Context: an optimization exercise on an open-source flow, tuned for small area and a short achievable clock period. The choices shown serve that exercise and are no tape-out recipe.
Function was checked by simulation only, so behaviour that the tests miss may differ from the original.
The series may have gaps, and a smaller design here may also do less where the tests do not look.
The clock cells of runs 4 to 8 come from the design's own scripts or RTL, not from TritonCTS.
The clock input has no modelled driver; a real chip could not lean on it and would need a root buffer or a full tree.

<file path="flow/design.v">
module sorter_top (clk, keys, sorted, guard);
    input         clk;
    input  [63:0] keys;
    output [63:0] sorted;
    output        guard;
    reg  [63:0] kin;
    reg  [63:0] sorted;
    reg         guard;
    wire [63:0] v;
    wire        g;
    Sorter u_sorter (.clk(clk), .rst_n(1'b1), .guard(g), .value(v), .reg_0(kin));
    always @(posedge clk) begin
        kin    <= keys;
        sorted <= v;
        guard  <= g;
    end
endmodule

module Sorter (clk, rst_n, guard, value, reg_0);
integer index;  
input clk;
input rst_n;
output guard;
output [63:0] value;
input [63:0] reg_0;
wire  wire0 = 1'b0;
wire  wire1 = 1'b1;
wire  wire2 = 1'b0;
wire [63:0] wire3 = reg_0;
wire [31:0] wire4 = wire3[31:0];
wire [31:0] wire5 = wire3[63:32];
wire [31:0] wire6 = wire5[31:0];
wire [15:0] wire7 = wire4[15:0];
wire [15:0] wire8 = wire4[31:16];
wire [15:0] wire9 = wire8[15:0];
wire [7:0] wire10 = wire7[7:0];
wire [7:0] wire11 = wire7[15:8];
wire [7:0] wire12 = wire11[7:0];
wire [3:0] wire13 = wire10[3:0];
wire [3:0] wire14 = wire10[7:4];
wire [3:0] wire15 = wire14[3:0];
wire [3:0] wire16 = wire12[3:0];
wire [3:0] wire17 = wire12[7:4];
wire [3:0] wire18 = wire17[3:0];
wire [7:0] wire19 = wire9[7:0];
wire [7:0] wire20 = wire9[15:8];
wire [7:0] wire21 = wire20[7:0];
wire [3:0] wire22 = wire19[3:0];
wire [3:0] wire23 = wire19[7:4];
wire [3:0] wire24 = wire23[3:0];
wire [3:0] wire25 = wire21[3:0];
wire [3:0] wire26 = wire21[7:4];
wire [3:0] wire27 = wire26[3:0];
wire [15:0] wire28 = wire6[15:0];
wire [15:0] wire29 = wire6[31:16];
wire [15:0] wire30 = wire29[15:0];
wire [7:0] wire31 = wire28[7:0];
wire [7:0] wire32 = wire28[15:8];
wire [7:0] wire33 = wire32[7:0];
wire [3:0] wire34 = wire31[3:0];
wire [3:0] wire35 = wire31[7:4];
wire [3:0] wire36 = wire35[3:0];
wire [3:0] wire37 = wire33[3:0];
wire [3:0] wire38 = wire33[7:4];
wire [3:0] wire39 = wire38[3:0];
wire [7:0] wire40 = wire30[7:0];
wire [7:0] wire41 = wire30[15:8];
wire [7:0] wire42 = wire41[7:0];
wire [3:0] wire43 = wire40[3:0];
wire [3:0] wire44 = wire40[7:4];
wire [3:0] wire45 = wire44[3:0];
wire [3:0] wire46 = wire42[3:0];
wire [3:0] wire47 = wire42[7:4];
wire [3:0] wire48 = wire47[3:0];
wire [7:0] wire49 = {wire13, wire15};
wire [3:0] wire50 = wire49[7:4];
wire  wire51 = wire13 <= wire15;
wire [3:0] wire52 = wire51 ? wire13 : wire15;
wire [3:0] wire53 = wire51 ? wire15 : wire13;
wire [7:0] wire54 = {wire52, wire53};
wire [3:0] wire55 = wire54[7:4];
wire [7:0] wire56 = {wire16, wire18};
wire [3:0] wire57 = wire56[7:4];
wire  wire58 = wire16 <= wire18;
wire [3:0] wire59 = wire58 ? wire16 : wire18;
wire [3:0] wire60 = wire58 ? wire18 : wire16;
wire [7:0] wire61 = {wire59, wire60};
wire [3:0] wire62 = wire61[7:4];
wire [7:0] wire63 = {wire60, wire59};
wire [15:0] wire64 = {wire54, wire63};
wire [7:0] wire65 = wire64[15:8];
wire [3:0] wire66 = wire63[7:4];
wire  wire67 = wire52 <= wire60;
wire [3:0] wire68 = wire67 ? wire52 : wire60;
wire [3:0] wire69 = wire67 ? wire60 : wire52;
wire [7:0] wire70 = {wire68, wire69};
wire [3:0] wire71 = wire70[7:4];
wire  wire72 = wire53 <= wire59;
wire [3:0] wire73 = wire72 ? wire53 : wire59;
wire [3:0] wire74 = wire72 ? wire59 : wire53;
wire [7:0] wire75 = {wire73, wire74};
wire [3:0] wire76 = wire75[7:4];
wire [7:0] wire77 = {wire68, wire73};
wire [7:0] wire78 = {wire69, wire74};
wire [15:0] wire79 = {wire77, wire78};
wire [7:0] wire80 = wire79[15:8];
wire [3:0] wire81 = wire77[7:4];
wire  wire82 = wire68 <= wire73;
wire [3:0] wire83 = wire82 ? wire68 : wire73;
wire [3:0] wire84 = wire82 ? wire73 : wire68;
wire [7:0] wire85 = {wire83, wire84};
wire [3:0] wire86 = wire85[7:4];
wire  wire87 = wire69 <= wire74;
wire [3:0] wire88 = wire87 ? wire69 : wire74;
wire [3:0] wire89 = wire87 ? wire74 : wire69;
wire [7:0] wire90 = {wire88, wire89};
wire [3:0] wire91 = wire90[7:4];
wire [15:0] wire92 = {wire85, wire90};
wire [7:0] wire93 = {wire22, wire24};
wire [3:0] wire94 = wire93[7:4];
wire  wire95 = wire22 <= wire24;
wire [3:0] wire96 = wire95 ? wire22 : wire24;
wire [3:0] wire97 = wire95 ? wire24 : wire22;
wire [7:0] wire98 = {wire96, wire97};
wire [3:0] wire99 = wire98[7:4];
wire [7:0] wire100 = {wire25, wire27};
wire [3:0] wire101 = wire100[7:4];
wire  wire102 = wire25 <= wire27;
wire [3:0] wire103 = wire102 ? wire25 : wire27;
wire [3:0] wire104 = wire102 ? wire27 : wire25;
wire [7:0] wire105 = {wire103, wire104};
wire [3:0] wire106 = wire105[7:4];
wire [7:0] wire107 = {wire104, wire103};
wire [15:0] wire108 = {wire98, wire107};
wire [7:0] wire109 = wire108[15:8];
wire [3:0] wire110 = wire107[7:4];
wire  wire111 = wire96 <= wire104;
wire [3:0] wire112 = wire111 ? wire96 : wire104;
wire [3:0] wire113 = wire111 ? wire104 : wire96;
wire [7:0] wire114 = {wire112, wire113};
wire [3:0] wire115 = wire114[7:4];
wire  wire116 = wire97 <= wire103;
wire [3:0] wire117 = wire116 ? wire97 : wire103;
wire [3:0] wire118 = wire116 ? wire103 : wire97;
wire [7:0] wire119 = {wire117, wire118};
wire [3:0] wire120 = wire119[7:4];
wire [7:0] wire121 = {wire112, wire117};
wire [7:0] wire122 = {wire113, wire118};
wire [15:0] wire123 = {wire121, wire122};
wire [7:0] wire124 = wire123[15:8];
wire [3:0] wire125 = wire121[7:4];
wire  wire126 = wire112 <= wire117;
wire [3:0] wire127 = wire126 ? wire112 : wire117;
wire [3:0] wire128 = wire126 ? wire117 : wire112;
wire [7:0] wire129 = {wire127, wire128};
wire [3:0] wire130 = wire129[7:4];
wire  wire131 = wire113 <= wire118;
wire [3:0] wire132 = wire131 ? wire113 : wire118;
wire [3:0] wire133 = wire131 ? wire118 : wire113;
wire [7:0] wire134 = {wire132, wire133};
wire [3:0] wire135 = wire134[7:4];
wire [15:0] wire136 = {wire129, wire134};
wire [7:0] wire137 = wire136[15:8];
wire [7:0] wire138 = {wire133, wire132};
wire [7:0] wire139 = {wire128, wire127};
wire [15:0] wire140 = {wire138, wire139};
wire [31:0] wire141 = {wire92, wire140};
wire [15:0] wire142 = wire141[31:16];
wire [7:0] wire143 = wire92[15:8];
wire [7:0] wire144 = wire140[15:8];
wire [3:0] wire145 = wire138[7:4];
wire [3:0] wire146 = wire139[7:4];
wire  wire147 = wire83 <= wire133;
wire [3:0] wire148 = wire147 ? wire83 : wire133;
wire [3:0] wire149 = wire147 ? wire133 : wire83;
wire [7:0] wire150 = {wire148, wire149};
wire [3:0] wire151 = wire150[7:4];
wire  wire152 = wire84 <= wire132;
wire [3:0] wire153 = wire152 ? wire84 : wire132;
wire [3:0] wire154 = wire152 ? wire132 : wire84;
wire [7:0] wire155 = {wire153, wire154};
wire [3:0] wire156 = wire155[7:4];
wire [7:0] wire157 = {wire148, wire153};
wire [7:0] wire158 = {wire149, wire154};
wire [15:0] wire159 = {wire157, wire158};
wire [7:0] wire160 = wire159[15:8];
wire  wire161 = wire88 <= wire128;
wire [3:0] wire162 = wire161 ? wire88 : wire128;
wire [3:0] wire163 = wire161 ? wire128 : wire88;
wire [7:0] wire164 = {wire162, wire163};
wire [3:0] wire165 = wire164[7:4];
wire  wire166 = wire89 <= wire127;
wire [3:0] wire167 = wire166 ? wire89 : wire127;
wire [3:0] wire168 = wire166 ? wire127 : wire89;
wire [7:0] wire169 = {wire167, wire168};
wire [3:0] wire170 = wire169[7:4];
wire [7:0] wire171 = {wire162, wire167};
wire [7:0] wire172 = {wire163, wire168};
wire [15:0] wire173 = {wire171, wire172};
wire [7:0] wire174 = wire173[15:8];
wire [15:0] wire175 = {wire157, wire171};
wire [15:0] wire176 = {wire158, wire172};
wire [31:0] wire177 = {wire175, wire176};
wire [15:0] wire178 = wire177[31:16];
wire [7:0] wire179 = wire175[15:8];
wire [3:0] wire180 = wire157[7:4];
wire [3:0] wire181 = wire171[7:4];
wire  wire182 = wire148 <= wire162;
wire [3:0] wire183 = wire182 ? wire148 : wire162;
wire [3:0] wire184 = wire182 ? wire162 : wire148;
wire [7:0] wire185 = {wire183, wire184};
wire [3:0] wire186 = wire185[7:4];
wire  wire187 = wire153 <= wire167;
wire [3:0] wire188 = wire187 ? wire153 : wire167;
wire [3:0] wire189 = wire187 ? wire167 : wire153;
wire [7:0] wire190 = {wire188, wire189};
wire [3:0] wire191 = wire190[7:4];
wire [7:0] wire192 = {wire183, wire188};
wire [7:0] wire193 = {wire184, wire189};
wire [15:0] wire194 = {wire192, wire193};
wire [7:0] wire195 = wire194[15:8];
wire [3:0] wire196 = wire192[7:4];
wire  wire197 = wire183 <= wire188;
wire [3:0] wire198 = wire197 ? wire183 : wire188;
wire [3:0] wire199 = wire197 ? wire188 : wire183;
wire [7:0] wire200 = {wire198, wire199};
wire [3:0] wire201 = wire200[7:4];
wire  wire202 = wire184 <= wire189;
wire [3:0] wire203 = wire202 ? wire184 : wire189;
wire [3:0] wire204 = wire202 ? wire189 : wire184;
wire [7:0] wire205 = {wire203, wire204};
wire [3:0] wire206 = wire205[7:4];
wire [15:0] wire207 = {wire200, wire205};
wire  wire208 = wire149 <= wire163;
wire [3:0] wire209 = wire208 ? wire149 : wire163;
wire [3:0] wire210 = wire208 ? wire163 : wire149;
wire [7:0] wire211 = {wire209, wire210};
wire [3:0] wire212 = wire211[7:4];
wire  wire213 = wire154 <= wire168;
wire [3:0] wire214 = wire213 ? wire154 : wire168;
wire [3:0] wire215 = wire213 ? wire168 : wire154;
wire [7:0] wire216 = {wire214, wire215};
wire [3:0] wire217 = wire216[7:4];
wire [7:0] wire218 = {wire209, wire214};
wire [7:0] wire219 = {wire210, wire215};
wire [15:0] wire220 = {wire218, wire219};
wire [7:0] wire221 = wire220[15:8];
wire [3:0] wire222 = wire218[7:4];
wire  wire223 = wire209 <= wire214;
wire [3:0] wire224 = wire223 ? wire209 : wire214;
wire [3:0] wire225 = wire223 ? wire214 : wire209;
wire [7:0] wire226 = {wire224, wire225};
wire [3:0] wire227 = wire226[7:4];
wire  wire228 = wire210 <= wire215;
wire [3:0] wire229 = wire228 ? wire210 : wire215;
wire [3:0] wire230 = wire228 ? wire215 : wire210;
wire [7:0] wire231 = {wire229, wire230};
wire [3:0] wire232 = wire231[7:4];
wire [15:0] wire233 = {wire226, wire231};
wire [31:0] wire234 = {wire207, wire233};
wire [7:0] wire235 = {wire34, wire36};
wire [3:0] wire236 = wire235[7:4];
wire  wire237 = wire34 <= wire36;
wire [3:0] wire238 = wire237 ? wire34 : wire36;
wire [3:0] wire239 = wire237 ? wire36 : wire34;
wire [7:0] wire240 = {wire238, wire239};
wire [3:0] wire241 = wire240[7:4];
wire [7:0] wire242 = {wire37, wire39};
wire [3:0] wire243 = wire242[7:4];
wire  wire244 = wire37 <= wire39;
wire [3:0] wire245 = wire244 ? wire37 : wire39;
wire [3:0] wire246 = wire244 ? wire39 : wire37;
wire [7:0] wire247 = {wire245, wire246};
wire [3:0] wire248 = wire247[7:4];
wire [7:0] wire249 = {wire246, wire245};
wire [15:0] wire250 = {wire240, wire249};
wire [7:0] wire251 = wire250[15:8];
wire [3:0] wire252 = wire249[7:4];
wire  wire253 = wire238 <= wire246;
wire [3:0] wire254 = wire253 ? wire238 : wire246;
wire [3:0] wire255 = wire253 ? wire246 : wire238;
wire [7:0] wire256 = {wire254, wire255};
wire [3:0] wire257 = wire256[7:4];
wire  wire258 = wire239 <= wire245;
wire [3:0] wire259 = wire258 ? wire239 : wire245;
wire [3:0] wire260 = wire258 ? wire245 : wire239;
wire [7:0] wire261 = {wire259, wire260};
wire [3:0] wire262 = wire261[7:4];
wire [7:0] wire263 = {wire254, wire259};
wire [7:0] wire264 = {wire255, wire260};
wire [15:0] wire265 = {wire263, wire264};
wire [7:0] wire266 = wire265[15:8];
wire [3:0] wire267 = wire263[7:4];
wire  wire268 = wire254 <= wire259;
wire [3:0] wire269 = wire268 ? wire254 : wire259;
wire [3:0] wire270 = wire268 ? wire259 : wire254;
wire [7:0] wire271 = {wire269, wire270};
wire [3:0] wire272 = wire271[7:4];
wire  wire273 = wire255 <= wire260;
wire [3:0] wire274 = wire273 ? wire255 : wire260;
wire [3:0] wire275 = wire273 ? wire260 : wire255;
wire [7:0] wire276 = {wire274, wire275};
wire [3:0] wire277 = wire276[7:4];
wire [15:0] wire278 = {wire271, wire276};
wire [7:0] wire279 = {wire43, wire45};
wire [3:0] wire280 = wire279[7:4];
wire  wire281 = wire43 <= wire45;
wire [3:0] wire282 = wire281 ? wire43 : wire45;
wire [3:0] wire283 = wire281 ? wire45 : wire43;
wire [7:0] wire284 = {wire282, wire283};
wire [3:0] wire285 = wire284[7:4];
wire [7:0] wire286 = {wire46, wire48};
wire [3:0] wire287 = wire286[7:4];
wire  wire288 = wire46 <= wire48;
wire [3:0] wire289 = wire288 ? wire46 : wire48;
wire [3:0] wire290 = wire288 ? wire48 : wire46;
wire [7:0] wire291 = {wire289, wire290};
wire [3:0] wire292 = wire291[7:4];
wire [7:0] wire293 = {wire290, wire289};
wire [15:0] wire294 = {wire284, wire293};
wire [7:0] wire295 = wire294[15:8];
wire [3:0] wire296 = wire293[7:4];
wire  wire297 = wire282 <= wire290;
wire [3:0] wire298 = wire297 ? wire282 : wire290;
wire [3:0] wire299 = wire297 ? wire290 : wire282;
wire [7:0] wire300 = {wire298, wire299};
wire [3:0] wire301 = wire300[7:4];
wire  wire302 = wire283 <= wire289;
wire [3:0] wire303 = wire302 ? wire283 : wire289;
wire [3:0] wire304 = wire302 ? wire289 : wire283;
wire [7:0] wire305 = {wire303, wire304};
wire [3:0] wire306 = wire305[7:4];
wire [7:0] wire307 = {wire298, wire303};
wire [7:0] wire308 = {wire299, wire304};
wire [15:0] wire309 = {wire307, wire308};
wire [7:0] wire310 = wire309[15:8];
wire [3:0] wire311 = wire307[7:4];
wire  wire312 = wire298 <= wire303;
wire [3:0] wire313 = wire312 ? wire298 : wire303;
wire [3:0] wire314 = wire312 ? wire303 : wire298;
wire [7:0] wire315 = {wire313, wire314};
wire [3:0] wire316 = wire315[7:4];
wire  wire317 = wire299 <= wire304;
wire [3:0] wire318 = wire317 ? wire299 : wire304;
wire [3:0] wire319 = wire317 ? wire304 : wire299;
wire [7:0] wire320 = {wire318, wire319};
wire [3:0] wire321 = wire320[7:4];
wire [15:0] wire322 = {wire315, wire320};
wire [7:0] wire323 = wire322[15:8];
wire [7:0] wire324 = {wire319, wire318};
wire [7:0] wire325 = {wire314, wire313};
wire [15:0] wire326 = {wire324, wire325};
wire [31:0] wire327 = {wire278, wire326};
wire [15:0] wire328 = wire327[31:16];
wire [7:0] wire329 = wire278[15:8];
wire [7:0] wire330 = wire326[15:8];
wire [3:0] wire331 = wire324[7:4];
wire [3:0] wire332 = wire325[7:4];
wire  wire333 = wire269 <= wire319;
wire [3:0] wire334 = wire333 ? wire269 : wire319;
wire [3:0] wire335 = wire333 ? wire319 : wire269;
wire [7:0] wire336 = {wire334, wire335};
wire [3:0] wire337 = wire336[7:4];
wire  wire338 = wire270 <= wire318;
wire [3:0] wire339 = wire338 ? wire270 : wire318;
wire [3:0] wire340 = wire338 ? wire318 : wire270;
wire [7:0] wire341 = {wire339, wire340};
wire [3:0] wire342 = wire341[7:4];
wire [7:0] wire343 = {wire334, wire339};
wire [7:0] wire344 = {wire335, wire340};
wire [15:0] wire345 = {wire343, wire344};
wire [7:0] wire346 = wire345[15:8];
wire  wire347 = wire274 <= wire314;
wire [3:0] wire348 = wire347 ? wire274 : wire314;
wire [3:0] wire349 = wire347 ? wire314 : wire274;
wire [7:0] wire350 = {wire348, wire349};
wire [3:0] wire351 = wire350[7:4];
wire  wire352 = wire275 <= wire313;
wire [3:0] wire353 = wire352 ? wire275 : wire313;
wire [3:0] wire354 = wire352 ? wire313 : wire275;
wire [7:0] wire355 = {wire353, wire354};
wire [3:0] wire356 = wire355[7:4];
wire [7:0] wire357 = {wire348, wire353};
wire [7:0] wire358 = {wire349, wire354};
wire [15:0] wire359 = {wire357, wire358};
wire [7:0] wire360 = wire359[15:8];
wire [15:0] wire361 = {wire343, wire357};
wire [15:0] wire362 = {wire344, wire358};
wire [31:0] wire363 = {wire361, wire362};
wire [15:0] wire364 = wire363[31:16];
wire [7:0] wire365 = wire361[15:8];
wire [3:0] wire366 = wire343[7:4];
wire [3:0] wire367 = wire357[7:4];
wire  wire368 = wire334 <= wire348;
wire [3:0] wire369 = wire368 ? wire334 : wire348;
wire [3:0] wire370 = wire368 ? wire348 : wire334;
wire [7:0] wire371 = {wire369, wire370};
wire [3:0] wire372 = wire371[7:4];
wire  wire373 = wire339 <= wire353;
wire [3:0] wire374 = wire373 ? wire339 : wire353;
wire [3:0] wire375 = wire373 ? wire353 : wire339;
wire [7:0] wire376 = {wire374, wire375};
wire [3:0] wire377 = wire376[7:4];
wire [7:0] wire378 = {wire369, wire374};
wire [7:0] wire379 = {wire370, wire375};
wire [15:0] wire380 = {wire378, wire379};
wire [7:0] wire381 = wire380[15:8];
wire [3:0] wire382 = wire378[7:4];
wire  wire383 = wire369 <= wire374;
wire [3:0] wire384 = wire383 ? wire369 : wire374;
wire [3:0] wire385 = wire383 ? wire374 : wire369;
wire [7:0] wire386 = {wire384, wire385};
wire [3:0] wire387 = wire386[7:4];
wire  wire388 = wire370 <= wire375;
wire [3:0] wire389 = wire388 ? wire370 : wire375;
wire [3:0] wire390 = wire388 ? wire375 : wire370;
wire [7:0] wire391 = {wire389, wire390};
wire [3:0] wire392 = wire391[7:4];
wire [15:0] wire393 = {wire386, wire391};
wire  wire394 = wire335 <= wire349;
wire [3:0] wire395 = wire394 ? wire335 : wire349;
wire [3:0] wire396 = wire394 ? wire349 : wire335;
wire [7:0] wire397 = {wire395, wire396};
wire [3:0] wire398 = wire397[7:4];
wire  wire399 = wire340 <= wire354;
wire [3:0] wire400 = wire399 ? wire340 : wire354;
wire [3:0] wire401 = wire399 ? wire354 : wire340;
wire [7:0] wire402 = {wire400, wire401};
wire [3:0] wire403 = wire402[7:4];
wire [7:0] wire404 = {wire395, wire400};
wire [7:0] wire405 = {wire396, wire401};
wire [15:0] wire406 = {wire404, wire405};
wire [7:0] wire407 = wire406[15:8];
wire [3:0] wire408 = wire404[7:4];
wire  wire409 = wire395 <= wire400;
wire [3:0] wire410 = wire409 ? wire395 : wire400;
wire [3:0] wire411 = wire409 ? wire400 : wire395;
wire [7:0] wire412 = {wire410, wire411};
wire [3:0] wire413 = wire412[7:4];
wire  wire414 = wire396 <= wire401;
wire [3:0] wire415 = wire414 ? wire396 : wire401;
wire [3:0] wire416 = wire414 ? wire401 : wire396;
wire [7:0] wire417 = {wire415, wire416};
wire [3:0] wire418 = wire417[7:4];
wire [15:0] wire419 = {wire412, wire417};
wire [31:0] wire420 = {wire393, wire419};
wire [15:0] wire421 = wire420[31:16];
wire [7:0] wire422 = wire393[15:8];
wire [7:0] wire423 = wire419[15:8];
wire [7:0] wire424 = {wire416, wire415};
wire [7:0] wire425 = {wire411, wire410};
wire [15:0] wire426 = {wire424, wire425};
wire [7:0] wire427 = {wire390, wire389};
wire [7:0] wire428 = {wire385, wire384};
wire [15:0] wire429 = {wire427, wire428};
wire [31:0] wire430 = {wire426, wire429};
wire [63:0] wire431 = {wire234, wire430};
wire [31:0] wire432 = wire431[63:32];
wire [15:0] wire433 = wire234[31:16];
wire [7:0] wire434 = wire207[15:8];
wire [7:0] wire435 = wire233[15:8];
wire [15:0] wire436 = wire430[31:16];
wire [7:0] wire437 = wire426[15:8];
wire [3:0] wire438 = wire424[7:4];
wire [3:0] wire439 = wire425[7:4];
wire [7:0] wire440 = wire429[15:8];
wire [3:0] wire441 = wire427[7:4];
wire [3:0] wire442 = wire428[7:4];
wire  wire443 = wire198 <= wire416;
wire [3:0] wire444 = wire443 ? wire198 : wire416;
wire [3:0] wire445 = wire443 ? wire416 : wire198;
wire [7:0] wire446 = {wire444, wire445};
wire [3:0] wire447 = wire446[7:4];
wire  wire448 = wire199 <= wire415;
wire [3:0] wire449 = wire448 ? wire199 : wire415;
wire [3:0] wire450 = wire448 ? wire415 : wire199;
wire [7:0] wire451 = {wire449, wire450};
wire [3:0] wire452 = wire451[7:4];
wire [7:0] wire453 = {wire444, wire449};
wire [7:0] wire454 = {wire445, wire450};
wire [15:0] wire455 = {wire453, wire454};
wire [7:0] wire456 = wire455[15:8];
wire  wire457 = wire203 <= wire411;
wire [3:0] wire458 = wire457 ? wire203 : wire411;
wire [3:0] wire459 = wire457 ? wire411 : wire203;
wire [7:0] wire460 = {wire458, wire459};
wire [3:0] wire461 = wire460[7:4];
wire  wire462 = wire204 <= wire410;
wire [3:0] wire463 = wire462 ? wire204 : wire410;
wire [3:0] wire464 = wire462 ? wire410 : wire204;
wire [7:0] wire465 = {wire463, wire464};
wire [3:0] wire466 = wire465[7:4];
wire [7:0] wire467 = {wire458, wire463};
wire [7:0] wire468 = {wire459, wire464};
wire [15:0] wire469 = {wire467, wire468};
wire [7:0] wire470 = wire469[15:8];
wire [15:0] wire471 = {wire453, wire467};
wire [15:0] wire472 = {wire454, wire468};
wire [31:0] wire473 = {wire471, wire472};
wire [15:0] wire474 = wire473[31:16];
wire  wire475 = wire224 <= wire390;
wire [3:0] wire476 = wire475 ? wire224 : wire390;
wire [3:0] wire477 = wire475 ? wire390 : wire224;
wire [7:0] wire478 = {wire476, wire477};
wire [3:0] wire479 = wire478[7:4];
wire  wire480 = wire225 <= wire389;
wire [3:0] wire481 = wire480 ? wire225 : wire389;
wire [3:0] wire482 = wire480 ? wire389 : wire225;
wire [7:0] wire483 = {wire481, wire482};
wire [3:0] wire484 = wire483[7:4];
wire [7:0] wire485 = {wire476, wire481};
wire [7:0] wire486 = {wire477, wire482};
wire [15:0] wire487 = {wire485, wire486};
wire [7:0] wire488 = wire487[15:8];
wire  wire489 = wire229 <= wire385;
wire [3:0] wire490 = wire489 ? wire229 : wire385;
wire [3:0] wire491 = wire489 ? wire385 : wire229;
wire [7:0] wire492 = {wire490, wire491};
wire [3:0] wire493 = wire492[7:4];
wire  wire494 = wire230 <= wire384;
wire [3:0] wire495 = wire494 ? wire230 : wire384;
wire [3:0] wire496 = wire494 ? wire384 : wire230;
wire [7:0] wire497 = {wire495, wire496};
wire [3:0] wire498 = wire497[7:4];
wire [7:0] wire499 = {wire490, wire495};
wire [7:0] wire500 = {wire491, wire496};
wire [15:0] wire501 = {wire499, wire500};
wire [7:0] wire502 = wire501[15:8];
wire [15:0] wire503 = {wire485, wire499};
wire [15:0] wire504 = {wire486, wire500};
wire [31:0] wire505 = {wire503, wire504};
wire [15:0] wire506 = wire505[31:16];
wire [31:0] wire507 = {wire471, wire503};
wire [31:0] wire508 = {wire472, wire504};
wire [63:0] wire509 = {wire507, wire508};
wire [31:0] wire510 = wire509[63:32];
wire [15:0] wire511 = wire507[31:16];
wire [7:0] wire512 = wire471[15:8];
wire [3:0] wire513 = wire453[7:4];
wire [3:0] wire514 = wire467[7:4];
wire [7:0] wire515 = wire503[15:8];
wire [3:0] wire516 = wire485[7:4];
wire [3:0] wire517 = wire499[7:4];
wire  wire518 = wire444 <= wire476;
wire [3:0] wire519 = wire518 ? wire444 : wire476;
wire [3:0] wire520 = wire518 ? wire476 : wire444;
wire [7:0] wire521 = {wire519, wire520};
wire [3:0] wire522 = wire521[7:4];
wire  wire523 = wire449 <= wire481;
wire [3:0] wire524 = wire523 ? wire449 : wire481;
wire [3:0] wire525 = wire523 ? wire481 : wire449;
wire [7:0] wire526 = {wire524, wire525};
wire [3:0] wire527 = wire526[7:4];
wire [7:0] wire528 = {wire519, wire524};
wire [7:0] wire529 = {wire520, wire525};
wire [15:0] wire530 = {wire528, wire529};
wire [7:0] wire531 = wire530[15:8];
wire  wire532 = wire458 <= wire490;
wire [3:0] wire533 = wire532 ? wire458 : wire490;
wire [3:0] wire534 = wire532 ? wire490 : wire458;
wire [7:0] wire535 = {wire533, wire534};
wire [3:0] wire536 = wire535[7:4];
wire  wire537 = wire463 <= wire495;
wire [3:0] wire538 = wire537 ? wire463 : wire495;
wire [3:0] wire539 = wire537 ? wire495 : wire463;
wire [7:0] wire540 = {wire538, wire539};
wire [3:0] wire541 = wire540[7:4];
wire [7:0] wire542 = {wire533, wire538};
wire [7:0] wire543 = {wire534, wire539};
wire [15:0] wire544 = {wire542, wire543};
wire [7:0] wire545 = wire544[15:8];
wire [15:0] wire546 = {wire528, wire542};
wire [15:0] wire547 = {wire529, wire543};
wire [31:0] wire548 = {wire546, wire547};
wire [15:0] wire549 = wire548[31:16];
wire [7:0] wire550 = wire546[15:8];
wire [3:0] wire551 = wire528[7:4];
wire [3:0] wire552 = wire542[7:4];
wire  wire553 = wire519 <= wire533;
wire [3:0] wire554 = wire553 ? wire519 : wire533;
wire [3:0] wire555 = wire553 ? wire533 : wire519;
wire [7:0] wire556 = {wire554, wire555};
wire [3:0] wire557 = wire556[7:4];
wire  wire558 = wire524 <= wire538;
wire [3:0] wire559 = wire558 ? wire524 : wire538;
wire [3:0] wire560 = wire558 ? wire538 : wire524;
wire [7:0] wire561 = {wire559, wire560};
wire [3:0] wire562 = wire561[7:4];
wire [7:0] wire563 = {wire554, wire559};
wire [7:0] wire564 = {wire555, wire560};
wire [15:0] wire565 = {wire563, wire564};
wire [7:0] wire566 = wire565[15:8];
wire [3:0] wire567 = wire563[7:4];
wire  wire568 = wire554 <= wire559;
wire [3:0] wire569 = wire568 ? wire554 : wire559;
wire [3:0] wire570 = wire568 ? wire559 : wire554;
wire [7:0] wire571 = {wire569, wire570};
wire [3:0] wire572 = wire571[7:4];
wire  wire573 = wire555 <= wire560;
wire [3:0] wire574 = wire573 ? wire555 : wire560;
wire [3:0] wire575 = wire573 ? wire560 : wire555;
wire [7:0] wire576 = {wire574, wire575};
wire [3:0] wire577 = wire576[7:4];
wire [15:0] wire578 = {wire571, wire576};
wire  wire579 = wire520 <= wire534;
wire [3:0] wire580 = wire579 ? wire520 : wire534;
wire [3:0] wire581 = wire579 ? wire534 : wire520;
wire [7:0] wire582 = {wire580, wire581};
wire [3:0] wire583 = wire582[7:4];
wire  wire584 = wire525 <= wire539;
wire [3:0] wire585 = wire584 ? wire525 : wire539;
wire [3:0] wire586 = wire584 ? wire539 : wire525;
wire [7:0] wire587 = {wire585, wire586};
wire [3:0] wire588 = wire587[7:4];
wire [7:0] wire589 = {wire580, wire585};
wire [7:0] wire590 = {wire581, wire586};
wire [15:0] wire591 = {wire589, wire590};
wire [7:0] wire592 = wire591[15:8];
wire [3:0] wire593 = wire589[7:4];
wire  wire594 = wire580 <= wire585;
wire [3:0] wire595 = wire594 ? wire580 : wire585;
wire [3:0] wire596 = wire594 ? wire585 : wire580;
wire [7:0] wire597 = {wire595, wire596};
wire [3:0] wire598 = wire597[7:4];
wire  wire599 = wire581 <= wire586;
wire [3:0] wire600 = wire599 ? wire581 : wire586;
wire [3:0] wire601 = wire599 ? wire586 : wire581;
wire [7:0] wire602 = {wire600, wire601};
wire [3:0] wire603 = wire602[7:4];
wire [15:0] wire604 = {wire597, wire602};
wire [31:0] wire605 = {wire578, wire604};
wire  wire606 = wire445 <= wire477;
wire [3:0] wire607 = wire606 ? wire445 : wire477;
wire [3:0] wire608 = wire606 ? wire477 : wire445;
wire [7:0] wire609 = {wire607, wire608};
wire [3:0] wire610 = wire609[7:4];
wire  wire611 = wire450 <= wire482;
wire [3:0] wire612 = wire611 ? wire450 : wire482;
wire [3:0] wire613 = wire611 ? wire482 : wire450;
wire [7:0] wire614 = {wire612, wire613};
wire [3:0] wire615 = wire614[7:4];
wire [7:0] wire616 = {wire607, wire612};
wire [7:0] wire617 = {wire608, wire613};
wire [15:0] wire618 = {wire616, wire617};
wire [7:0] wire619 = wire618[15:8];
wire  wire620 = wire459 <= wire491;
wire [3:0] wire621 = wire620 ? wire459 : wire491;
wire [3:0] wire622 = wire620 ? wire491 : wire459;
wire [7:0] wire623 = {wire621, wire622};
wire [3:0] wire624 = wire623[7:4];
wire  wire625 = wire464 <= wire496;
wire [3:0] wire626 = wire625 ? wire464 : wire496;
wire [3:0] wire627 = wire625 ? wire496 : wire464;
wire [7:0] wire628 = {wire626, wire627};
wire [3:0] wire629 = wire628[7:4];
wire [7:0] wire630 = {wire621, wire626};
wire [7:0] wire631 = {wire622, wire627};
wire [15:0] wire632 = {wire630, wire631};
wire [7:0] wire633 = wire632[15:8];
wire [15:0] wire634 = {wire616, wire630};
wire [15:0] wire635 = {wire617, wire631};
wire [31:0] wire636 = {wire634, wire635};
wire [15:0] wire637 = wire636[31:16];
wire [7:0] wire638 = wire634[15:8];
wire [3:0] wire639 = wire616[7:4];
wire [3:0] wire640 = wire630[7:4];
wire  wire641 = wire607 <= wire621;
wire [3:0] wire642 = wire641 ? wire607 : wire621;
wire [3:0] wire643 = wire641 ? wire621 : wire607;
wire [7:0] wire644 = {wire642, wire643};
wire [3:0] wire645 = wire644[7:4];
wire  wire646 = wire612 <= wire626;
wire [3:0] wire647 = wire646 ? wire612 : wire626;
wire [3:0] wire648 = wire646 ? wire626 : wire612;
wire [7:0] wire649 = {wire647, wire648};
wire [3:0] wire650 = wire649[7:4];
wire [7:0] wire651 = {wire642, wire647};
wire [7:0] wire652 = {wire643, wire648};
wire [15:0] wire653 = {wire651, wire652};
wire [7:0] wire654 = wire653[15:8];
wire [3:0] wire655 = wire651[7:4];
wire  wire656 = wire642 <= wire647;
wire [3:0] wire657 = wire656 ? wire642 : wire647;
wire [3:0] wire658 = wire656 ? wire647 : wire642;
wire [7:0] wire659 = {wire657, wire658};
wire [3:0] wire660 = wire659[7:4];
wire  wire661 = wire643 <= wire648;
wire [3:0] wire662 = wire661 ? wire643 : wire648;
wire [3:0] wire663 = wire661 ? wire648 : wire643;
wire [7:0] wire664 = {wire662, wire663};
wire [3:0] wire665 = wire664[7:4];
wire [15:0] wire666 = {wire659, wire664};
wire  wire667 = wire608 <= wire622;
wire [3:0] wire668 = wire667 ? wire608 : wire622;
wire [3:0] wire669 = wire667 ? wire622 : wire608;
wire [7:0] wire670 = {wire668, wire669};
wire [3:0] wire671 = wire670[7:4];
wire  wire672 = wire613 <= wire627;
wire [3:0] wire673 = wire672 ? wire613 : wire627;
wire [3:0] wire674 = wire672 ? wire627 : wire613;
wire [7:0] wire675 = {wire673, wire674};
wire [3:0] wire676 = wire675[7:4];
wire [7:0] wire677 = {wire668, wire673};
wire [7:0] wire678 = {wire669, wire674};
wire [15:0] wire679 = {wire677, wire678};
wire [7:0] wire680 = wire679[15:8];
wire [3:0] wire681 = wire677[7:4];
wire  wire682 = wire668 <= wire673;
wire [3:0] wire683 = wire682 ? wire668 : wire673;
wire [3:0] wire684 = wire682 ? wire673 : wire668;
wire [7:0] wire685 = {wire683, wire684};
wire [3:0] wire686 = wire685[7:4];
wire  wire687 = wire669 <= wire674;
wire [3:0] wire688 = wire687 ? wire669 : wire674;
wire [3:0] wire689 = wire687 ? wire674 : wire669;
wire [7:0] wire690 = {wire688, wire689};
wire [3:0] wire691 = wire690[7:4];
wire [15:0] wire692 = {wire685, wire690};
wire [31:0] wire693 = {wire666, wire692};
wire [63:0] wire694 = {wire605, wire693};
assign guard = wire1;
assign value = wire694;
always@(posedge clk)
begin
	if(rst_n)
		begin
		end
	else
		begin
	if(wire1)
		begin
		end
		end
end
endmodule
</file>
<file path="flow/run.sh">
#!/bin/bash
# synth_recipe.tcl (not shown) runs the flow's synth.tcl, then flattens the netlist and writes it again
# the make line also repeats each setting of config.mk as NAME=value (left out here)
make -C /OpenROAD-flow-scripts/flow DESIGN_CONFIG=/design/flow/config.mk WORK_HOME=/design/flow/orfs CLKGATE_MAP_FILE= SYNTH_SCRIPT=/design/flow/synth_recipe.tcl finish
</file>
<file path="flow/config.mk">
export PLATFORM = sky130hd
export DESIGN_NAME = sorter_top
export DESIGN_NICKNAME = sorter_top
export VERILOG_FILES = /design/flow/design.v
export SDC_FILE = /design/flow/constraint.sdc
export NUM_CORES = 4
export LEC_CHECK = 0
export CAP_MARGIN = 20
export CORE_MARGIN = 2
export CORE_UTILIZATION = 40
export SLEW_MARGIN = 20
</file>
<file path="flow/constraint.sdc">
create_clock -name core_clock -period 18.0 [get_ports {clk}]
set_input_delay 3.6000 -clock core_clock [delete_from_list [all_inputs] [get_ports {clk}]]
set_output_delay 3.6000 -clock core_clock [all_outputs]
set_load 0.01 [all_outputs]
</file>
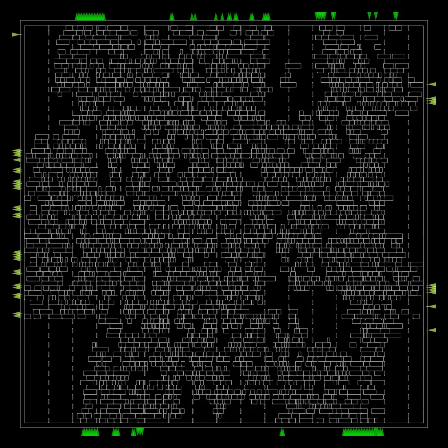
**Above:** run 1 (placed standard cells).
Cell Rows: 84
sequential share of cell area: 10.1%
post-route insts no fill: 3655
Core Region: 52400 um2
Seq Cell Count: 128

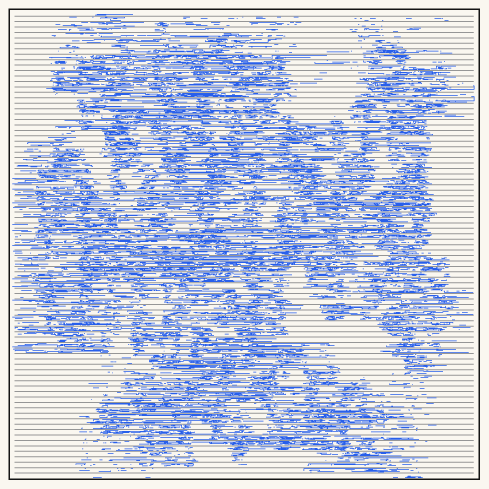
**Above:** run 1 (the metal 1 layer).
(2 px per um) Supply wires on this layer in grey.
- share of all routed wire: 45%
- longest straight run: 59.8 um
- nets with wire on the layer: 3159
- main direction: horizontal
Detailed Route WL: 69400 um
met1 Use GR: 30.7%
vias post-DR: 22.6k

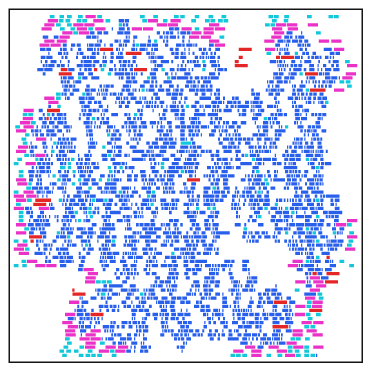
**Above:** run 1 (cells coloured by class).
(1.5 px per um)
- red: clock drivers and dummy loads (cells 31; share of their area 2.6%)
- blue: combinational and other logic (cells 2584; share of their area 79%)
- magenta: flops (cells 128; share of their area 10%)
- cyan: other buffers and delay cells (cells 224; share of their area 8.3%)
Post-Layout Inst Area: 25300 um2
Final Util: 48.2%

==> flow_metrics.py, run 1 <==
metrics = {
    "cts": {
        "cts_buffers": 17,
        "postCtsSetupRepairBufs": 1,
        "insertion_delay_ps": 490,
        "cts_resized": 6,
        "cts_tree": "yes",
        "cts_hold_buf": 0,
        "path_clk_slew_ps": 60,
        "cts.sinks": 128,
    },
    "sta": {
        "tightest_slew_ps": 1070,
        "fin_crit_sh_pct": 95.7,
        "setup_ws_ps": 781,
        "hold_violations": 0,
        "max_freq_mhz": 58.1,
    },
    "yosys": {
        "netlist_area_um2": 21200,
        "synth_nets": 3068,
        "synthAdderAreaFrac_pct": 14.1,
        "synth_top_family_by_area": "compound AO/OA/AOI/OAI gates",
        "yosys.area_share.simple_pct": 18.3,
        "async_reset_ff_share_pct": 0,
        "yosysWarnings": 2,
        "ys_types": 119,
        "synth_compound_area_share_pct": 33.4,
        "synth_edf_count": 0,
    },
    "finish": {
        "multi_input_area_share_pct": 72.4,
        "buffers_excl_clock": 224,
        "seq_area_um2": 2560,
    },
    "global_routing": {
        "grt_max_degree": 17,
        "grt.busiest_layer": "met2",
        "grt_pass1_wl_um": 106000,
    },
    "placement": {
        "dp_slack_ps": -736,
        "placed_cells": 3583,
        "postPlaceCellArea_um2": 23500,
        "port_buffers": 128,
    },
    "route": {
        "wl_met2_um": 33100,
        "wire_per_inst_um": 19.0,
        "antenna_left": 0,
        "first_pass_iters": 7,
    },
    "floorplan": {
        "die_h_um": 234,
        "nWellTaps": 688,
    },
    "run": {
        "cap_violations": 0,
    },
    "critical_path": {
        "endpoint_kind": "register",
        "path_class": "register to register",
        "crit_path_frequent_cell": "ha_1",
    },
    "run_status": {
        "status": "no timing/DRC/antenna violations",
    },
}
run 1: registers in the layout, indices dropped and copies added, names as in the netlist:
name,flops
sorted,64
kin,64
run 1: cells in the mapped netlist, types with 13 or more instances:
master | number | area (um2)
a211oi_1 | 37 | 278
a21boi_0 | 14 | 105
a21boi_1 | 13 | 97.6
a21o_1 | 42 | 315
a21oi_1 | 214 | 1070
a22o_1 | 14 | 123
a22oi_1 | 19 | 143
a31oi_1 | 38 | 238
a32oi_1 | 32 | 280
a41o_1 | 15 | 150
a41oi_1 | 18 | 158
and2_1 | 39 | 244
and3_1 | 22 | 138
clkbuf_1 | 35 | 131
dfxtp_1 | 128 | 2560
ha_1 | 233 | 2920
inv_1 | 245 | 920
mux2_2 | 46 | 518
mux2i_1 | 267 | 2670
nand2_1 | 221 | 830
nand2b_1 | 26 | 163
nand3_1 | 56 | 280
nand4_1 | 24 | 150
nor2_1 | 192 | 721
nor2b_1 | 25 | 156
nor3_1 | 57 | 285
nor3b_1 | 13 | 97.6
o2111ai_1 | 14 | 123
o211ai_1 | 38 | 285
o21a_1 | 40 | 300
o21ai_0 | 134 | 671
o21ai_1 | 21 | 105
o22a_1 | 14 | 123
o22ai_1 | 27 | 169
o31ai_1 | 28 | 210
or2_2 | 19 | 119
or3_1 | 27 | 169
run 1: worst max-delay path: cells and delay by family, from the launching register on:
family | cells | cell delay [ps]
AOI/OAI and AO/OA | 35 | 7070
buffers and inverters | 10 | 1420
DFF | 1 | 380
muxes | 9 | 2740
adders and majority gates | 11 | 3550
and+or+nand+nor | 10 | 1940
run 1: final timing paths:
| path | start | to | slack [ps] | depth (start not counted) |
|---|---|---|---|---|
| worst max-delay path | kin[37] | sorted[14] | 780 | 75 |
| worst min-delay path | kin[20] | sorted[60] | 2180 | 12 |
| worst max register to register | kin[37] | sorted[14] | 780 | 75 |
| worst min register to register | kin[20] | sorted[60] | 2180 | 12 |
**Run 1: top view of the die**

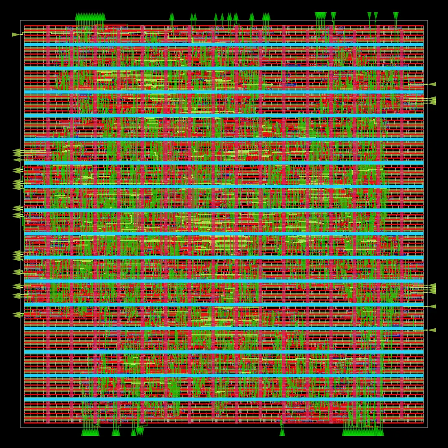

## Run 2: files that changed since run 1, shown whole
==> flow/design.v <==
module sorter_top (clk, keys, sorted, guard);
    input         clk;
    input  [63:0] keys;
    output [63:0] sorted;
    output        guard;
    reg  [63:0] kin;
    reg  [63:0] sorted;
    reg         guard;
    wire [63:0] v;
    wire        g;
    Sorter u_sorter (.clk(clk), .rst_n(1'b1), .guard(g), .value(v), .reg_0(kin));
    always @(posedge clk) begin
        kin    <= keys;
        sorted <= v;
        guard  <= g;
    end
endmodule

module Sorter (clk, rst_n, guard, value, reg_0);
input clk;
input rst_n;
output guard;
output [63:0] value;
input [63:0] reg_0;
assign guard = 1'b1;
function [14:0] therm;
  input [3:0] k;
  integer t;
  begin
    for (t = 0; t < 15; t = t + 1) therm[t] = (k > t);
  end
endfunction
function [3:0] bin;
  input [14:0] g;
  begin
    bin[3] = g[7];
    bin[2] = g[11] | (g[3] & ~g[7]);
    bin[1] = g[13] | (g[9] & ~g[11]) | (g[5] & ~g[7]) | (g[1] & ~g[3]);
    bin[0] = g[14] | (g[12] & ~g[13]) | (g[10] & ~g[11]) | (g[8] & ~g[9]) | (g[6] & ~g[7]) | (g[4] & ~g[5]) | (g[2] & ~g[3]) | (g[0] & ~g[1]);
  end
endfunction
wire [14:0] s0_0 = therm(reg_0[3:0]);
wire [14:0] s0_1 = therm(reg_0[7:4]);
wire [14:0] s0_2 = therm(reg_0[11:8]);
wire [14:0] s0_3 = therm(reg_0[15:12]);
wire [14:0] s0_4 = therm(reg_0[19:16]);
wire [14:0] s0_5 = therm(reg_0[23:20]);
wire [14:0] s0_6 = therm(reg_0[27:24]);
wire [14:0] s0_7 = therm(reg_0[31:28]);
wire [14:0] s0_8 = therm(reg_0[35:32]);
wire [14:0] s0_9 = therm(reg_0[39:36]);
wire [14:0] s0_10 = therm(reg_0[43:40]);
wire [14:0] s0_11 = therm(reg_0[47:44]);
wire [14:0] s0_12 = therm(reg_0[51:48]);
wire [14:0] s0_13 = therm(reg_0[55:52]);
wire [14:0] s0_14 = therm(reg_0[59:56]);
wire [14:0] s0_15 = therm(reg_0[63:60]);
wire [14:0] s1_0 = s0_0 & s0_13;
wire [14:0] s1_13 = s0_0 | s0_13;
wire [14:0] s1_1 = s0_1 & s0_12;
wire [14:0] s1_12 = s0_1 | s0_12;
wire [14:0] s1_2 = s0_2 & s0_15;
wire [14:0] s1_15 = s0_2 | s0_15;
wire [14:0] s1_3 = s0_3 & s0_14;
wire [14:0] s1_14 = s0_3 | s0_14;
wire [14:0] s1_4 = s0_4 & s0_8;
wire [14:0] s1_8 = s0_4 | s0_8;
wire [14:0] s1_5 = s0_5 & s0_6;
wire [14:0] s1_6 = s0_5 | s0_6;
wire [14:0] s1_7 = s0_7 & s0_11;
wire [14:0] s1_11 = s0_7 | s0_11;
wire [14:0] s1_9 = s0_9 & s0_10;
wire [14:0] s1_10 = s0_9 | s0_10;
wire [14:0] s2_0 = s1_0 & s1_5;
wire [14:0] s2_5 = s1_0 | s1_5;
wire [14:0] s2_1 = s1_1 & s1_7;
wire [14:0] s2_7 = s1_1 | s1_7;
wire [14:0] s2_2 = s1_2 & s1_9;
wire [14:0] s2_9 = s1_2 | s1_9;
wire [14:0] s2_3 = s1_3 & s1_4;
wire [14:0] s2_4 = s1_3 | s1_4;
wire [14:0] s2_6 = s1_6 & s1_13;
wire [14:0] s2_13 = s1_6 | s1_13;
wire [14:0] s2_8 = s1_8 & s1_14;
wire [14:0] s2_14 = s1_8 | s1_14;
wire [14:0] s2_10 = s1_10 & s1_15;
wire [14:0] s2_15 = s1_10 | s1_15;
wire [14:0] s2_11 = s1_11 & s1_12;
wire [14:0] s2_12 = s1_11 | s1_12;
wire [14:0] s3_0 = s2_0 & s2_1;
wire [14:0] s3_1 = s2_0 | s2_1;
wire [14:0] s3_2 = s2_2 & s2_3;
wire [14:0] s3_3 = s2_2 | s2_3;
wire [14:0] s3_4 = s2_4 & s2_5;
wire [14:0] s3_5 = s2_4 | s2_5;
wire [14:0] s3_6 = s2_6 & s2_8;
wire [14:0] s3_8 = s2_6 | s2_8;
wire [14:0] s3_7 = s2_7 & s2_9;
wire [14:0] s3_9 = s2_7 | s2_9;
wire [14:0] s3_10 = s2_10 & s2_11;
wire [14:0] s3_11 = s2_10 | s2_11;
wire [14:0] s3_12 = s2_12 & s2_13;
wire [14:0] s3_13 = s2_12 | s2_13;
wire [14:0] s3_14 = s2_14 & s2_15;
wire [14:0] s3_15 = s2_14 | s2_15;
wire [14:0] s4_0 = s3_0 & s3_2;
wire [14:0] s4_2 = s3_0 | s3_2;
wire [14:0] s4_1 = s3_1 & s3_3;
wire [14:0] s4_3 = s3_1 | s3_3;
wire [14:0] s4_4 = s3_4 & s3_10;
wire [14:0] s4_10 = s3_4 | s3_10;
wire [14:0] s4_5 = s3_5 & s3_11;
wire [14:0] s4_11 = s3_5 | s3_11;
wire [14:0] s4_6 = s3_6 & s3_7;
wire [14:0] s4_7 = s3_6 | s3_7;
wire [14:0] s4_8 = s3_8 & s3_9;
wire [14:0] s4_9 = s3_8 | s3_9;
wire [14:0] s4_12 = s3_12 & s3_14;
wire [14:0] s4_14 = s3_12 | s3_14;
wire [14:0] s4_13 = s3_13 & s3_15;
wire [14:0] s4_15 = s3_13 | s3_15;
wire [14:0] s5_1 = s4_1 & s4_2;
wire [14:0] s5_2 = s4_1 | s4_2;
wire [14:0] s5_3 = s4_3 & s4_12;
wire [14:0] s5_12 = s4_3 | s4_12;
wire [14:0] s5_4 = s4_4 & s4_6;
wire [14:0] s5_6 = s4_4 | s4_6;
wire [14:0] s5_5 = s4_5 & s4_7;
wire [14:0] s5_7 = s4_5 | s4_7;
wire [14:0] s5_8 = s4_8 & s4_10;
wire [14:0] s5_10 = s4_8 | s4_10;
wire [14:0] s5_9 = s4_9 & s4_11;
wire [14:0] s5_11 = s4_9 | s4_11;
wire [14:0] s5_13 = s4_13 & s4_14;
wire [14:0] s5_14 = s4_13 | s4_14;
wire [14:0] s6_1 = s5_1 & s5_4;
wire [14:0] s6_4 = s5_1 | s5_4;
wire [14:0] s6_2 = s5_2 & s5_6;
wire [14:0] s6_6 = s5_2 | s5_6;
wire [14:0] s6_5 = s5_5 & s5_8;
wire [14:0] s6_8 = s5_5 | s5_8;
wire [14:0] s6_7 = s5_7 & s5_10;
wire [14:0] s6_10 = s5_7 | s5_10;
wire [14:0] s6_9 = s5_9 & s5_13;
wire [14:0] s6_13 = s5_9 | s5_13;
wire [14:0] s6_11 = s5_11 & s5_14;
wire [14:0] s6_14 = s5_11 | s5_14;
wire [14:0] s7_2 = s6_2 & s6_4;
wire [14:0] s7_4 = s6_2 | s6_4;
wire [14:0] s7_3 = s5_3 & s6_6;
wire [14:0] s7_6 = s5_3 | s6_6;
wire [14:0] s7_9 = s6_9 & s5_12;
wire [14:0] s7_12 = s6_9 | s5_12;
wire [14:0] s7_11 = s6_11 & s6_13;
wire [14:0] s7_13 = s6_11 | s6_13;
wire [14:0] s8_3 = s7_3 & s6_5;
wire [14:0] s8_5 = s7_3 | s6_5;
wire [14:0] s8_6 = s7_6 & s6_8;
wire [14:0] s8_8 = s7_6 | s6_8;
wire [14:0] s8_7 = s6_7 & s7_9;
wire [14:0] s8_9 = s6_7 | s7_9;
wire [14:0] s8_10 = s6_10 & s7_12;
wire [14:0] s8_12 = s6_10 | s7_12;
wire [14:0] s9_3 = s8_3 & s7_4;
wire [14:0] s9_4 = s8_3 | s7_4;
wire [14:0] s9_5 = s8_5 & s8_6;
wire [14:0] s9_6 = s8_5 | s8_6;
wire [14:0] s9_7 = s8_7 & s8_8;
wire [14:0] s9_8 = s8_7 | s8_8;
wire [14:0] s9_9 = s8_9 & s8_10;
wire [14:0] s9_10 = s8_9 | s8_10;
wire [14:0] s9_11 = s7_11 & s8_12;
wire [14:0] s9_12 = s7_11 | s8_12;
wire [14:0] s10_6 = s9_6 & s9_7;
wire [14:0] s10_7 = s9_6 | s9_7;
wire [14:0] s10_8 = s9_8 & s9_9;
wire [14:0] s10_9 = s9_8 | s9_9;
assign value[63:60] = bin(s4_0);
assign value[59:56] = bin(s6_1);
assign value[55:52] = bin(s7_2);
assign value[51:48] = bin(s9_3);
assign value[47:44] = bin(s9_4);
assign value[43:40] = bin(s9_5);
assign value[39:36] = bin(s10_6);
assign value[35:32] = bin(s10_7);
assign value[31:28] = bin(s10_8);
assign value[27:24] = bin(s10_9);
assign value[23:20] = bin(s9_10);
assign value[19:16] = bin(s9_11);
assign value[15:12] = bin(s9_12);
assign value[11:8] = bin(s7_13);
assign value[7:4] = bin(s6_14);
assign value[3:0] = bin(s4_15);
endmodule
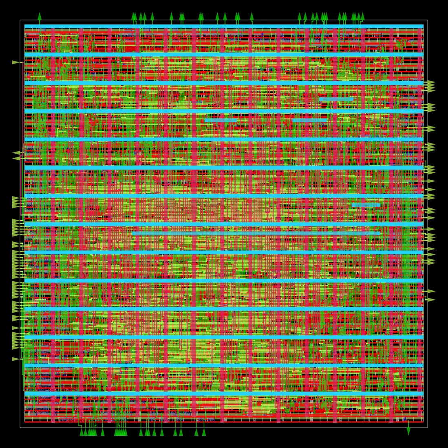
**Above:** run 2 (top view of the die).
Cell Rows: 70
Post-Layout Inst Area: 17100 um2

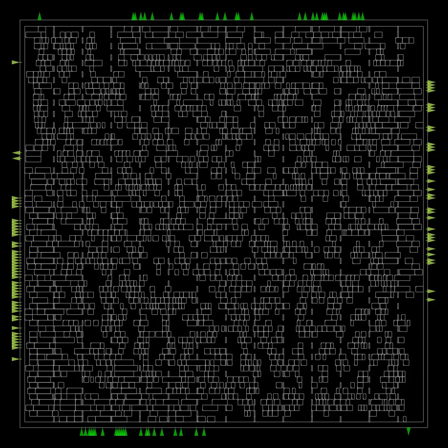
**Above:** run 2 (placed standard cells).
post-route insts no fill: 2685
Final Util: 46.9%

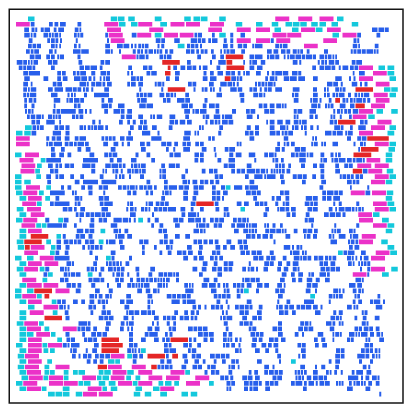
**Above:** run 2 (cells coloured by class).
(2 px per um)
- magenta: flops (cells 128; share of their area 16%)
- blue: combinational and other logic (cells 1863; share of their area 70%)
- red: clock drivers and dummy loads (cells 31; share of their area 3.6%)
- cyan: other buffers and delay cells (cells 190; share of their area 11%)
Core Region: 36500 um2
sequential share of cell area: 15.0%

==> run 2 against run 1 <==
Against the previous run: final cell count shrank 27%; design area shrank 32%; critical path type is now register to primary output; first-iteration DRC count increased by 120%; global-route usage is 22 points higher; register-to-register slack better by 12000 ps; sequential share of layout area up 4.9 points; via count is 7.1% lower; core utilization shrank 1.4 points; sequential cell count is the same; highest routed layer is now met5; still clean.
==> flow_metrics.py, run 2 <==
metrics = {
    "sta": {
        "fin_crit_sh_pct": 27.3,
        "max_freq_mhz": 203,
        "hold_violations": 0,
        "tightest_slew_ps": 1240,
    },
    "yosys": {
        "yosysMostFrequentCell": "nor2_1",
        "ys_types": 87,
        "synth_edf_count": 0,
        "synth_top_cell_by_area": "dfxtp_1",
        "netlist_area_um2": 14800,
        "synth_top_area_share_pct": 17.3,
        "synth_common_cells": "nor2_1, nand2_1, nand4_1",
        "synthTopCellsByArea": "dfxtp_1, a22oi_1, nand4_1",
        "async_reset_ff_share_pct": 0,
        "synth_nets": 2191,
        "yosysWarnings": 2,
    },
    "global_routing": {
        "grtUsageMet1_pct": 53.8,
        "grt_max_degree": 29,
        "grt_pass1_wl_um": 127000,
        "grt.busiest_layer": "met2",
    },
    "critical_path": {
        "worst_path_dominant_cell_family": "buffers and inverters",
        "critPathBufInv": 1,
        "endpoint_kind": "primary output",
        "cp-startpoint": "sorted[5]",
        "path_class": "register to primary output",
        "reg2reg_from": "kin[59]",
    },
    "finish": {
        "final_cell_mix": "nor2_1, nand2_1, nand4_1",
        "layout.nets": 2265,
        "seq_area_um2": 2570,
        "reg_top3": "kin (64), sorted (64)",
    },
    "cts": {
        "cts_tree": "yes",
        "path_clk_slew_ps": 70,
        "postCtsSetupRepairBufs": 0,
        "cts.sinks": 128,
        "insertion_delay_ps": 470,
        "cts_resized": 0,
        "cts_buffers": 17,
        "cts_hold_buf": 0,
    },
    "hold_path": {
        "holdCritPathClass": "register to register",
        "hp-start": "kin[19]",
    },
    "run": {
        "cap_violations": 0,
    },
    "placement": {
        "port_buffers": 128,
        "postPlaceCellArea_um2": 16500,
        "placed_cells": 2649,
    },
    "route": {
        "finalWirelength_um": 90700,
        "antenna_left": 0,
        "first_pass_iters": 10,
        "wire_per_inst_um": 33.8,
    },
    "floorplan": {
        "die_area_um2": 38500,
        "die_h_um": 196,
    },
    "run_status": {
        "status": "no timing/DRC/antenna violations",
    },
}
-- run 2: per-stage QoR --
step	setup WS [ps]
2_1_floorplan	14070
3_3_place_gp	13580
3_5_place_dp	13550
4_1_cts	13060
5_1_grt	13040
6_report	13080
-- run 2: cell families after synthesis --
| group | synth area share, % |
|---|---|
| other | 0.0254 |
| adder cells (fa/ha/maj) | 2.85 |
| buffers and inverters | 5.06 |
| flip-flops | 17.3 |
| AND/OR/NAND/NOR | 34.9 |
| AO/OA/AOI/OAI | 39.8 |
-- run 2: final cells by class --
| cell class | instances | area share [%] |
|---|---|---|
| flip-flops and latches | 128 | 15.0 |
| clock buffers | 20 | 2.73 |
| well taps | 468 | 3.42 |
| repair buffers | 190 | 10.2 |
| clock inverters | 11 | 0.767 |
| multi-input cells | 1839 | 67.3 |
| inverters | 24 | 0.526 |
| diodes | 5 | 0.0731 |
-- run 2: routing by layer --
layer | wire, um | up-vias
li1 | - | 8914
met1 | 32100 | 9668
met2 | 35900 | 1849
met3 | 13500 | 536
met4 | 9080 | 10
met5 | 172 | -
-- run 2: final timing paths --
| path | slack (ps) | depth (start not counted) | endpoint |
|---|---|---|---|
| setup reg to reg | 13200 | 10 | sorted[24] |
| hold reg to reg | 980 | 4 | sorted[63] |
| setup / recovery | 13080 | 1 | sorted[5] |
| hold / removal | 980 | 4 | sorted[63] |
**Run 2: the metal 1 layer**

(3 px per um) Supply wires on this layer in grey.
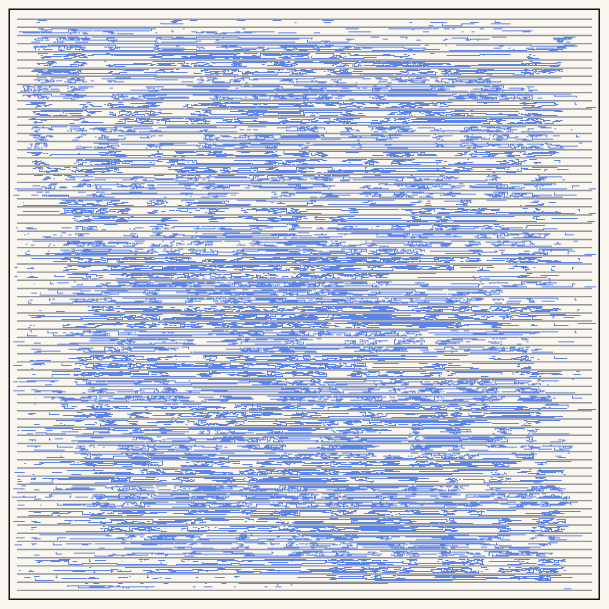

==> run 3: changes to the inputs <==
==> flow/flow/run.sh (new file) <==
#!/bin/bash
# Own layout flow: the standard ORFS flow, except that synthesis maps the logic with an
# area-oriented ABC script (flow/area.abc) and ports are buffered with buf_1.
set -euo pipefail
W=$(pwd)
F=$W/flow
cat > $W/own_synth.tcl <<TCL
proc abc {args} {
  set i [lsearch -exact \$args -script]
  if {\$i >= 0} { lset args [expr {\$i + 1}] $F/area.abc }
  yosys abc {*}\$args
}
source $W/synth_recipe.tcl
TCL
bash standard.sh SYNTH_SCRIPT=$W/own_synth.tcl synth > $W/own_synth.log 2>&1
bash standard.sh "BUFFER_PORTS_ARGS=-buffer_cell sky130_fd_sc_hd__buf_1" > $W/own_layout.log 2>&1
==> flow/flow/area.abc (new file) <==
strash
&get -n
&fraig -x
&put
scorr
dc2
dretime
strash
&get -n
&dch -f
&nf
&put
==> flow/standard.sh (new file) <==
#!/bin/bash
# synth_recipe.tcl (not shown) runs the flow's synth.tcl, then flattens the netlist and writes it again
# the make line also repeats each setting of config.mk as NAME=value (left out here)
make -C /OpenROAD-flow-scripts/flow DESIGN_CONFIG=/design/flow/config.mk WORK_HOME=/design/flow/orfs CLKGATE_MAP_FILE= SYNTH_SCRIPT=/design/flow/synth_recipe.tcl "${@:-finish}"
removed: flow/run.sh
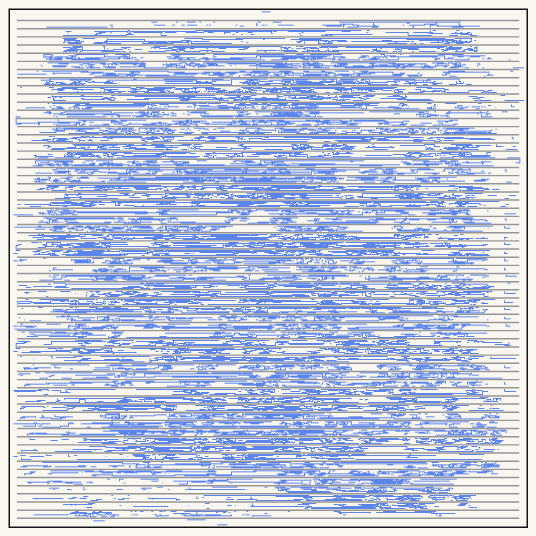
**Above:** run 3 (the metal 1 layer).
(3 px per um) Supply wires on this layer in grey.
- share of all routed wire: 36%
- nets with wire on the layer: 1747
- wire length on this layer: 25.2 mm
- longest straight run: 58.9 um
Detailed Route WL: 70000 um
met1 Use GR: 56.7%
vias post-DR: 17.1k

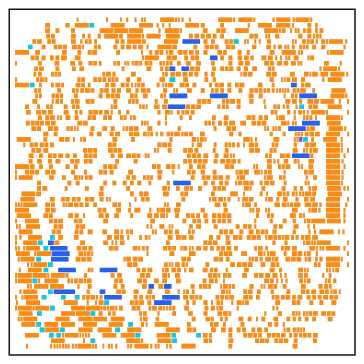
**Above:** run 3 (sizing map).
(2 px per um)
- cyan: _3 and _4 cells (cells 34; share 1.9%)
- orange: _0 and _1 cells (cells 1725; share 97%)
- blue: _6 and larger (cells 26; share 1.5%)
- purple: _2 cells (cells 1; share 0.056%)
Layout area overhead: 15.4%
Signal buffers: 157

==> run 3 against run 2 <==
Against the previous run: design area is 24% lower; sequential cell count stayed put; critical path type unchanged.
==> flow_metrics.py, run 3 <==
metrics = {
    "route": {
        "antenna_left": 0,
        "wl_met2_um": 26600,
        "routed-wl-met3_um": 12200,
        "top_layer_used": "met5",
        "first_pass_iters": 10,
        "met1_length_um": 25200,
    },
    "yosys": {
        "avgSynthCellArea_um2": 7.08,
        "netlist_area_um2": 11300,
        "synth_top_area_share_pct": 22.7,
        "ys_types": 51,
        "synth_common_cells": "nand4_1, nor4_1, a22oi_1",
        "yosysWarnings": 2,
        "yosysMostFrequentCell": "nand4_1",
        "synthTopCellsByArea": "dfxtp_1, a22oi_1, nand4_1",
        "synth_top_cell_by_area": "dfxtp_1",
        "synth_nets": 1663,
    },
    "floorplan": {
        "die_h_um": 172,
        "std_cell_rows": 61,
        "core_um2": 27800,
        "die_area_um2": 29600,
    },
    "cts": {
        "cts_tree": "yes",
        "cts_buffers": 17,
        "path_clk_slew_ps": 70,
        "cts.sinks": 128,
        "insertion_delay_ps": 450,
        "cts_hold_buf": 0,
        "postCtsSetupRepairBufs": 0,
        "cts_resized": 0,
    },
    "sta": {
        "max_freq_mhz": 221,
        "fin_crit_sh_pct": 25.1,
        "hold_violations": 0,
        "tightest_slew_ps": 1230,
    },
    "critical_path": {
        "endpoint_kind": "primary output",
        "path_class": "register to primary output",
        "critPathBufInv": 1,
        "worst_path_dominant_cell_family": "flip-flops",
    },
    "finish": {
        "layout.nets": 1838,
        "reg_top3": "kin (64), sorted (64)",
    },
    "run": {
        "cap_violations": 0,
    },
    "global_routing": {
        "grt_max_degree": 23,
        "grt_pass1_wl_um": 96300,
    },
    "placement": {
        "port_buffers": 128,
        "postPlaceCellArea_um2": 12500,
        "dp_slack_ps": 13950,
    },
    "run_status": {
        "status": "no timing/DRC/antenna violations",
    },
    "hold_path": {
        "holdCritPathClass": "register to register",
    },
}
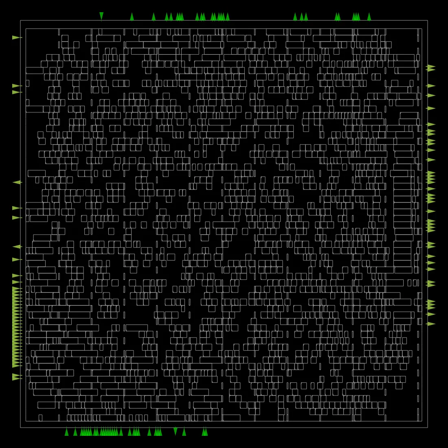
**Above:** run 3 (placed standard cells).
Final Util: 47.0%
Fill cells: 2946

-- run 3: final cells by class --
class	count	area [um2]
well taps	378	473
multi-input cells	1463	8720
clock inverters	15	151
fillers	2946	14700
inverters	6	22.5
flip-flops and latches	128	2560
clock buffers	17	425
diodes	2	5.00
repair buffers	157	698
-- run 3: path summary, 6_finish.rpt --
kind / cells past startpoint / startpoint / slack [ps] / to
max reg2reg: 9 / kin[10] / 13580 / sorted[32]
max: 1 / sorted[7] / 13480 / sorted[7]
min reg2reg: 4 / kin[7] / 1010 / sorted[63]
min: 4 / kin[7] / 1010 / sorted[63]
-- run 3: kinds of logic (layout without fill, tap and decap cells) --
family	Yosys count	after routing	share of synthesized area, %
compound gates	678	678	40.7
simple gates	784	784	36.3
flops	128	128	22.7
buf+inv	7	195	0.265
other cells	1	3	0.0332
-- run 3: tightest hold or removal path, stage by stage (launching register included) --
cell and delay (ps):
dfxtp_1 300, buf_4 230, nand4_1 190, nor4_1 70, buf_4 160
-- run 3: metrics by stage --
step	std cells	hold slack, ps
after floorplan	1598	782
after global placement	2132	967
after detailed placement	2132	977
after CTS	2164	983
after global routing	2164	1060
final	2166	1010
-- run 3: routing by layer --
layer / track usage (%) / up-vias
met1: 56.7 / 7783
met5: 1.57 / -
met3: 22.5 / 465
met2: 64.7 / 1572
met4: 27.2 / 2
li1: - / 7266
**Run 3: top view of the die**

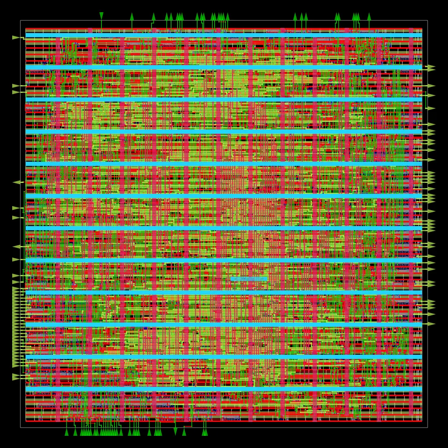

==> run 4: changes to the inputs <==
==> flow/flow/run.sh (replaced) <==
#!/bin/bash
# Own layout flow: the standard ORFS flow (standard.sh), except that
#  - synthesis maps the logic with an area-oriented ABC script (flow/area.abc);
#  - ports are buffered with buf_1;
#  - the clock tree is one level of four clkbuf_16 (flow/own_cts.tcl) instead of TritonCTS.
set -euo pipefail
W=$(pwd)
F=$W/flow
cat > $W/own_synth.tcl <<TCL
proc abc {args} {
  set i [lsearch -exact \$args -script]
  if {\$i >= 0} { lset args [expr {\$i + 1}] $F/area.abc }
  yosys abc {*}\$args
}
source $W/synth_recipe.tcl
TCL
bash standard.sh SYNTH_SCRIPT=$W/own_synth.tcl synth > $W/own_synth.log 2>&1
bash standard.sh "BUFFER_PORTS_ARGS=-buffer_cell sky130_fd_sc_hd__buf_1" "PRE_CTS_TCL=$F/own_cts.tcl" > $W/own_layout.log 2>&1
==> flow/flow/own_cts.tcl (new file) <==
# Sourced by ORFS's cts.tcl (PRE_CTS_TCL). Replaces TritonCTS with a one-level clock tree:
# the clock port drives four clkbuf_16, each driving a quarter of the flip-flops, grouped
# by location so that the four groups have equal loads and short wires.
proc own_clock_tree {nb} {
  set db [ord::get_db]
  set block [ord::get_db_block]
  set clknet [$block findNet clk]
  set master [$db findMaster sky130_fd_sc_hd__clkbuf_16]
  set sinks {}
  foreach it [$clknet getITerms] {
    set inst [$it getInst]
    set loc [$inst getLocation]
    lappend sinks [list $it [lindex $loc 0] [lindex $loc 1]]
  }
  # split by x into halves, then each half by y into nb/2 groups
  set sinks [lsort -integer -index 1 $sinks]
  set n [llength $sinks]
  set half [expr {$n / 2}]
  set groups {}
  foreach part [list [lrange $sinks 0 [expr {$half - 1}]] [lrange $sinks $half end]] {
    set part [lsort -integer -index 2 $part]
    set m [llength $part]
    set k [expr {$nb / 2}]
    for {set g 0} {$g < $k} {incr g} {
      lappend groups [lrange $part [expr {$g * $m / $k}] [expr {($g + 1) * $m / $k - 1}]]
    }
  }
  set i 0
  foreach grp $groups {
    set sx 0; set sy 0
    foreach s $grp { incr sx [lindex $s 1]; incr sy [lindex $s 2] }
    set cx [expr {$sx / [llength $grp]}]; set cy [expr {$sy / [llength $grp]}]
    set buf [odb::dbInst_create $block $master clkbuf_own_$i]
    set net [odb::dbNet_create $block clknet_own_$i]
    $net setSigType CLOCK
    [$buf findITerm A] connect $clknet
    [$buf findITerm X] connect $net
    foreach s $grp { set it [lindex $s 0]; $it disconnect; $it connect $net }
    $buf setLocation $cx $cy
    $buf setPlacementStatus PLACED
    incr i
  }
}

proc clock_tree_synthesis {args} {
  own_clock_tree 4
  set_propagated_clock [all_clocks]
}
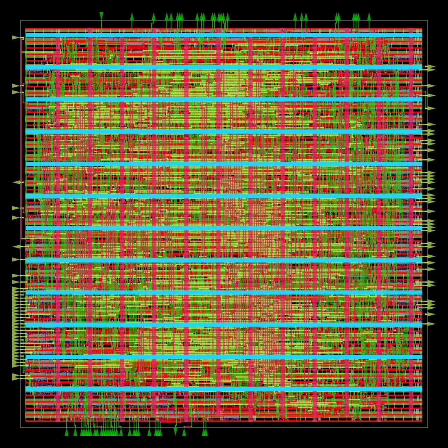
**Above:** run 4 (top view of the die).
die footprint: 29600 um2
Detailed Route WL: 69000 um
post-route insts no fill: 2141
Die X: 172 um

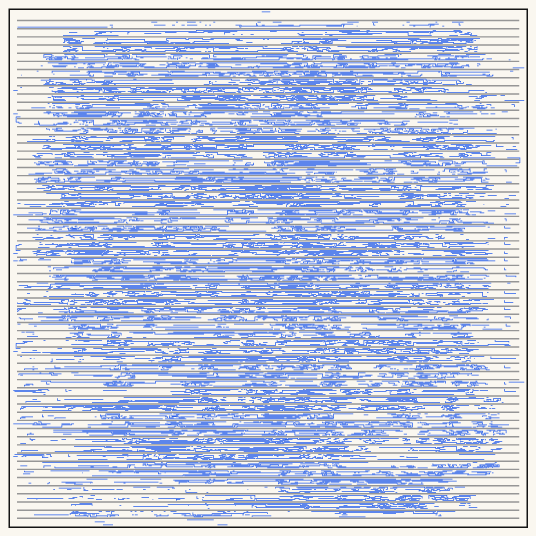
**Above:** run 4 (the metal 1 layer).
(3 px per um) Supply wires on this layer in grey.
- nets with wire on the layer: 1743
- share of all routed wire: 36%
vias post-DR: 16.8k
met1 Use GR: 56.1%

==> run 4 against run 3 <==
Against the previous run: core utilization is 1.7 points lower; critical path depth grew 6; final cell count fell by 1.2%; sequential share of layout area is 0.73 points higher; die area is the same; synthesized cell count is the same; critical endpoint is now sorted[56]; critical path type is now register to register; design area fell by 3.6%; clock skew increased by 9.0 ps.
==> flow_metrics.py, run 4 <==
metrics = {
    "run_status": {
        "status": "no timing/DRC/antenna violations",
    },
    "hold_path": {
        "holdCritPathClass": "register to register",
        "hold_end": "sorted[63]",
    },
    "sta": {
        "tightest_slew_ps": 1160,
        "fin_crit_sh_pct": 25.1,
        "hold_violations": 0,
        "holdWs_ps": 1020,
        "max_freq_mhz": 221,
    },
    "cts": {
        "postCtsSetupRepairBufs": 0,
        "cts_hold_buf": 0,
        "cts_resized": 0,
        "insertion_delay_ps": 190,
        "path_clk_slew_ps": 120,
    },
    "placement": {
        "port_buffers": 128,
        "placed_cells": 2132,
    },
    "yosys": {
        "synth_top_cell_by_area": "dfxtp_1",
        "netlist_area_um2": 11300,
        "ys_types": 51,
        "yosysWarnings": 2,
        "synth_nets": 1663,
        "avgSynthCellArea_um2": 7.08,
        "yosysMostFrequentCell": "nand4_1",
        "synth_top_area_share_pct": 22.7,
        "synthTopCellsByArea": "dfxtp_1, a22oi_1, nand4_1",
    },
    "critical_path": {
        "rrSetupSlack_ps": 13470,
        "crit_fanout": 16,
        "path_class": "register to register",
        "worstRegToRegCells": 7,
        "endpoint_kind": "register",
    },
    "floorplan": {
        "std_cell_rows": 61,
        "core_um2": 27800,
    },
    "route": {
        "first_pass_iters": 10,
    },
    "global_routing": {
        "grt_max_degree": 33,
    },
    "finish": {
        "syn2layout_area_growth_pct": 11.3,
        "layout.nets": 1825,
    },
}
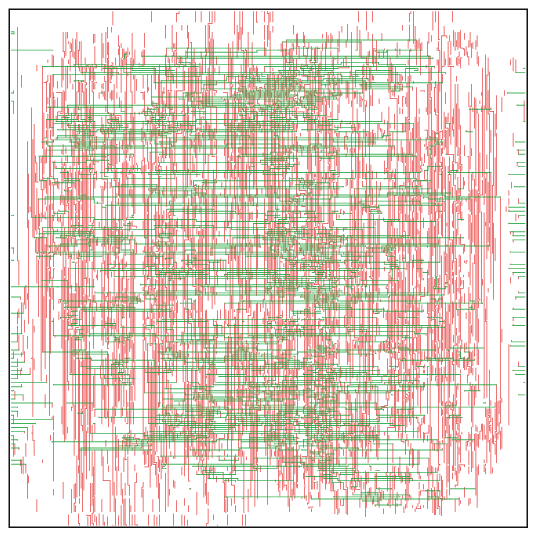
**Above:** run 4 (signal wires by layer).
(3 px per um) Two of the layers only.
- green: metal 3 (wire length 11600 um)
- red: metal 2 (wire length 26.4 mm)
Total GRT Usage: 44.8%
WL/cell: 32.2 um

run 4: cell counts after synthesis:
No cell type changed its count.
run 4: routing by layer:
layer / share of wire (%) / vias to the layer above / global-route usage (%)
li1: - / 7222 / -
met1: 36 / 7671 / 56.1
met2: 38 / 1518 / 63.6
met3: 17 / 435 / 19.9
met4: 8.5 / 0 / 25.3
met5: 0 / - / 0.696
run 4: critical path, cell delays in order (launching register included):
cell and delay, ps:
dfxtp_1 1070, a21oi_1 310, nor4_1 640, a22oi_1 270, nor4_1 1030, nor3_1 180, a21oi_1 630, nand4b_1 230
run 4: cell families (layout without fill, tap and decap cells):
family | Yosys count | after routing | share of synthesized area [%]
other cells | 1 | 6 | 0.0332
buf+inv | 7 | 167 | 0.265
compound gates | 678 | 678 | 40.7
simple gates | 784 | 784 | 36.3
flops | 128 | 128 | 22.7
run 4: how the worst max path moves through the flow:
| stage | to | depth (start not counted) | start |
|---|---|---|---|
| floorplan | sorted[0] | 0 | sorted[0] |
| global placement | sorted[10] | 1 | sorted[10] |
| CTS | sorted[7] | 1 | sorted[7] |
| global route | sorted[28] | 9 | kin[30] |
| detailed placement | sorted[7] | 1 | sorted[7] |
| finish | sorted[56] | 7 | kin[30] |
run 4: cell type report:
type                    instances  area, um2
diodes                          5       12.5
fillers                      2976      15200
flip-flops and latches        128       2560
inverters                       6       22.5
repair buffers                157        698
well taps                     378        473
multi-input cells            1463       8720
plain buffers                   4        100
run 4: per-stage QoR:
step / worst slack [ps] / utilization, % / instance area [um2]
3_3_place_gp: 13970 / 44.9 / 12500
5_1_grt: 13520 / 45.3 / 12600
2_1_floorplan: 14070 / - / 11300
6_report: 13470 / 45.3 / 12600
3_5_place_dp: 13950 / 44.9 / 12500
4_1_cts: 13730 / 45.3 / 12600
**Run 4: placed standard cells**

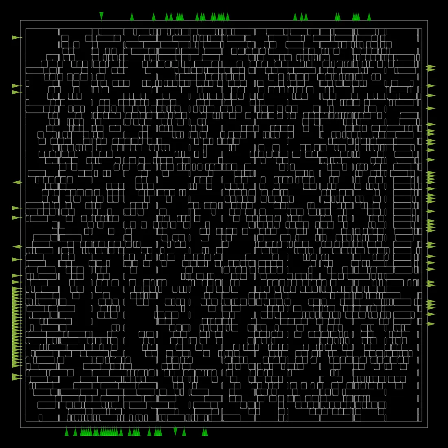

==> run 5: changes to the inputs <==
--- a/flow/flow/run.sh
+++ b/flow/flow/run.sh
@@ -15,4 +15,4 @@
 source $W/synth_recipe.tcl
 TCL
 bash standard.sh SYNTH_SCRIPT=$W/own_synth.tcl synth > $W/own_synth.log 2>&1
-bash standard.sh "BUFFER_PORTS_ARGS=-buffer_cell sky130_fd_sc_hd__buf_1" "PRE_CTS_TCL=$F/own_cts.tcl" > $W/own_layout.log 2>&1
+bash standard.sh "BUFFER_PORTS_ARGS=-buffer_cell sky130_fd_sc_hd__buf_1" "PRE_CTS_TCL=$F/own_cts.tcl" SETUP_SLACK_MARGIN=13.8 > $W/own_layout.log 2>&1
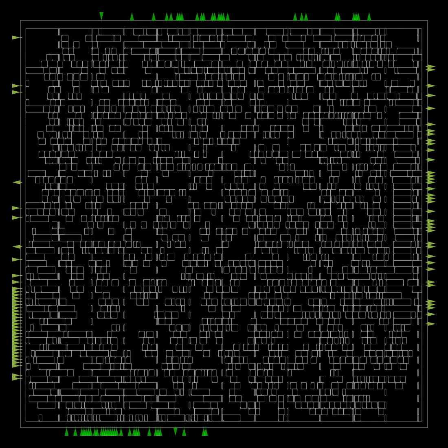
**Above:** run 5 (placed standard cells).
Core Region: 27800 um2
sequential share of cell area: 20.3%

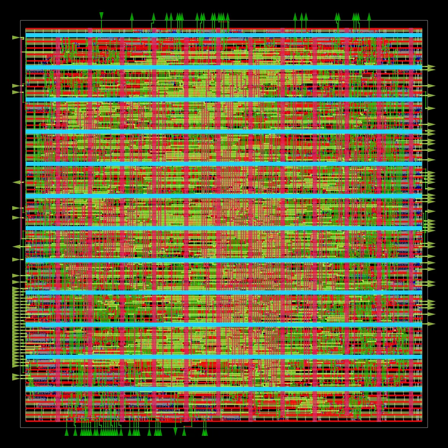
**Above:** run 5 (top view of the die).
Detailed Route WL: 69200 um
Die H: 172 um
Post-Layout Inst Area: 12800 um2
Final Util: 46.2%
Cell Rows: 61

==> run 5 against run 4 <==
Against the previous run: first-iteration DRC count is 7.1% higher; critical path type unchanged; global-route usage hardly changed; largest cell class unchanged; register-to-register slack better by 230 ps; critical endpoint unchanged.
==> flow_metrics.py, run 5 <==
metrics = {
    "placement": {
        "dp_slack_ps": 13950,
        "port_buffers": 128,
        "gp_congestion": 1.15,
        "placed_cells": 2132,
    },
    "cts": {
        "path_clk_slew_ps": 120,
        "postCtsSetupRepairBufs": 0,
        "insertion_delay_ps": 190,
    },
    "sta": {
        "hold_violations": 0,
        "setup_ws_ps": 13700,
        "tightest_slew_ps": 1140,
        "final_max_slew_viol_count": 0,
        "max_freq_mhz": 233,
        "holdWs_ps": 1020,
        "fin_crit_sh_pct": 23.9,
    },
    "yosys": {
        "synth_top_family_by_area": "compound AO/OA/AOI/OAI gates",
        "synth_top_area_share_pct": 22.7,
        "synth_cells": 1598,
        "netlist_area_um2": 11300,
        "ys_seq_elements": 128,
        "synth_top_cell_by_area": "dfxtp_1",
        "synthAdderAreaFrac_pct": 0,
        "avgSynthCellArea_um2": 7.08,
        "yosysWarnings": 2,
        "synth_compound_area_share_pct": 40.7,
        "yosysMostFrequentCell": "nand4_1",
        "yosys.area_share.simple_pct": 36.3,
        "synthTopCellsByArea": "dfxtp_1, a22oi_1, nand4_1",
        "synth_common_cells": "nand4_1, nor4_1, a22oi_1",
        "synth_ff_type": "dfxtp_1",
        "muxShareOfSynthArea_pct": 0,
        "ys_types": 51,
        "synth_nets": 1663,
        "synth_xor_xnor_area_share_pct": 0,
    },
    "finish": {
        "drive_gt1_share_pct": 7.74,
        "final_cell_mix": "nand4_1, nor4_1, a22oi_1",
        "layout.nets": 1825,
        "final_common_cell": "nand4_1",
        "syn2layout_area_growth_pct": 13.5,
        "final_cell_count_no_fill": 2141,
    },
    "critical_path": {
        "critPathMaxStageDelay_ps": 970,
        "endpoint_kind": "register",
        "timing.critical_path.slowest_stage_cell": "dfxtp_1",
        "path_class": "register to register",
        "critical_path.cell_chain": "a21oi_1, nor4_1, o22ai_1, nor4_1, nor3_1, a21oi_1, nand4b_1",
        "crit_fanout": 12,
    },
    "route": {
        "route.detailed.drc": 0,
        "antenna_left": 0,
        "first_pass_iters": 10,
    },
    "floorplan": {
        "die-width_um": 172,
        "die_area_um2": 29600,
        "initial_utilization_pct": 40.7,
    },
    "hold_path": {
        "holdCritPathClass": "register to register",
    },
    "global_routing": {
        "grt_pass1_vias": 14200,
        "grt_max_degree": 33,
    },
    "run_status": {
        "status": "no timing/DRC/antenna violations",
    },
}
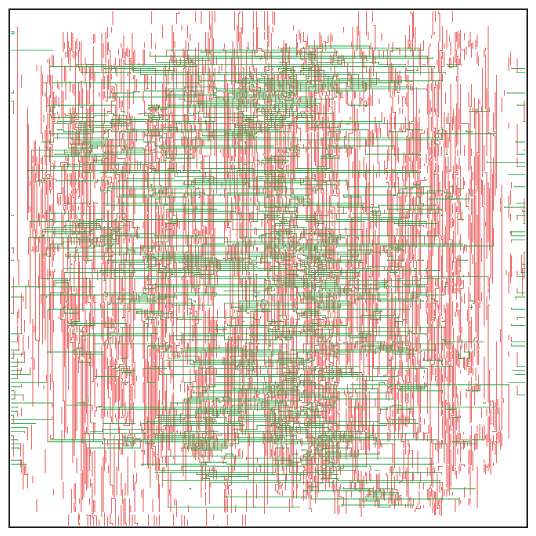
**Above:** run 5 (signal wires by layer).
(3 px per um) Two of the layers only.
- green: metal 3 (wire length 11700 um)
- red: metal 2 (wire length 26.4 mm)
Total GRT Usage: 44.9%
WL/cell: 32.3 um
vias post-DR: 16.8k

## run 5: cell counts after synthesis
Identical to the previous run, type by type.
## run 5: logic make-up after synthesis
logic type / after synthesis
compound gates: 678
flops: 128
simple gates: 784
other cells: 1
buf+inv: 7
## run 5: worst paths after layout
| path | start | to | slack (ps) | cells after the start |
|---|---|---|---|---|
| worst max-delay path | kin[17] | sorted[56] | 13700 | 7 |
| worst min-delay path | kin[3] | sorted[63] | 1020 | 4 |
| worst max register to register | kin[17] | sorted[56] | 13700 | 7 |
| worst min register to register | kin[3] | sorted[63] | 1020 | 4 |
## run 5: through the flow
step	utilization [%]	cell area [um2]
after floorplan	-	11300
after global placement	44.9	12500
after detailed placement	44.9	12500
after CTS	45.6	12700
after global routing	46.2	12800
final	46.2	12800
## run 5: routing by layer
| layer | up-vias | GRT usage, % | share of wire, % |
|---|---|---|---|
| li1 | 7219 | - | - |
| met1 | 7593 | 56.1 | 36 |
| met2 | 1565 | 63.6 | 38 |
| met3 | 452 | 19.9 | 17 |
| met4 | 0 | 25.3 | 8.6 |
| met5 | - | 0.696 | 0 |
## run 5: repair_timing
action / in CTS / in global routing
hold buffers: 0 / 0
gates cloned: 0 / 0
endpoints found under the setup margin: 64 / 67
gates resized for setup: 64 / 60
## run 5: cell type report
class                   count  area [um2]
inverters                   6        22.5
fillers                  2960       14900
diodes                      5        12.5
repair buffers            157         903
well taps                 378         473
plain buffers               4         100
flip-flops and latches    128        2610
multi-input cells        1463        8720
## run 5: critical path, delay by kind of cell (launching register included)
family	cells	cell delay, ps
AO/OA/AOI/OAI	3	1160
flip-flops	1	970
AND/OR/NAND/NOR	4	2010
**Run 5: cells coloured by class**

(2 px per um)
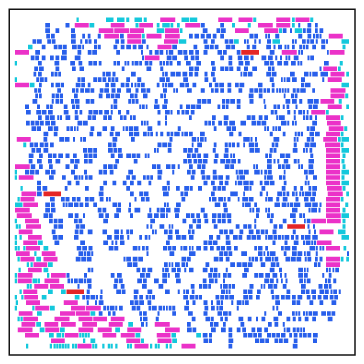

==> run 6: changes to the inputs <==
==> flow/flow/run.sh (replaced) <==
#!/bin/bash
# Own layout flow: the standard ORFS flow (standard.sh), except that
#  - synthesis maps the logic with an area-oriented ABC script (flow/area.abc);
#  - ports are buffered with buf_1;
#  - the clock tree is two levels (4 clkbuf_8, then 8 clkbuf_16) (flow/own_cts.tcl) instead of TritonCTS.
set -euo pipefail
W=$(pwd)
F=$W/flow
cat > $W/own_synth.tcl <<TCL
proc abc {args} {
  set i [lsearch -exact \$args -script]
  if {\$i >= 0} { lset args [expr {\$i + 1}] $F/area.abc }
  yosys abc {*}\$args
}
source $W/synth_recipe.tcl
TCL
bash standard.sh SYNTH_SCRIPT=$W/own_synth.tcl synth > $W/own_synth.log 2>&1
bash standard.sh "BUFFER_PORTS_ARGS=-buffer_cell sky130_fd_sc_hd__buf_1" "PRE_CTS_TCL=$F/own_cts.tcl" SETUP_SLACK_MARGIN=13.9 > $W/own_layout.log 2>&1
==> flow/flow/own_cts.tcl (replaced) <==
# Sourced by ORFS's cts.tcl (PRE_CTS_TCL). Replaces TritonCTS with a balanced two-level clock
# tree: the clock port drives four clkbuf_8, each of which drives two clkbuf_16, each of which
# drives one eighth of the flip-flops (16), grouped by location.

# Split items {obj x y} into n groups of equal size: halves by x, then each half by y.
proc own_split {items n} {
  set items [lsort -integer -index 1 $items]
  set m [llength $items]
  set h [expr {$m / 2}]
  set k [expr {$n / 2}]
  set groups {}
  foreach part [list [lrange $items 0 [expr {$h - 1}]] [lrange $items $h end]] {
    set part [lsort -integer -index 2 $part]
    set p [llength $part]
    for {set g 0} {$g < $k} {incr g} {
      lappend groups [lrange $part [expr {$g * $p / $k}] [expr {($g + 1) * $p / $k - 1}]]
    }
  }
  return $groups
}

proc own_centroid {grp} {
  set sx 0; set sy 0
  foreach s $grp { incr sx [lindex $s 1]; incr sy [lindex $s 2] }
  return [list [expr {$sx / [llength $grp]}] [expr {$sy / [llength $grp]}]]
}

# Create a buffer of master at (x, y) driving a new net; its input joins net in.
proc own_buffer {name master in x y} {
  set block [ord::get_db_block]
  set buf [odb::dbInst_create $block $master $name]
  set net [odb::dbNet_create $block net_$name]
  $net setSigType CLOCK
  [$buf findITerm A] connect $in
  [$buf findITerm X] connect $net
  $buf setLocation $x $y
  $buf setPlacementStatus PLACED
  return $net
}

proc own_clock_tree {} {
  set db [ord::get_db]
  set block [ord::get_db_block]
  set clknet [$block findNet clk]
  set leafm [$db findMaster sky130_fd_sc_hd__clkbuf_16]
  set rootm [$db findMaster sky130_fd_sc_hd__clkbuf_8]
  set sinks {}
  foreach it [$clknet getITerms] {
    set loc [[$it getInst] getLocation]
    lappend sinks [list $it [lindex $loc 0] [lindex $loc 1]]
  }
  # Eight leaf groups: x halves, each cut into four by y; consecutive pairs share a root.
  set leaves [own_split $sinks 8]
  for {set r 0} {$r < 4} {incr r} {
    set pair [lrange $leaves [expr {2 * $r}] [expr {2 * $r + 1}]]
    set c0 [own_centroid [lindex $pair 0]]
    set c1 [own_centroid [lindex $pair 1]]
    set rx [expr {([lindex $c0 0] + [lindex $c1 0]) / 2}]
    set ry [expr {([lindex $c0 1] + [lindex $c1 1]) / 2}]
    set rnet [own_buffer clkroot_own_$r $rootm $clknet $rx $ry]
    foreach grp $pair c [list $c0 $c1] l {0 1} {
      set lnet [own_buffer clkleaf_own_${r}_$l $leafm $rnet [lindex $c 0] [lindex $c 1]]
      foreach s $grp { set it [lindex $s 0]; $it disconnect; $it connect $lnet }
    }
  }
}

proc clock_tree_synthesis {args} {
  own_clock_tree
  set_propagated_clock [all_clocks]
}
--- a/flow/config.mk
+++ b/flow/config.mk
@@ -7,5 +7,5 @@
 export LEC_CHECK = 0
 export CAP_MARGIN = 20
 export CORE_MARGIN = 2
-export CORE_UTILIZATION = 40
+export CORE_UTILIZATION = 50
 export SLEW_MARGIN = 20
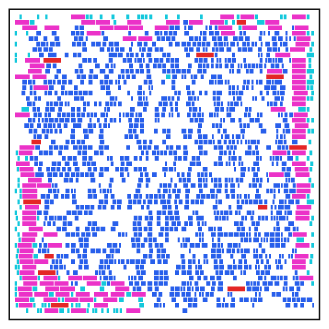
**Above:** run 6 (cells coloured by class).
(2 px per um)
- red: clock drivers (cells 12; share of their area 2.1%)
- cyan: other buffers and delay cells (cells 143; share of their area 5.9%)
- blue: combinational and other logic (cells 1469; share of their area 71%)
- magenta: flops (cells 128; share of their area 21%)
Post-Layout Inst Area: 12700 um2
Core Region: 22400 um2
Cell Rows: 55

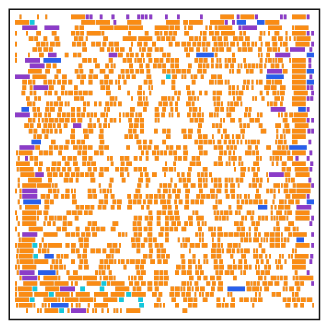
**Above:** run 6 (sizing map).
(2 px per um)
- purple: _2 cells (cells 82; share 4.7%)
- orange: _0 and _1 cells (cells 1635; share 93%)
- cyan: _3 and _4 cells (cells 15; share 0.86%)
- blue: _6 and larger (cells 20; share 1.1%)
Layout area overhead: 12.2%
final setup margin: 13640 ps

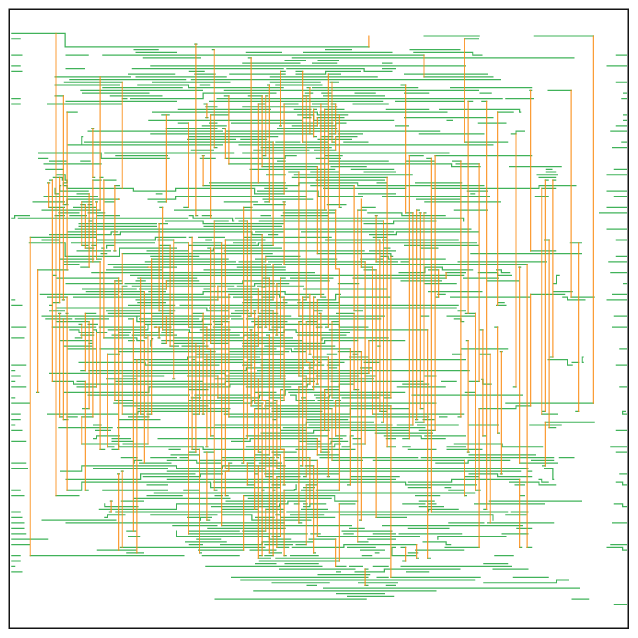
**Above:** run 6 (signal wires by layer).
(4 px per um) Two of the layers only.
- green: metal 3 (wire length 11500 um)
- orange: metal 4 (wire length 6280 um)
Total GRT Usage: 50.1%
Detailed Route WL: 63200 um
WL/cell: 31.0 um
vias post-DR: 16.9k

==> run 6 against run 5 <==
Against the previous run: still clean; global-route usage increased by 5.3 points; worst setup slack got worse by 62 ps; register-to-register slack improved by 97 ps; final cell count decreased by 4.9%; design area decreased by 1.2%; critical endpoint is now sorted[44]; largest cell class unchanged.
==> flow_metrics.py, run 6 <==
metrics = {
    "run_status": {
        "status": "no timing/DRC/antenna violations",
    },
    "route": {
        "route.detailed.drc": 0,
        "antenna_left": 0,
    },
    "yosys": {
        "yosysWarnings": 2,
        "yosysMostFrequentCell": "nand4_1",
        "synthTopCellsByArea": "dfxtp_1, a22oi_1, nand4_1",
        "avgSynthCellArea_um2": 7.08,
        "netlist_area_um2": 11300,
        "ys_types": 51,
        "synth_cells": 1598,
        "synth_top_cell_by_area": "dfxtp_1",
    },
    "finish": {
        "n_antenna_cell": 0,
        "multi_input_area_um2": 8740,
        "layout.nets": 1819,
        "final_common_cell": "nand4_1",
        "drive_gt1_share_pct": 6.68,
        "fillers": 2217,
    },
    "cts": {
        "insertion_delay_ps": 310,
        "cts_hold_buf": 0,
    },
    "floorplan": {
        "die_area_um2": 23800,
        "initial_utilization_pct": 50.4,
        "die_h_um": 154,
    },
    "critical_path": {
        "timing.critical_path.slowest_stage_cell": "dfxtp_2",
        "critPathBufInv": 1,
        "crit_fanout": 1,
        "worstRegToRegCells": 9,
        "path_depth": 1,
        "endpoint_kind": "primary output",
        "critical_path.cell_chain": "buf_6",
    },
    "hold_path": {
        "min_path_cells": 4,
        "holdCritPathClass": "register to register",
    },
    "sta": {
        "fin_crit_sh_pct": 24.2,
    },
    "placement": {
        "port_buffers": 128,
    },
}
run 6: worst paths after layout:
path / startpoint / to / slack (ps)
max reg2reg: kin[34] / sorted[28] / 13800
min reg2reg: kin[3] / sorted[63] / 1000
max: sorted[44] / sorted[44] / 13640
min: kin[3] / sorted[63] / 1000
run 6: stage by stage:
stage,cell area [um2],hold slack (ps)
floorplan,11300,782
global placement,12300,943
detailed placement,12300,961
CTS,12600,952
global route,12700,985
finish,12700,997
run 6: cells by family after synthesis:
family                 Yosys count  synth area share (%)
and+or+nand+nor                784                  36.3
AOI/OAI and AO/OA              678                  40.7
DFF                            128                  22.7
buffers and inverters            7                 0.265
other                            1                0.0332
run 6: per-layer routing:
metal / routed length, um / share of wire (%) / vias to the layer above / global-route usage [%]
met4: 6280 / 9.9 / 8 / 33.0
met1: 22300 / 35 / 7545 / 62.5
met3: 11500 / 18 / 490 / 24.1
li1: - / - / 7200 / -
met2: 23100 / 36 / 1666 / 68.2
met5: 48 / 0.076 / - / 0
run 6: area by class of cell:
| class | count | area share [%] |
|---|---|---|
| Tap cell | 285 | 2.81 |
| Inverter | 6 | 0.177 |
| Sequential cell | 128 | 20.4 |
| Timing Repair Buffer | 143 | 5.70 |
| Buffer | 12 | 2.01 |
| Multi-Input combinational cell | 1463 | 68.9 |
**Run 6: top view of the die**

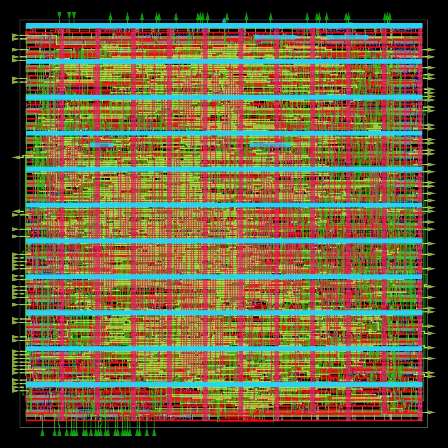

==> run 7: changes to the inputs <==
--- a/flow/flow/run.sh
+++ b/flow/flow/run.sh
@@ -2,7 +2,7 @@
 # Own layout flow: the standard ORFS flow (standard.sh), except that
 #  - synthesis maps the logic with an area-oriented ABC script (flow/area.abc);
 #  - ports are buffered with buf_1;
-#  - the clock tree is two levels (4 clkbuf_8, then 8 clkbuf_16) (flow/own_cts.tcl) instead of TritonCTS.
+#  - the clock tree is two levels (4 clkbuf_16, then 8 clkbuf_16) (flow/own_cts.tcl) instead of TritonCTS.
 set -euo pipefail
 W=$(pwd)
 F=$W/flow
--- a/flow/flow/own_cts.tcl
+++ b/flow/flow/own_cts.tcl
@@ -1,5 +1,5 @@
 # Sourced by ORFS's cts.tcl (PRE_CTS_TCL). Replaces TritonCTS with a balanced two-level clock
-# tree: the clock port drives four clkbuf_8, each of which drives two clkbuf_16, each of which
+# tree: the clock port drives four clkbuf_16, each of which drives two more clkbuf_16, each of which
 # drives one eighth of the flip-flops (16), grouped by location.
 
 # Split items {obj x y} into n groups of equal size: halves by x, then each half by y.
@@ -43,7 +43,7 @@
   set block [ord::get_db_block]
   set clknet [$block findNet clk]
   set leafm [$db findMaster sky130_fd_sc_hd__clkbuf_16]
-  set rootm [$db findMaster sky130_fd_sc_hd__clkbuf_8]
+  set rootm [$db findMaster sky130_fd_sc_hd__clkbuf_16]
   set sinks {}
   foreach it [$clknet getITerms] {
     set loc [[$it getInst] getLocation]
--- a/flow/config.mk
+++ b/flow/config.mk
@@ -7,5 +7,5 @@
 export LEC_CHECK = 0
 export CAP_MARGIN = 20
 export CORE_MARGIN = 2
-export CORE_UTILIZATION = 50
+export CORE_UTILIZATION = 55
 export SLEW_MARGIN = 20
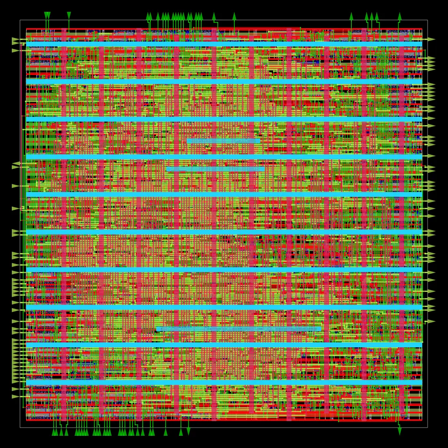
**Above:** run 7 (top view of the die).
Die X: 147 um
IO Pins: 130

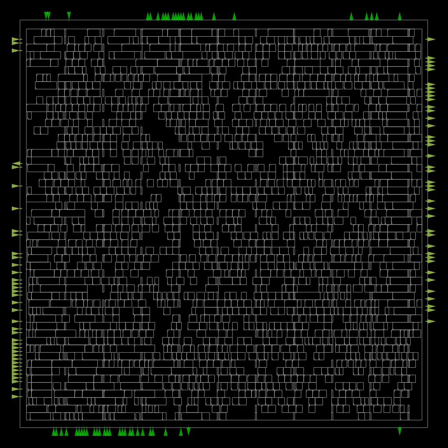
**Above:** run 7 (placed standard cells).
sequential share of cell area: 20.1%
post-route insts no fill: 2039
Tap Cells: 270
Core Region: 20200 um2
Fill cells: 1884

==> run 7 against run 6 <==
Against the previous run: worst setup slack better by 28 ps; core utilization rose by 7.3 points; final cell count is essentially flat; first-iteration DRC count up 11%; still clean; routed wire length down 2.2%; clock skew is 11 ps lower; critical endpoint is now sorted[4]; critical path depth did not move; synthesized cell count did not move.
==> flow_metrics.py, run 7 <==
metrics = {
    "yosys": {
        "ys_types": 51,
        "synth_top_cell_by_area": "dfxtp_1",
        "netlist_area_um2": 11300,
        "yosysWarnings": 2,
        "synth_cells": 1598,
        "synthTopCellsByArea": "dfxtp_1, a22oi_1, nand4_1",
        "yosysMostFrequentCell": "nand4_1",
        "avgSynthCellArea_um2": 7.08,
    },
    "finish": {
        "syn2layout_area_growth_pct": 14.3,
        "final_common_cell": "nand4_1",
        "drive_gt1_share_pct": 7.98,
        "layout.nets": 1835,
    },
    "hold_path": {
        "min_path_cells": 4,
        "holdCritPathClass": "register to register",
        "hold_end": "sorted[63]",
        "hp-start": "kin[7]",
    },
    "route": {
        "route.detailed.drc": 0,
        "antenna_left": 0,
        "wire_per_inst_um": 30.3,
    },
    "critical_path": {
        "critPathBufInv": 1,
        "crit_fanout": 1,
        "worstRegToRegCells": 9,
        "rrSetupSlack_ps": 13690,
        "worstReg2RegEnd": "sorted[16]",
        "reg2reg_from": "kin[61]",
    },
    "floorplan": {
        "initial_utilization_pct": 55.9,
        "std_cell_rows": 52,
    },
    "run_status": {
        "status": "no timing/DRC/antenna violations",
    },
    "sta": {
        "fin_crit_sh_pct": 24.1,
    },
    "global_routing": {
        "grt_usage_pct": 53.5,
    },
    "cts": {
        "insertion_delay_ps": 290,
    },
    "placement": {
        "port_buffers": 128,
    },
}
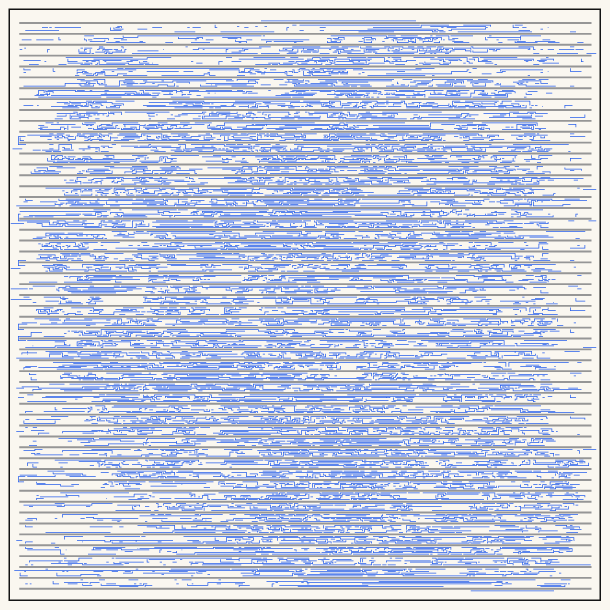
**Above:** run 7 (the metal 1 layer).
(4 px per um) Supply wires on this layer in grey.
- longest straight run: 60.3 um
- nets with wire on the layer: 1741
- share of all routed wire: 33%
- main direction: horizontal
- wire length on this layer: 20.5 mm
Detailed Route WL: 61800 um
vias post-DR: 17.3k
met1 Use GR: 64.6%

[run 7: final cells by class]
cell class,instances,area [um2],area share (%)
well taps,270,338,2.61
diodes,1,2.50,0.0194
flip-flops and latches,128,2590,20.1
plain buffers,12,300,2.32
multi-input cells,1463,8780,67.9
repair buffers,159,893,6.91
inverters,6,22.5,0.174
[run 7: cell families after synthesis]
group | after synthesis | synth area share (%)
AND/OR/NAND/NOR | 784 | 36.3
other | 1 | 0.0332
buffers and inverters | 7 | 0.265
AO/OA/AOI/OAI | 678 | 40.7
flip-flops | 128 | 22.7
[run 7: through the flow]
stage,hold WS [ps],utilization [%],setup WS [ps],cell area (um2)
after global placement,948,61.1,13960,12400
after detailed placement,964,61.1,13940,12400
after floorplan,782,-,14070,11300
final,972,63.9,13670,12900
after CTS,938,63.1,13670,12800
after global routing,1020,63.9,13660,12900
[run 7: worst min-delay path: stages (launching register included)]
cell	delay [ps]
dfxtp_1	300
buf_4	230
nand4_1	180
nor4_1	70
buf_4	170
[run 7: repair_timing]
| action | CTS | global route |
|---|---|---|
| gates resized for setup | 74 | 40 |
| setup buffers | 0 | 0 |
| hold endpoints to repair | 0 | 0 |
| cloned | 0 | 0 |
| setup endpoints to repair | 64 | 70 |
[run 7: metal layers]
metal,vias up,track usage (%),part of all wire (%)
met5,-,0.909,0.19
met4,6,36.0,11
met3,600,28.1,19
met2,1791,73.2,37
met1,7693,64.6,33
li1,7233,-,-
[run 7: worst max path at each step]
stage               startpoint  cells after the start          to  slack (ps)
finish               sorted[4]                      1   sorted[4]       13670
global route         sorted[9]                      1   sorted[9]       13660
CTS                  sorted[4]                      1   sorted[4]       13670
detailed placement  sorted[13]                      1  sorted[13]       13940
global placement    sorted[11]                      1  sorted[11]       13960
floorplan            sorted[0]                      0   sorted[0]       14070
**Run 7: sizing map**

(2 px per um)
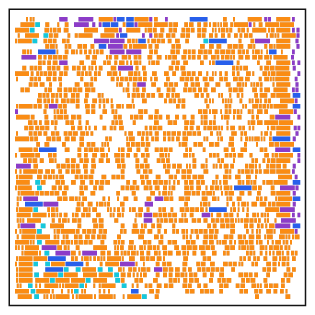

==> run 8: changes to the inputs <==
--- a/flow/config.mk
+++ b/flow/config.mk
@@ -7,5 +7,5 @@
 export LEC_CHECK = 0
 export CAP_MARGIN = 20
 export CORE_MARGIN = 2
-export CORE_UTILIZATION = 55
+export CORE_UTILIZATION = 50
 export SLEW_MARGIN = 20
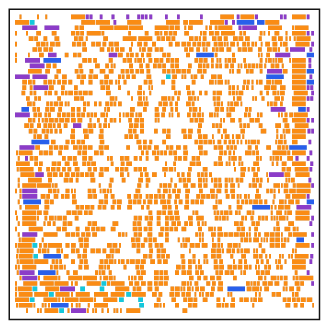
**Above:** run 8 (sizing map).
(2 px per um)
- orange: _0 and _1 cells (cells 1634; share 93%)
- cyan: _3 and _4 cells (cells 15; share 0.86%)
- blue: _6 and larger (cells 20; share 1.1%)
- purple: _2 cells (cells 83; share 4.7%)
Layout area overhead: 12.6%
Post-Layout Inst Area: 12700 um2

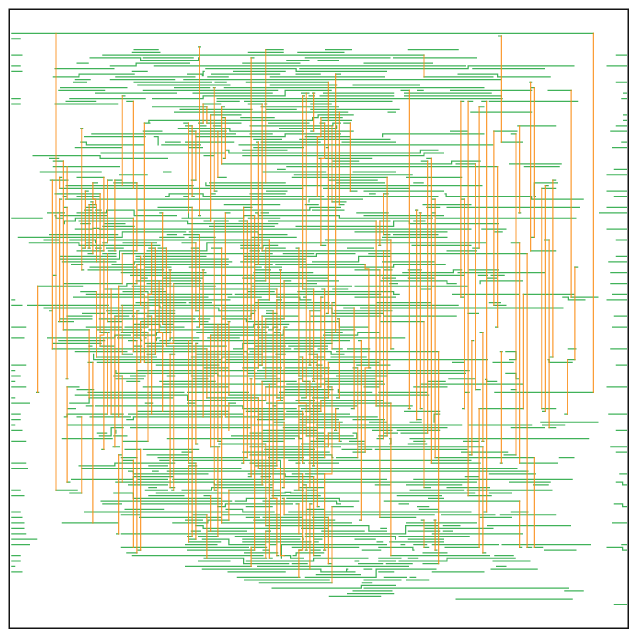
**Above:** run 8 (signal wires by layer).
(4 px per um) Two of the layers only.
- green: metal 3 (wire length 11800 um)
- orange: metal 4 (wire length 6220 um)
WL/cell: 30.8 um
vias post-DR: 16.8k
Detailed Route WL: 62800 um

==> run 8 against run 7 <==
Against the previous run: sequential cell count did not move; register-to-register slack is essentially flat; synthesized cell count stayed put; fmax about the same; via count shrank 2.8%; still clean; critical path depth unchanged.
==> flow_metrics.py, run 8 <==
metrics = {
    "run_status": {
        "status": "no timing/DRC/antenna violations",
    },
    "critical_path": {
        "worstSetupEndpoint": "sorted[44]",
        "critPathBufInv": 1,
        "crit_fanout": 1,
        "critPathMaxStageDelay_ps": 350,
        "rrSetupSlack_ps": 13700,
        "worstReg2RegEnd": "sorted[28]",
        "worstRegToRegCells": 9,
        "cp-startpoint": "sorted[44]",
        "worst_path_dominant_cell_family": "flip-flops",
        "path_depth": 1,
        "reg2reg_from": "kin[34]",
    },
    "yosys": {
        "avgSynthCellArea_um2": 7.08,
        "synthTopCellsByArea": "dfxtp_1, a22oi_1, nand4_1",
        "yosysMostFrequentCell": "nand4_1",
        "yosysWarnings": 2,
        "synth_top_area_share_pct": 22.7,
        "synth_cells": 1598,
        "ys_types": 51,
        "synth_top_cell_by_area": "dfxtp_1",
        "netlist_area_um2": 11300,
    },
    "finish": {
        "final_cell_count_no_fill": 2037,
        "n_antenna_cell": 0,
        "post-route-util_pct": 56.8,
        "final_common_cell": "nand4_1",
        "drive_gt1_share_pct": 6.74,
    },
    "hold_path": {
        "holdCritPathClass": "register to register",
        "min_path_cells": 4,
    },
    "sta": {
        "fin_crit_sh_pct": 24.1,
        "fin_crit_ps": 4330,
        "finalSetupViolations": 0,
        "hold_violations": 0,
    },
    "route": {
        "route.detailed.drc": 0,
        "antenna_left": 0,
    },
    "placement": {
        "port_buffers": 128,
    },
    "floorplan": {
        "initial_utilization_pct": 50.4,
        "ios": 130,
        "core_um2": 22400,
        "die-width_um": 154,
        "std_cell_rows": 55,
    },
    "cts": {
        "postCtsSetupRepairBufs": 0,
    },
    "global_routing": {
        "grt_usage_pct": 50.1,
    },
}
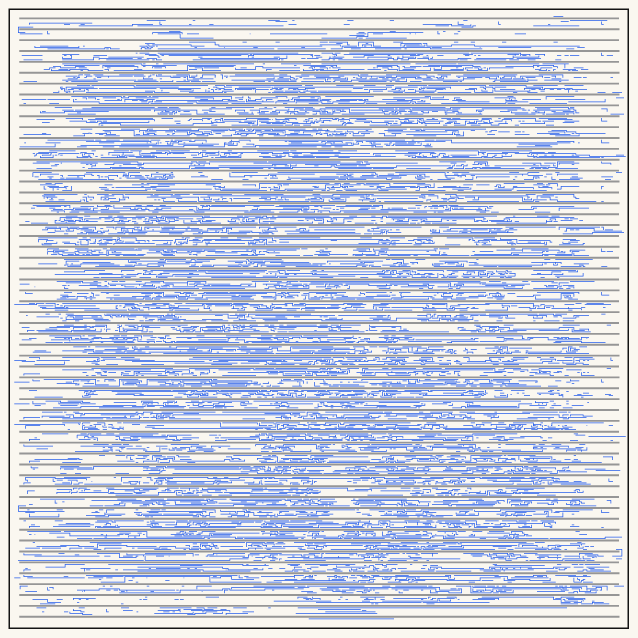
**Above:** run 8 (the metal 1 layer).
(4 px per um) Supply wires on this layer in grey.
- share of all routed wire: 35%
- nets with wire on the layer: 1712
- wire length on this layer: 21.7 mm
- longest straight run: 67.2 um
met1 Use GR: 62.3%

[run 8: logic make-up (layout without fill, tap and decap cells)]
logic type | after synthesis | in the layout | share of synthesized area, %
AOI/OAI and AO/OA | 678 | 678 | 40.7
buffers and inverters | 7 | 161 | 0.265
DFF | 128 | 128 | 22.7
other | 1 | 1 | 0.0332
and+or+nand+nor | 784 | 784 | 36.3
[run 8: final cells by class]
class	instances	area [um2]
plain buffers	12	300
fillers	2215	9700
repair buffers	143	723
inverters	6	22.5
well taps	285	357
flip-flops and latches	128	2590
multi-input cells	1463	8740
[run 8: worst min-delay path by stage]
stage             from          to  slack, ps
2_1_floorplan  kin[59]  sorted[63]        780
3_3_place_gp    kin[3]  sorted[63]        940
3_5_place_dp    kin[7]  sorted[63]        960
4_1_cts         kin[3]  sorted[63]        960
5_1_grt         kin[3]  sorted[63]        990
6_report        kin[3]  sorted[63]       1000
[run 8: metal layers]
| metal | routed length, um | GRT usage (%) |
|---|---|---|
| met5 | 49 | 0 |
| met4 | 6220 | 31.9 |
| met3 | 11800 | 24.5 |
| met2 | 23000 | 68.6 |
| met1 | 21700 | 62.3 |
[run 8: metrics by stage]
| stage | cell area (um2) | setup WS [ps] | hold slack (ps) |
|---|---|---|---|
| 5_1_grt | 12700 | 13650 | 989 |
| 3_5_place_dp | 12300 | 13910 | 961 |
| 4_1_cts | 12600 | 13670 | 956 |
| 3_3_place_gp | 12300 | 13900 | 943 |
| 2_1_floorplan | 11300 | 14070 | 782 |
| 6_report | 12700 | 13670 | 997 |
[run 8: what timing repair did]
action | 4_1_cts | 5_1_grt
gates cloned | 0 | 0
resized for setup | 66 | 31
endpoints found under the setup margin | 64 | 71

## Gallery

Signal wires by layer.
picture 1
(3 px per um) Two of the layers only.
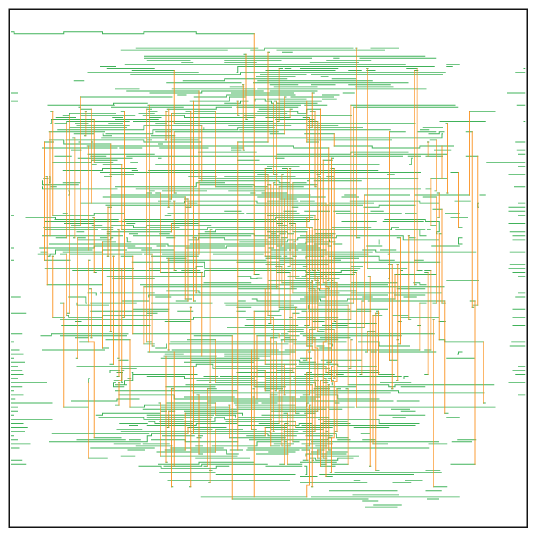
picture 2
(4 px per um) Two of the layers only.
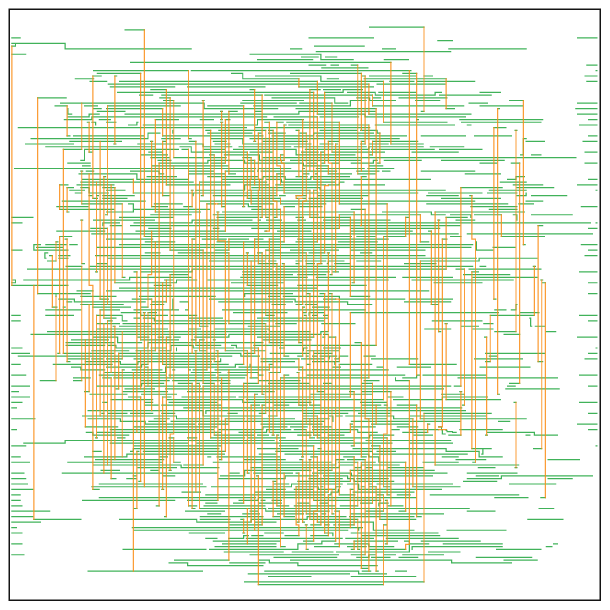
picture 3
(2 px per um) Two of the layers only.
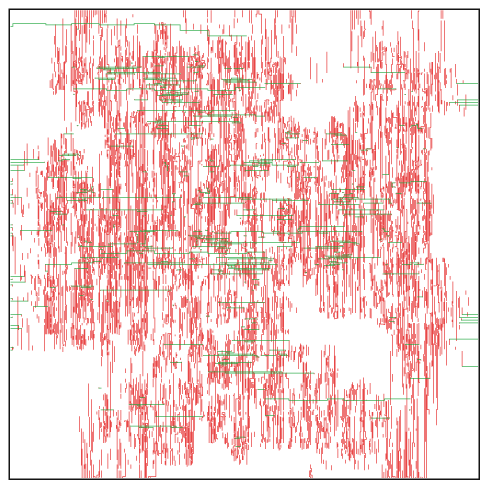
picture 4
(3 px per um) Two of the layers only.
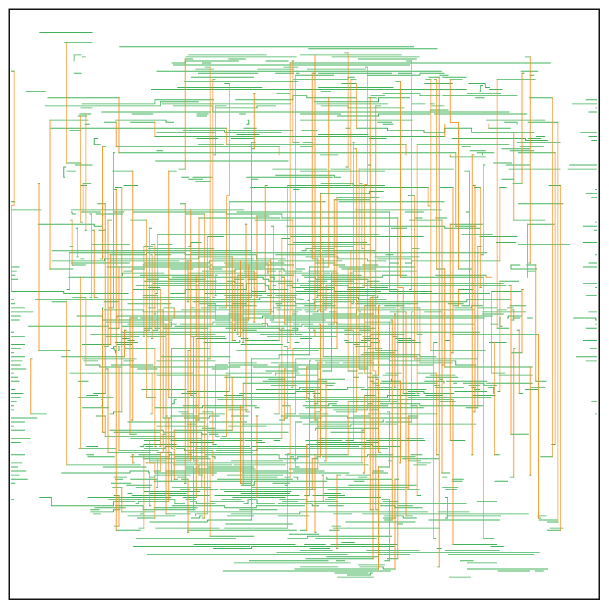
- most wire: picture 4
- largest die: picture 3
- run 3 = picture 1
- run 2 = picture 4
- run 7 = picture 2
- run 1 = picture 3

Key to picture 3:
- green: metal 3 (wire length 3410 um)
- red: metal 2 (wire length 33.1 mm)


==> layout pictures side by side <==
Cells coloured by class.
(2 px per um)
panel A
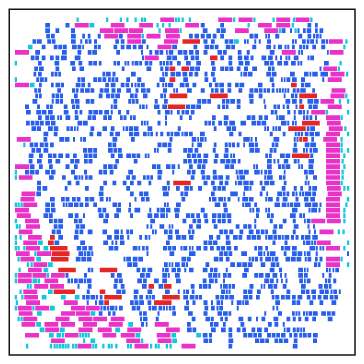
panel B
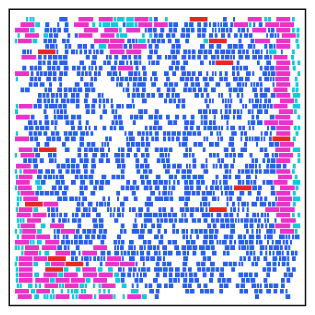
Panel B is run 7.
Panel A is run 3.
Of these, largest die: panel A
Of these, highest utilization: panel B

==> port drivers added, routing unchanged <==
The results above use ideal ports. As a check the final layouts listed here were re-extracted and re-timed, cells and wires unchanged. Step 1 sets driving cells, clkbuf_16 on the clock port and buf_2 on the other inputs (assumed; they add their load-dependent delay and slew). Step 2 moves the port delays by t, midway between the first and last clock arrival at a register: inputs arrive t later, outputs are due t later. That takes back most of the time a late clock gives input paths. a / b / c = ideal / step 1 / step 2; a / b = the first two.
| run | t (ns) | setup WS [ns] | worst data-port slew with drivers (ns) | pins driven straight from the clock port |
|---|---|---|---|---|
| run 1 | 0.546 | 0.781 / 0.781 / 0.781 | 0.06 | 1 |
| run 2 | 0.515 | 13.082 / 13.026 / 13.197 | 0.06 | 1 |
| run 3 | 0.493 | 13.478 / 13.424 / 13.580 | 0.04 | 1 |
| run 4 | 0.302 | 13.474 / 13.474 / 13.474 | 0.04 | 4 |
| run 5 | 0.301 | 13.703 / 13.639 / 13.703 | 0.04 | 4 |
| run 6 | 0.395 | 13.641 / 13.535 / 13.798 | 0.04 | 4 |
| run 7 | 0.384 | 13.669 / 13.557 / 13.687 | 0.05 | 4 |
| run 8 | 0.390 | 13.666 / 13.550 / 13.697 | 0.04 | 4 |
After both steps every run listed still meets setup and hold.
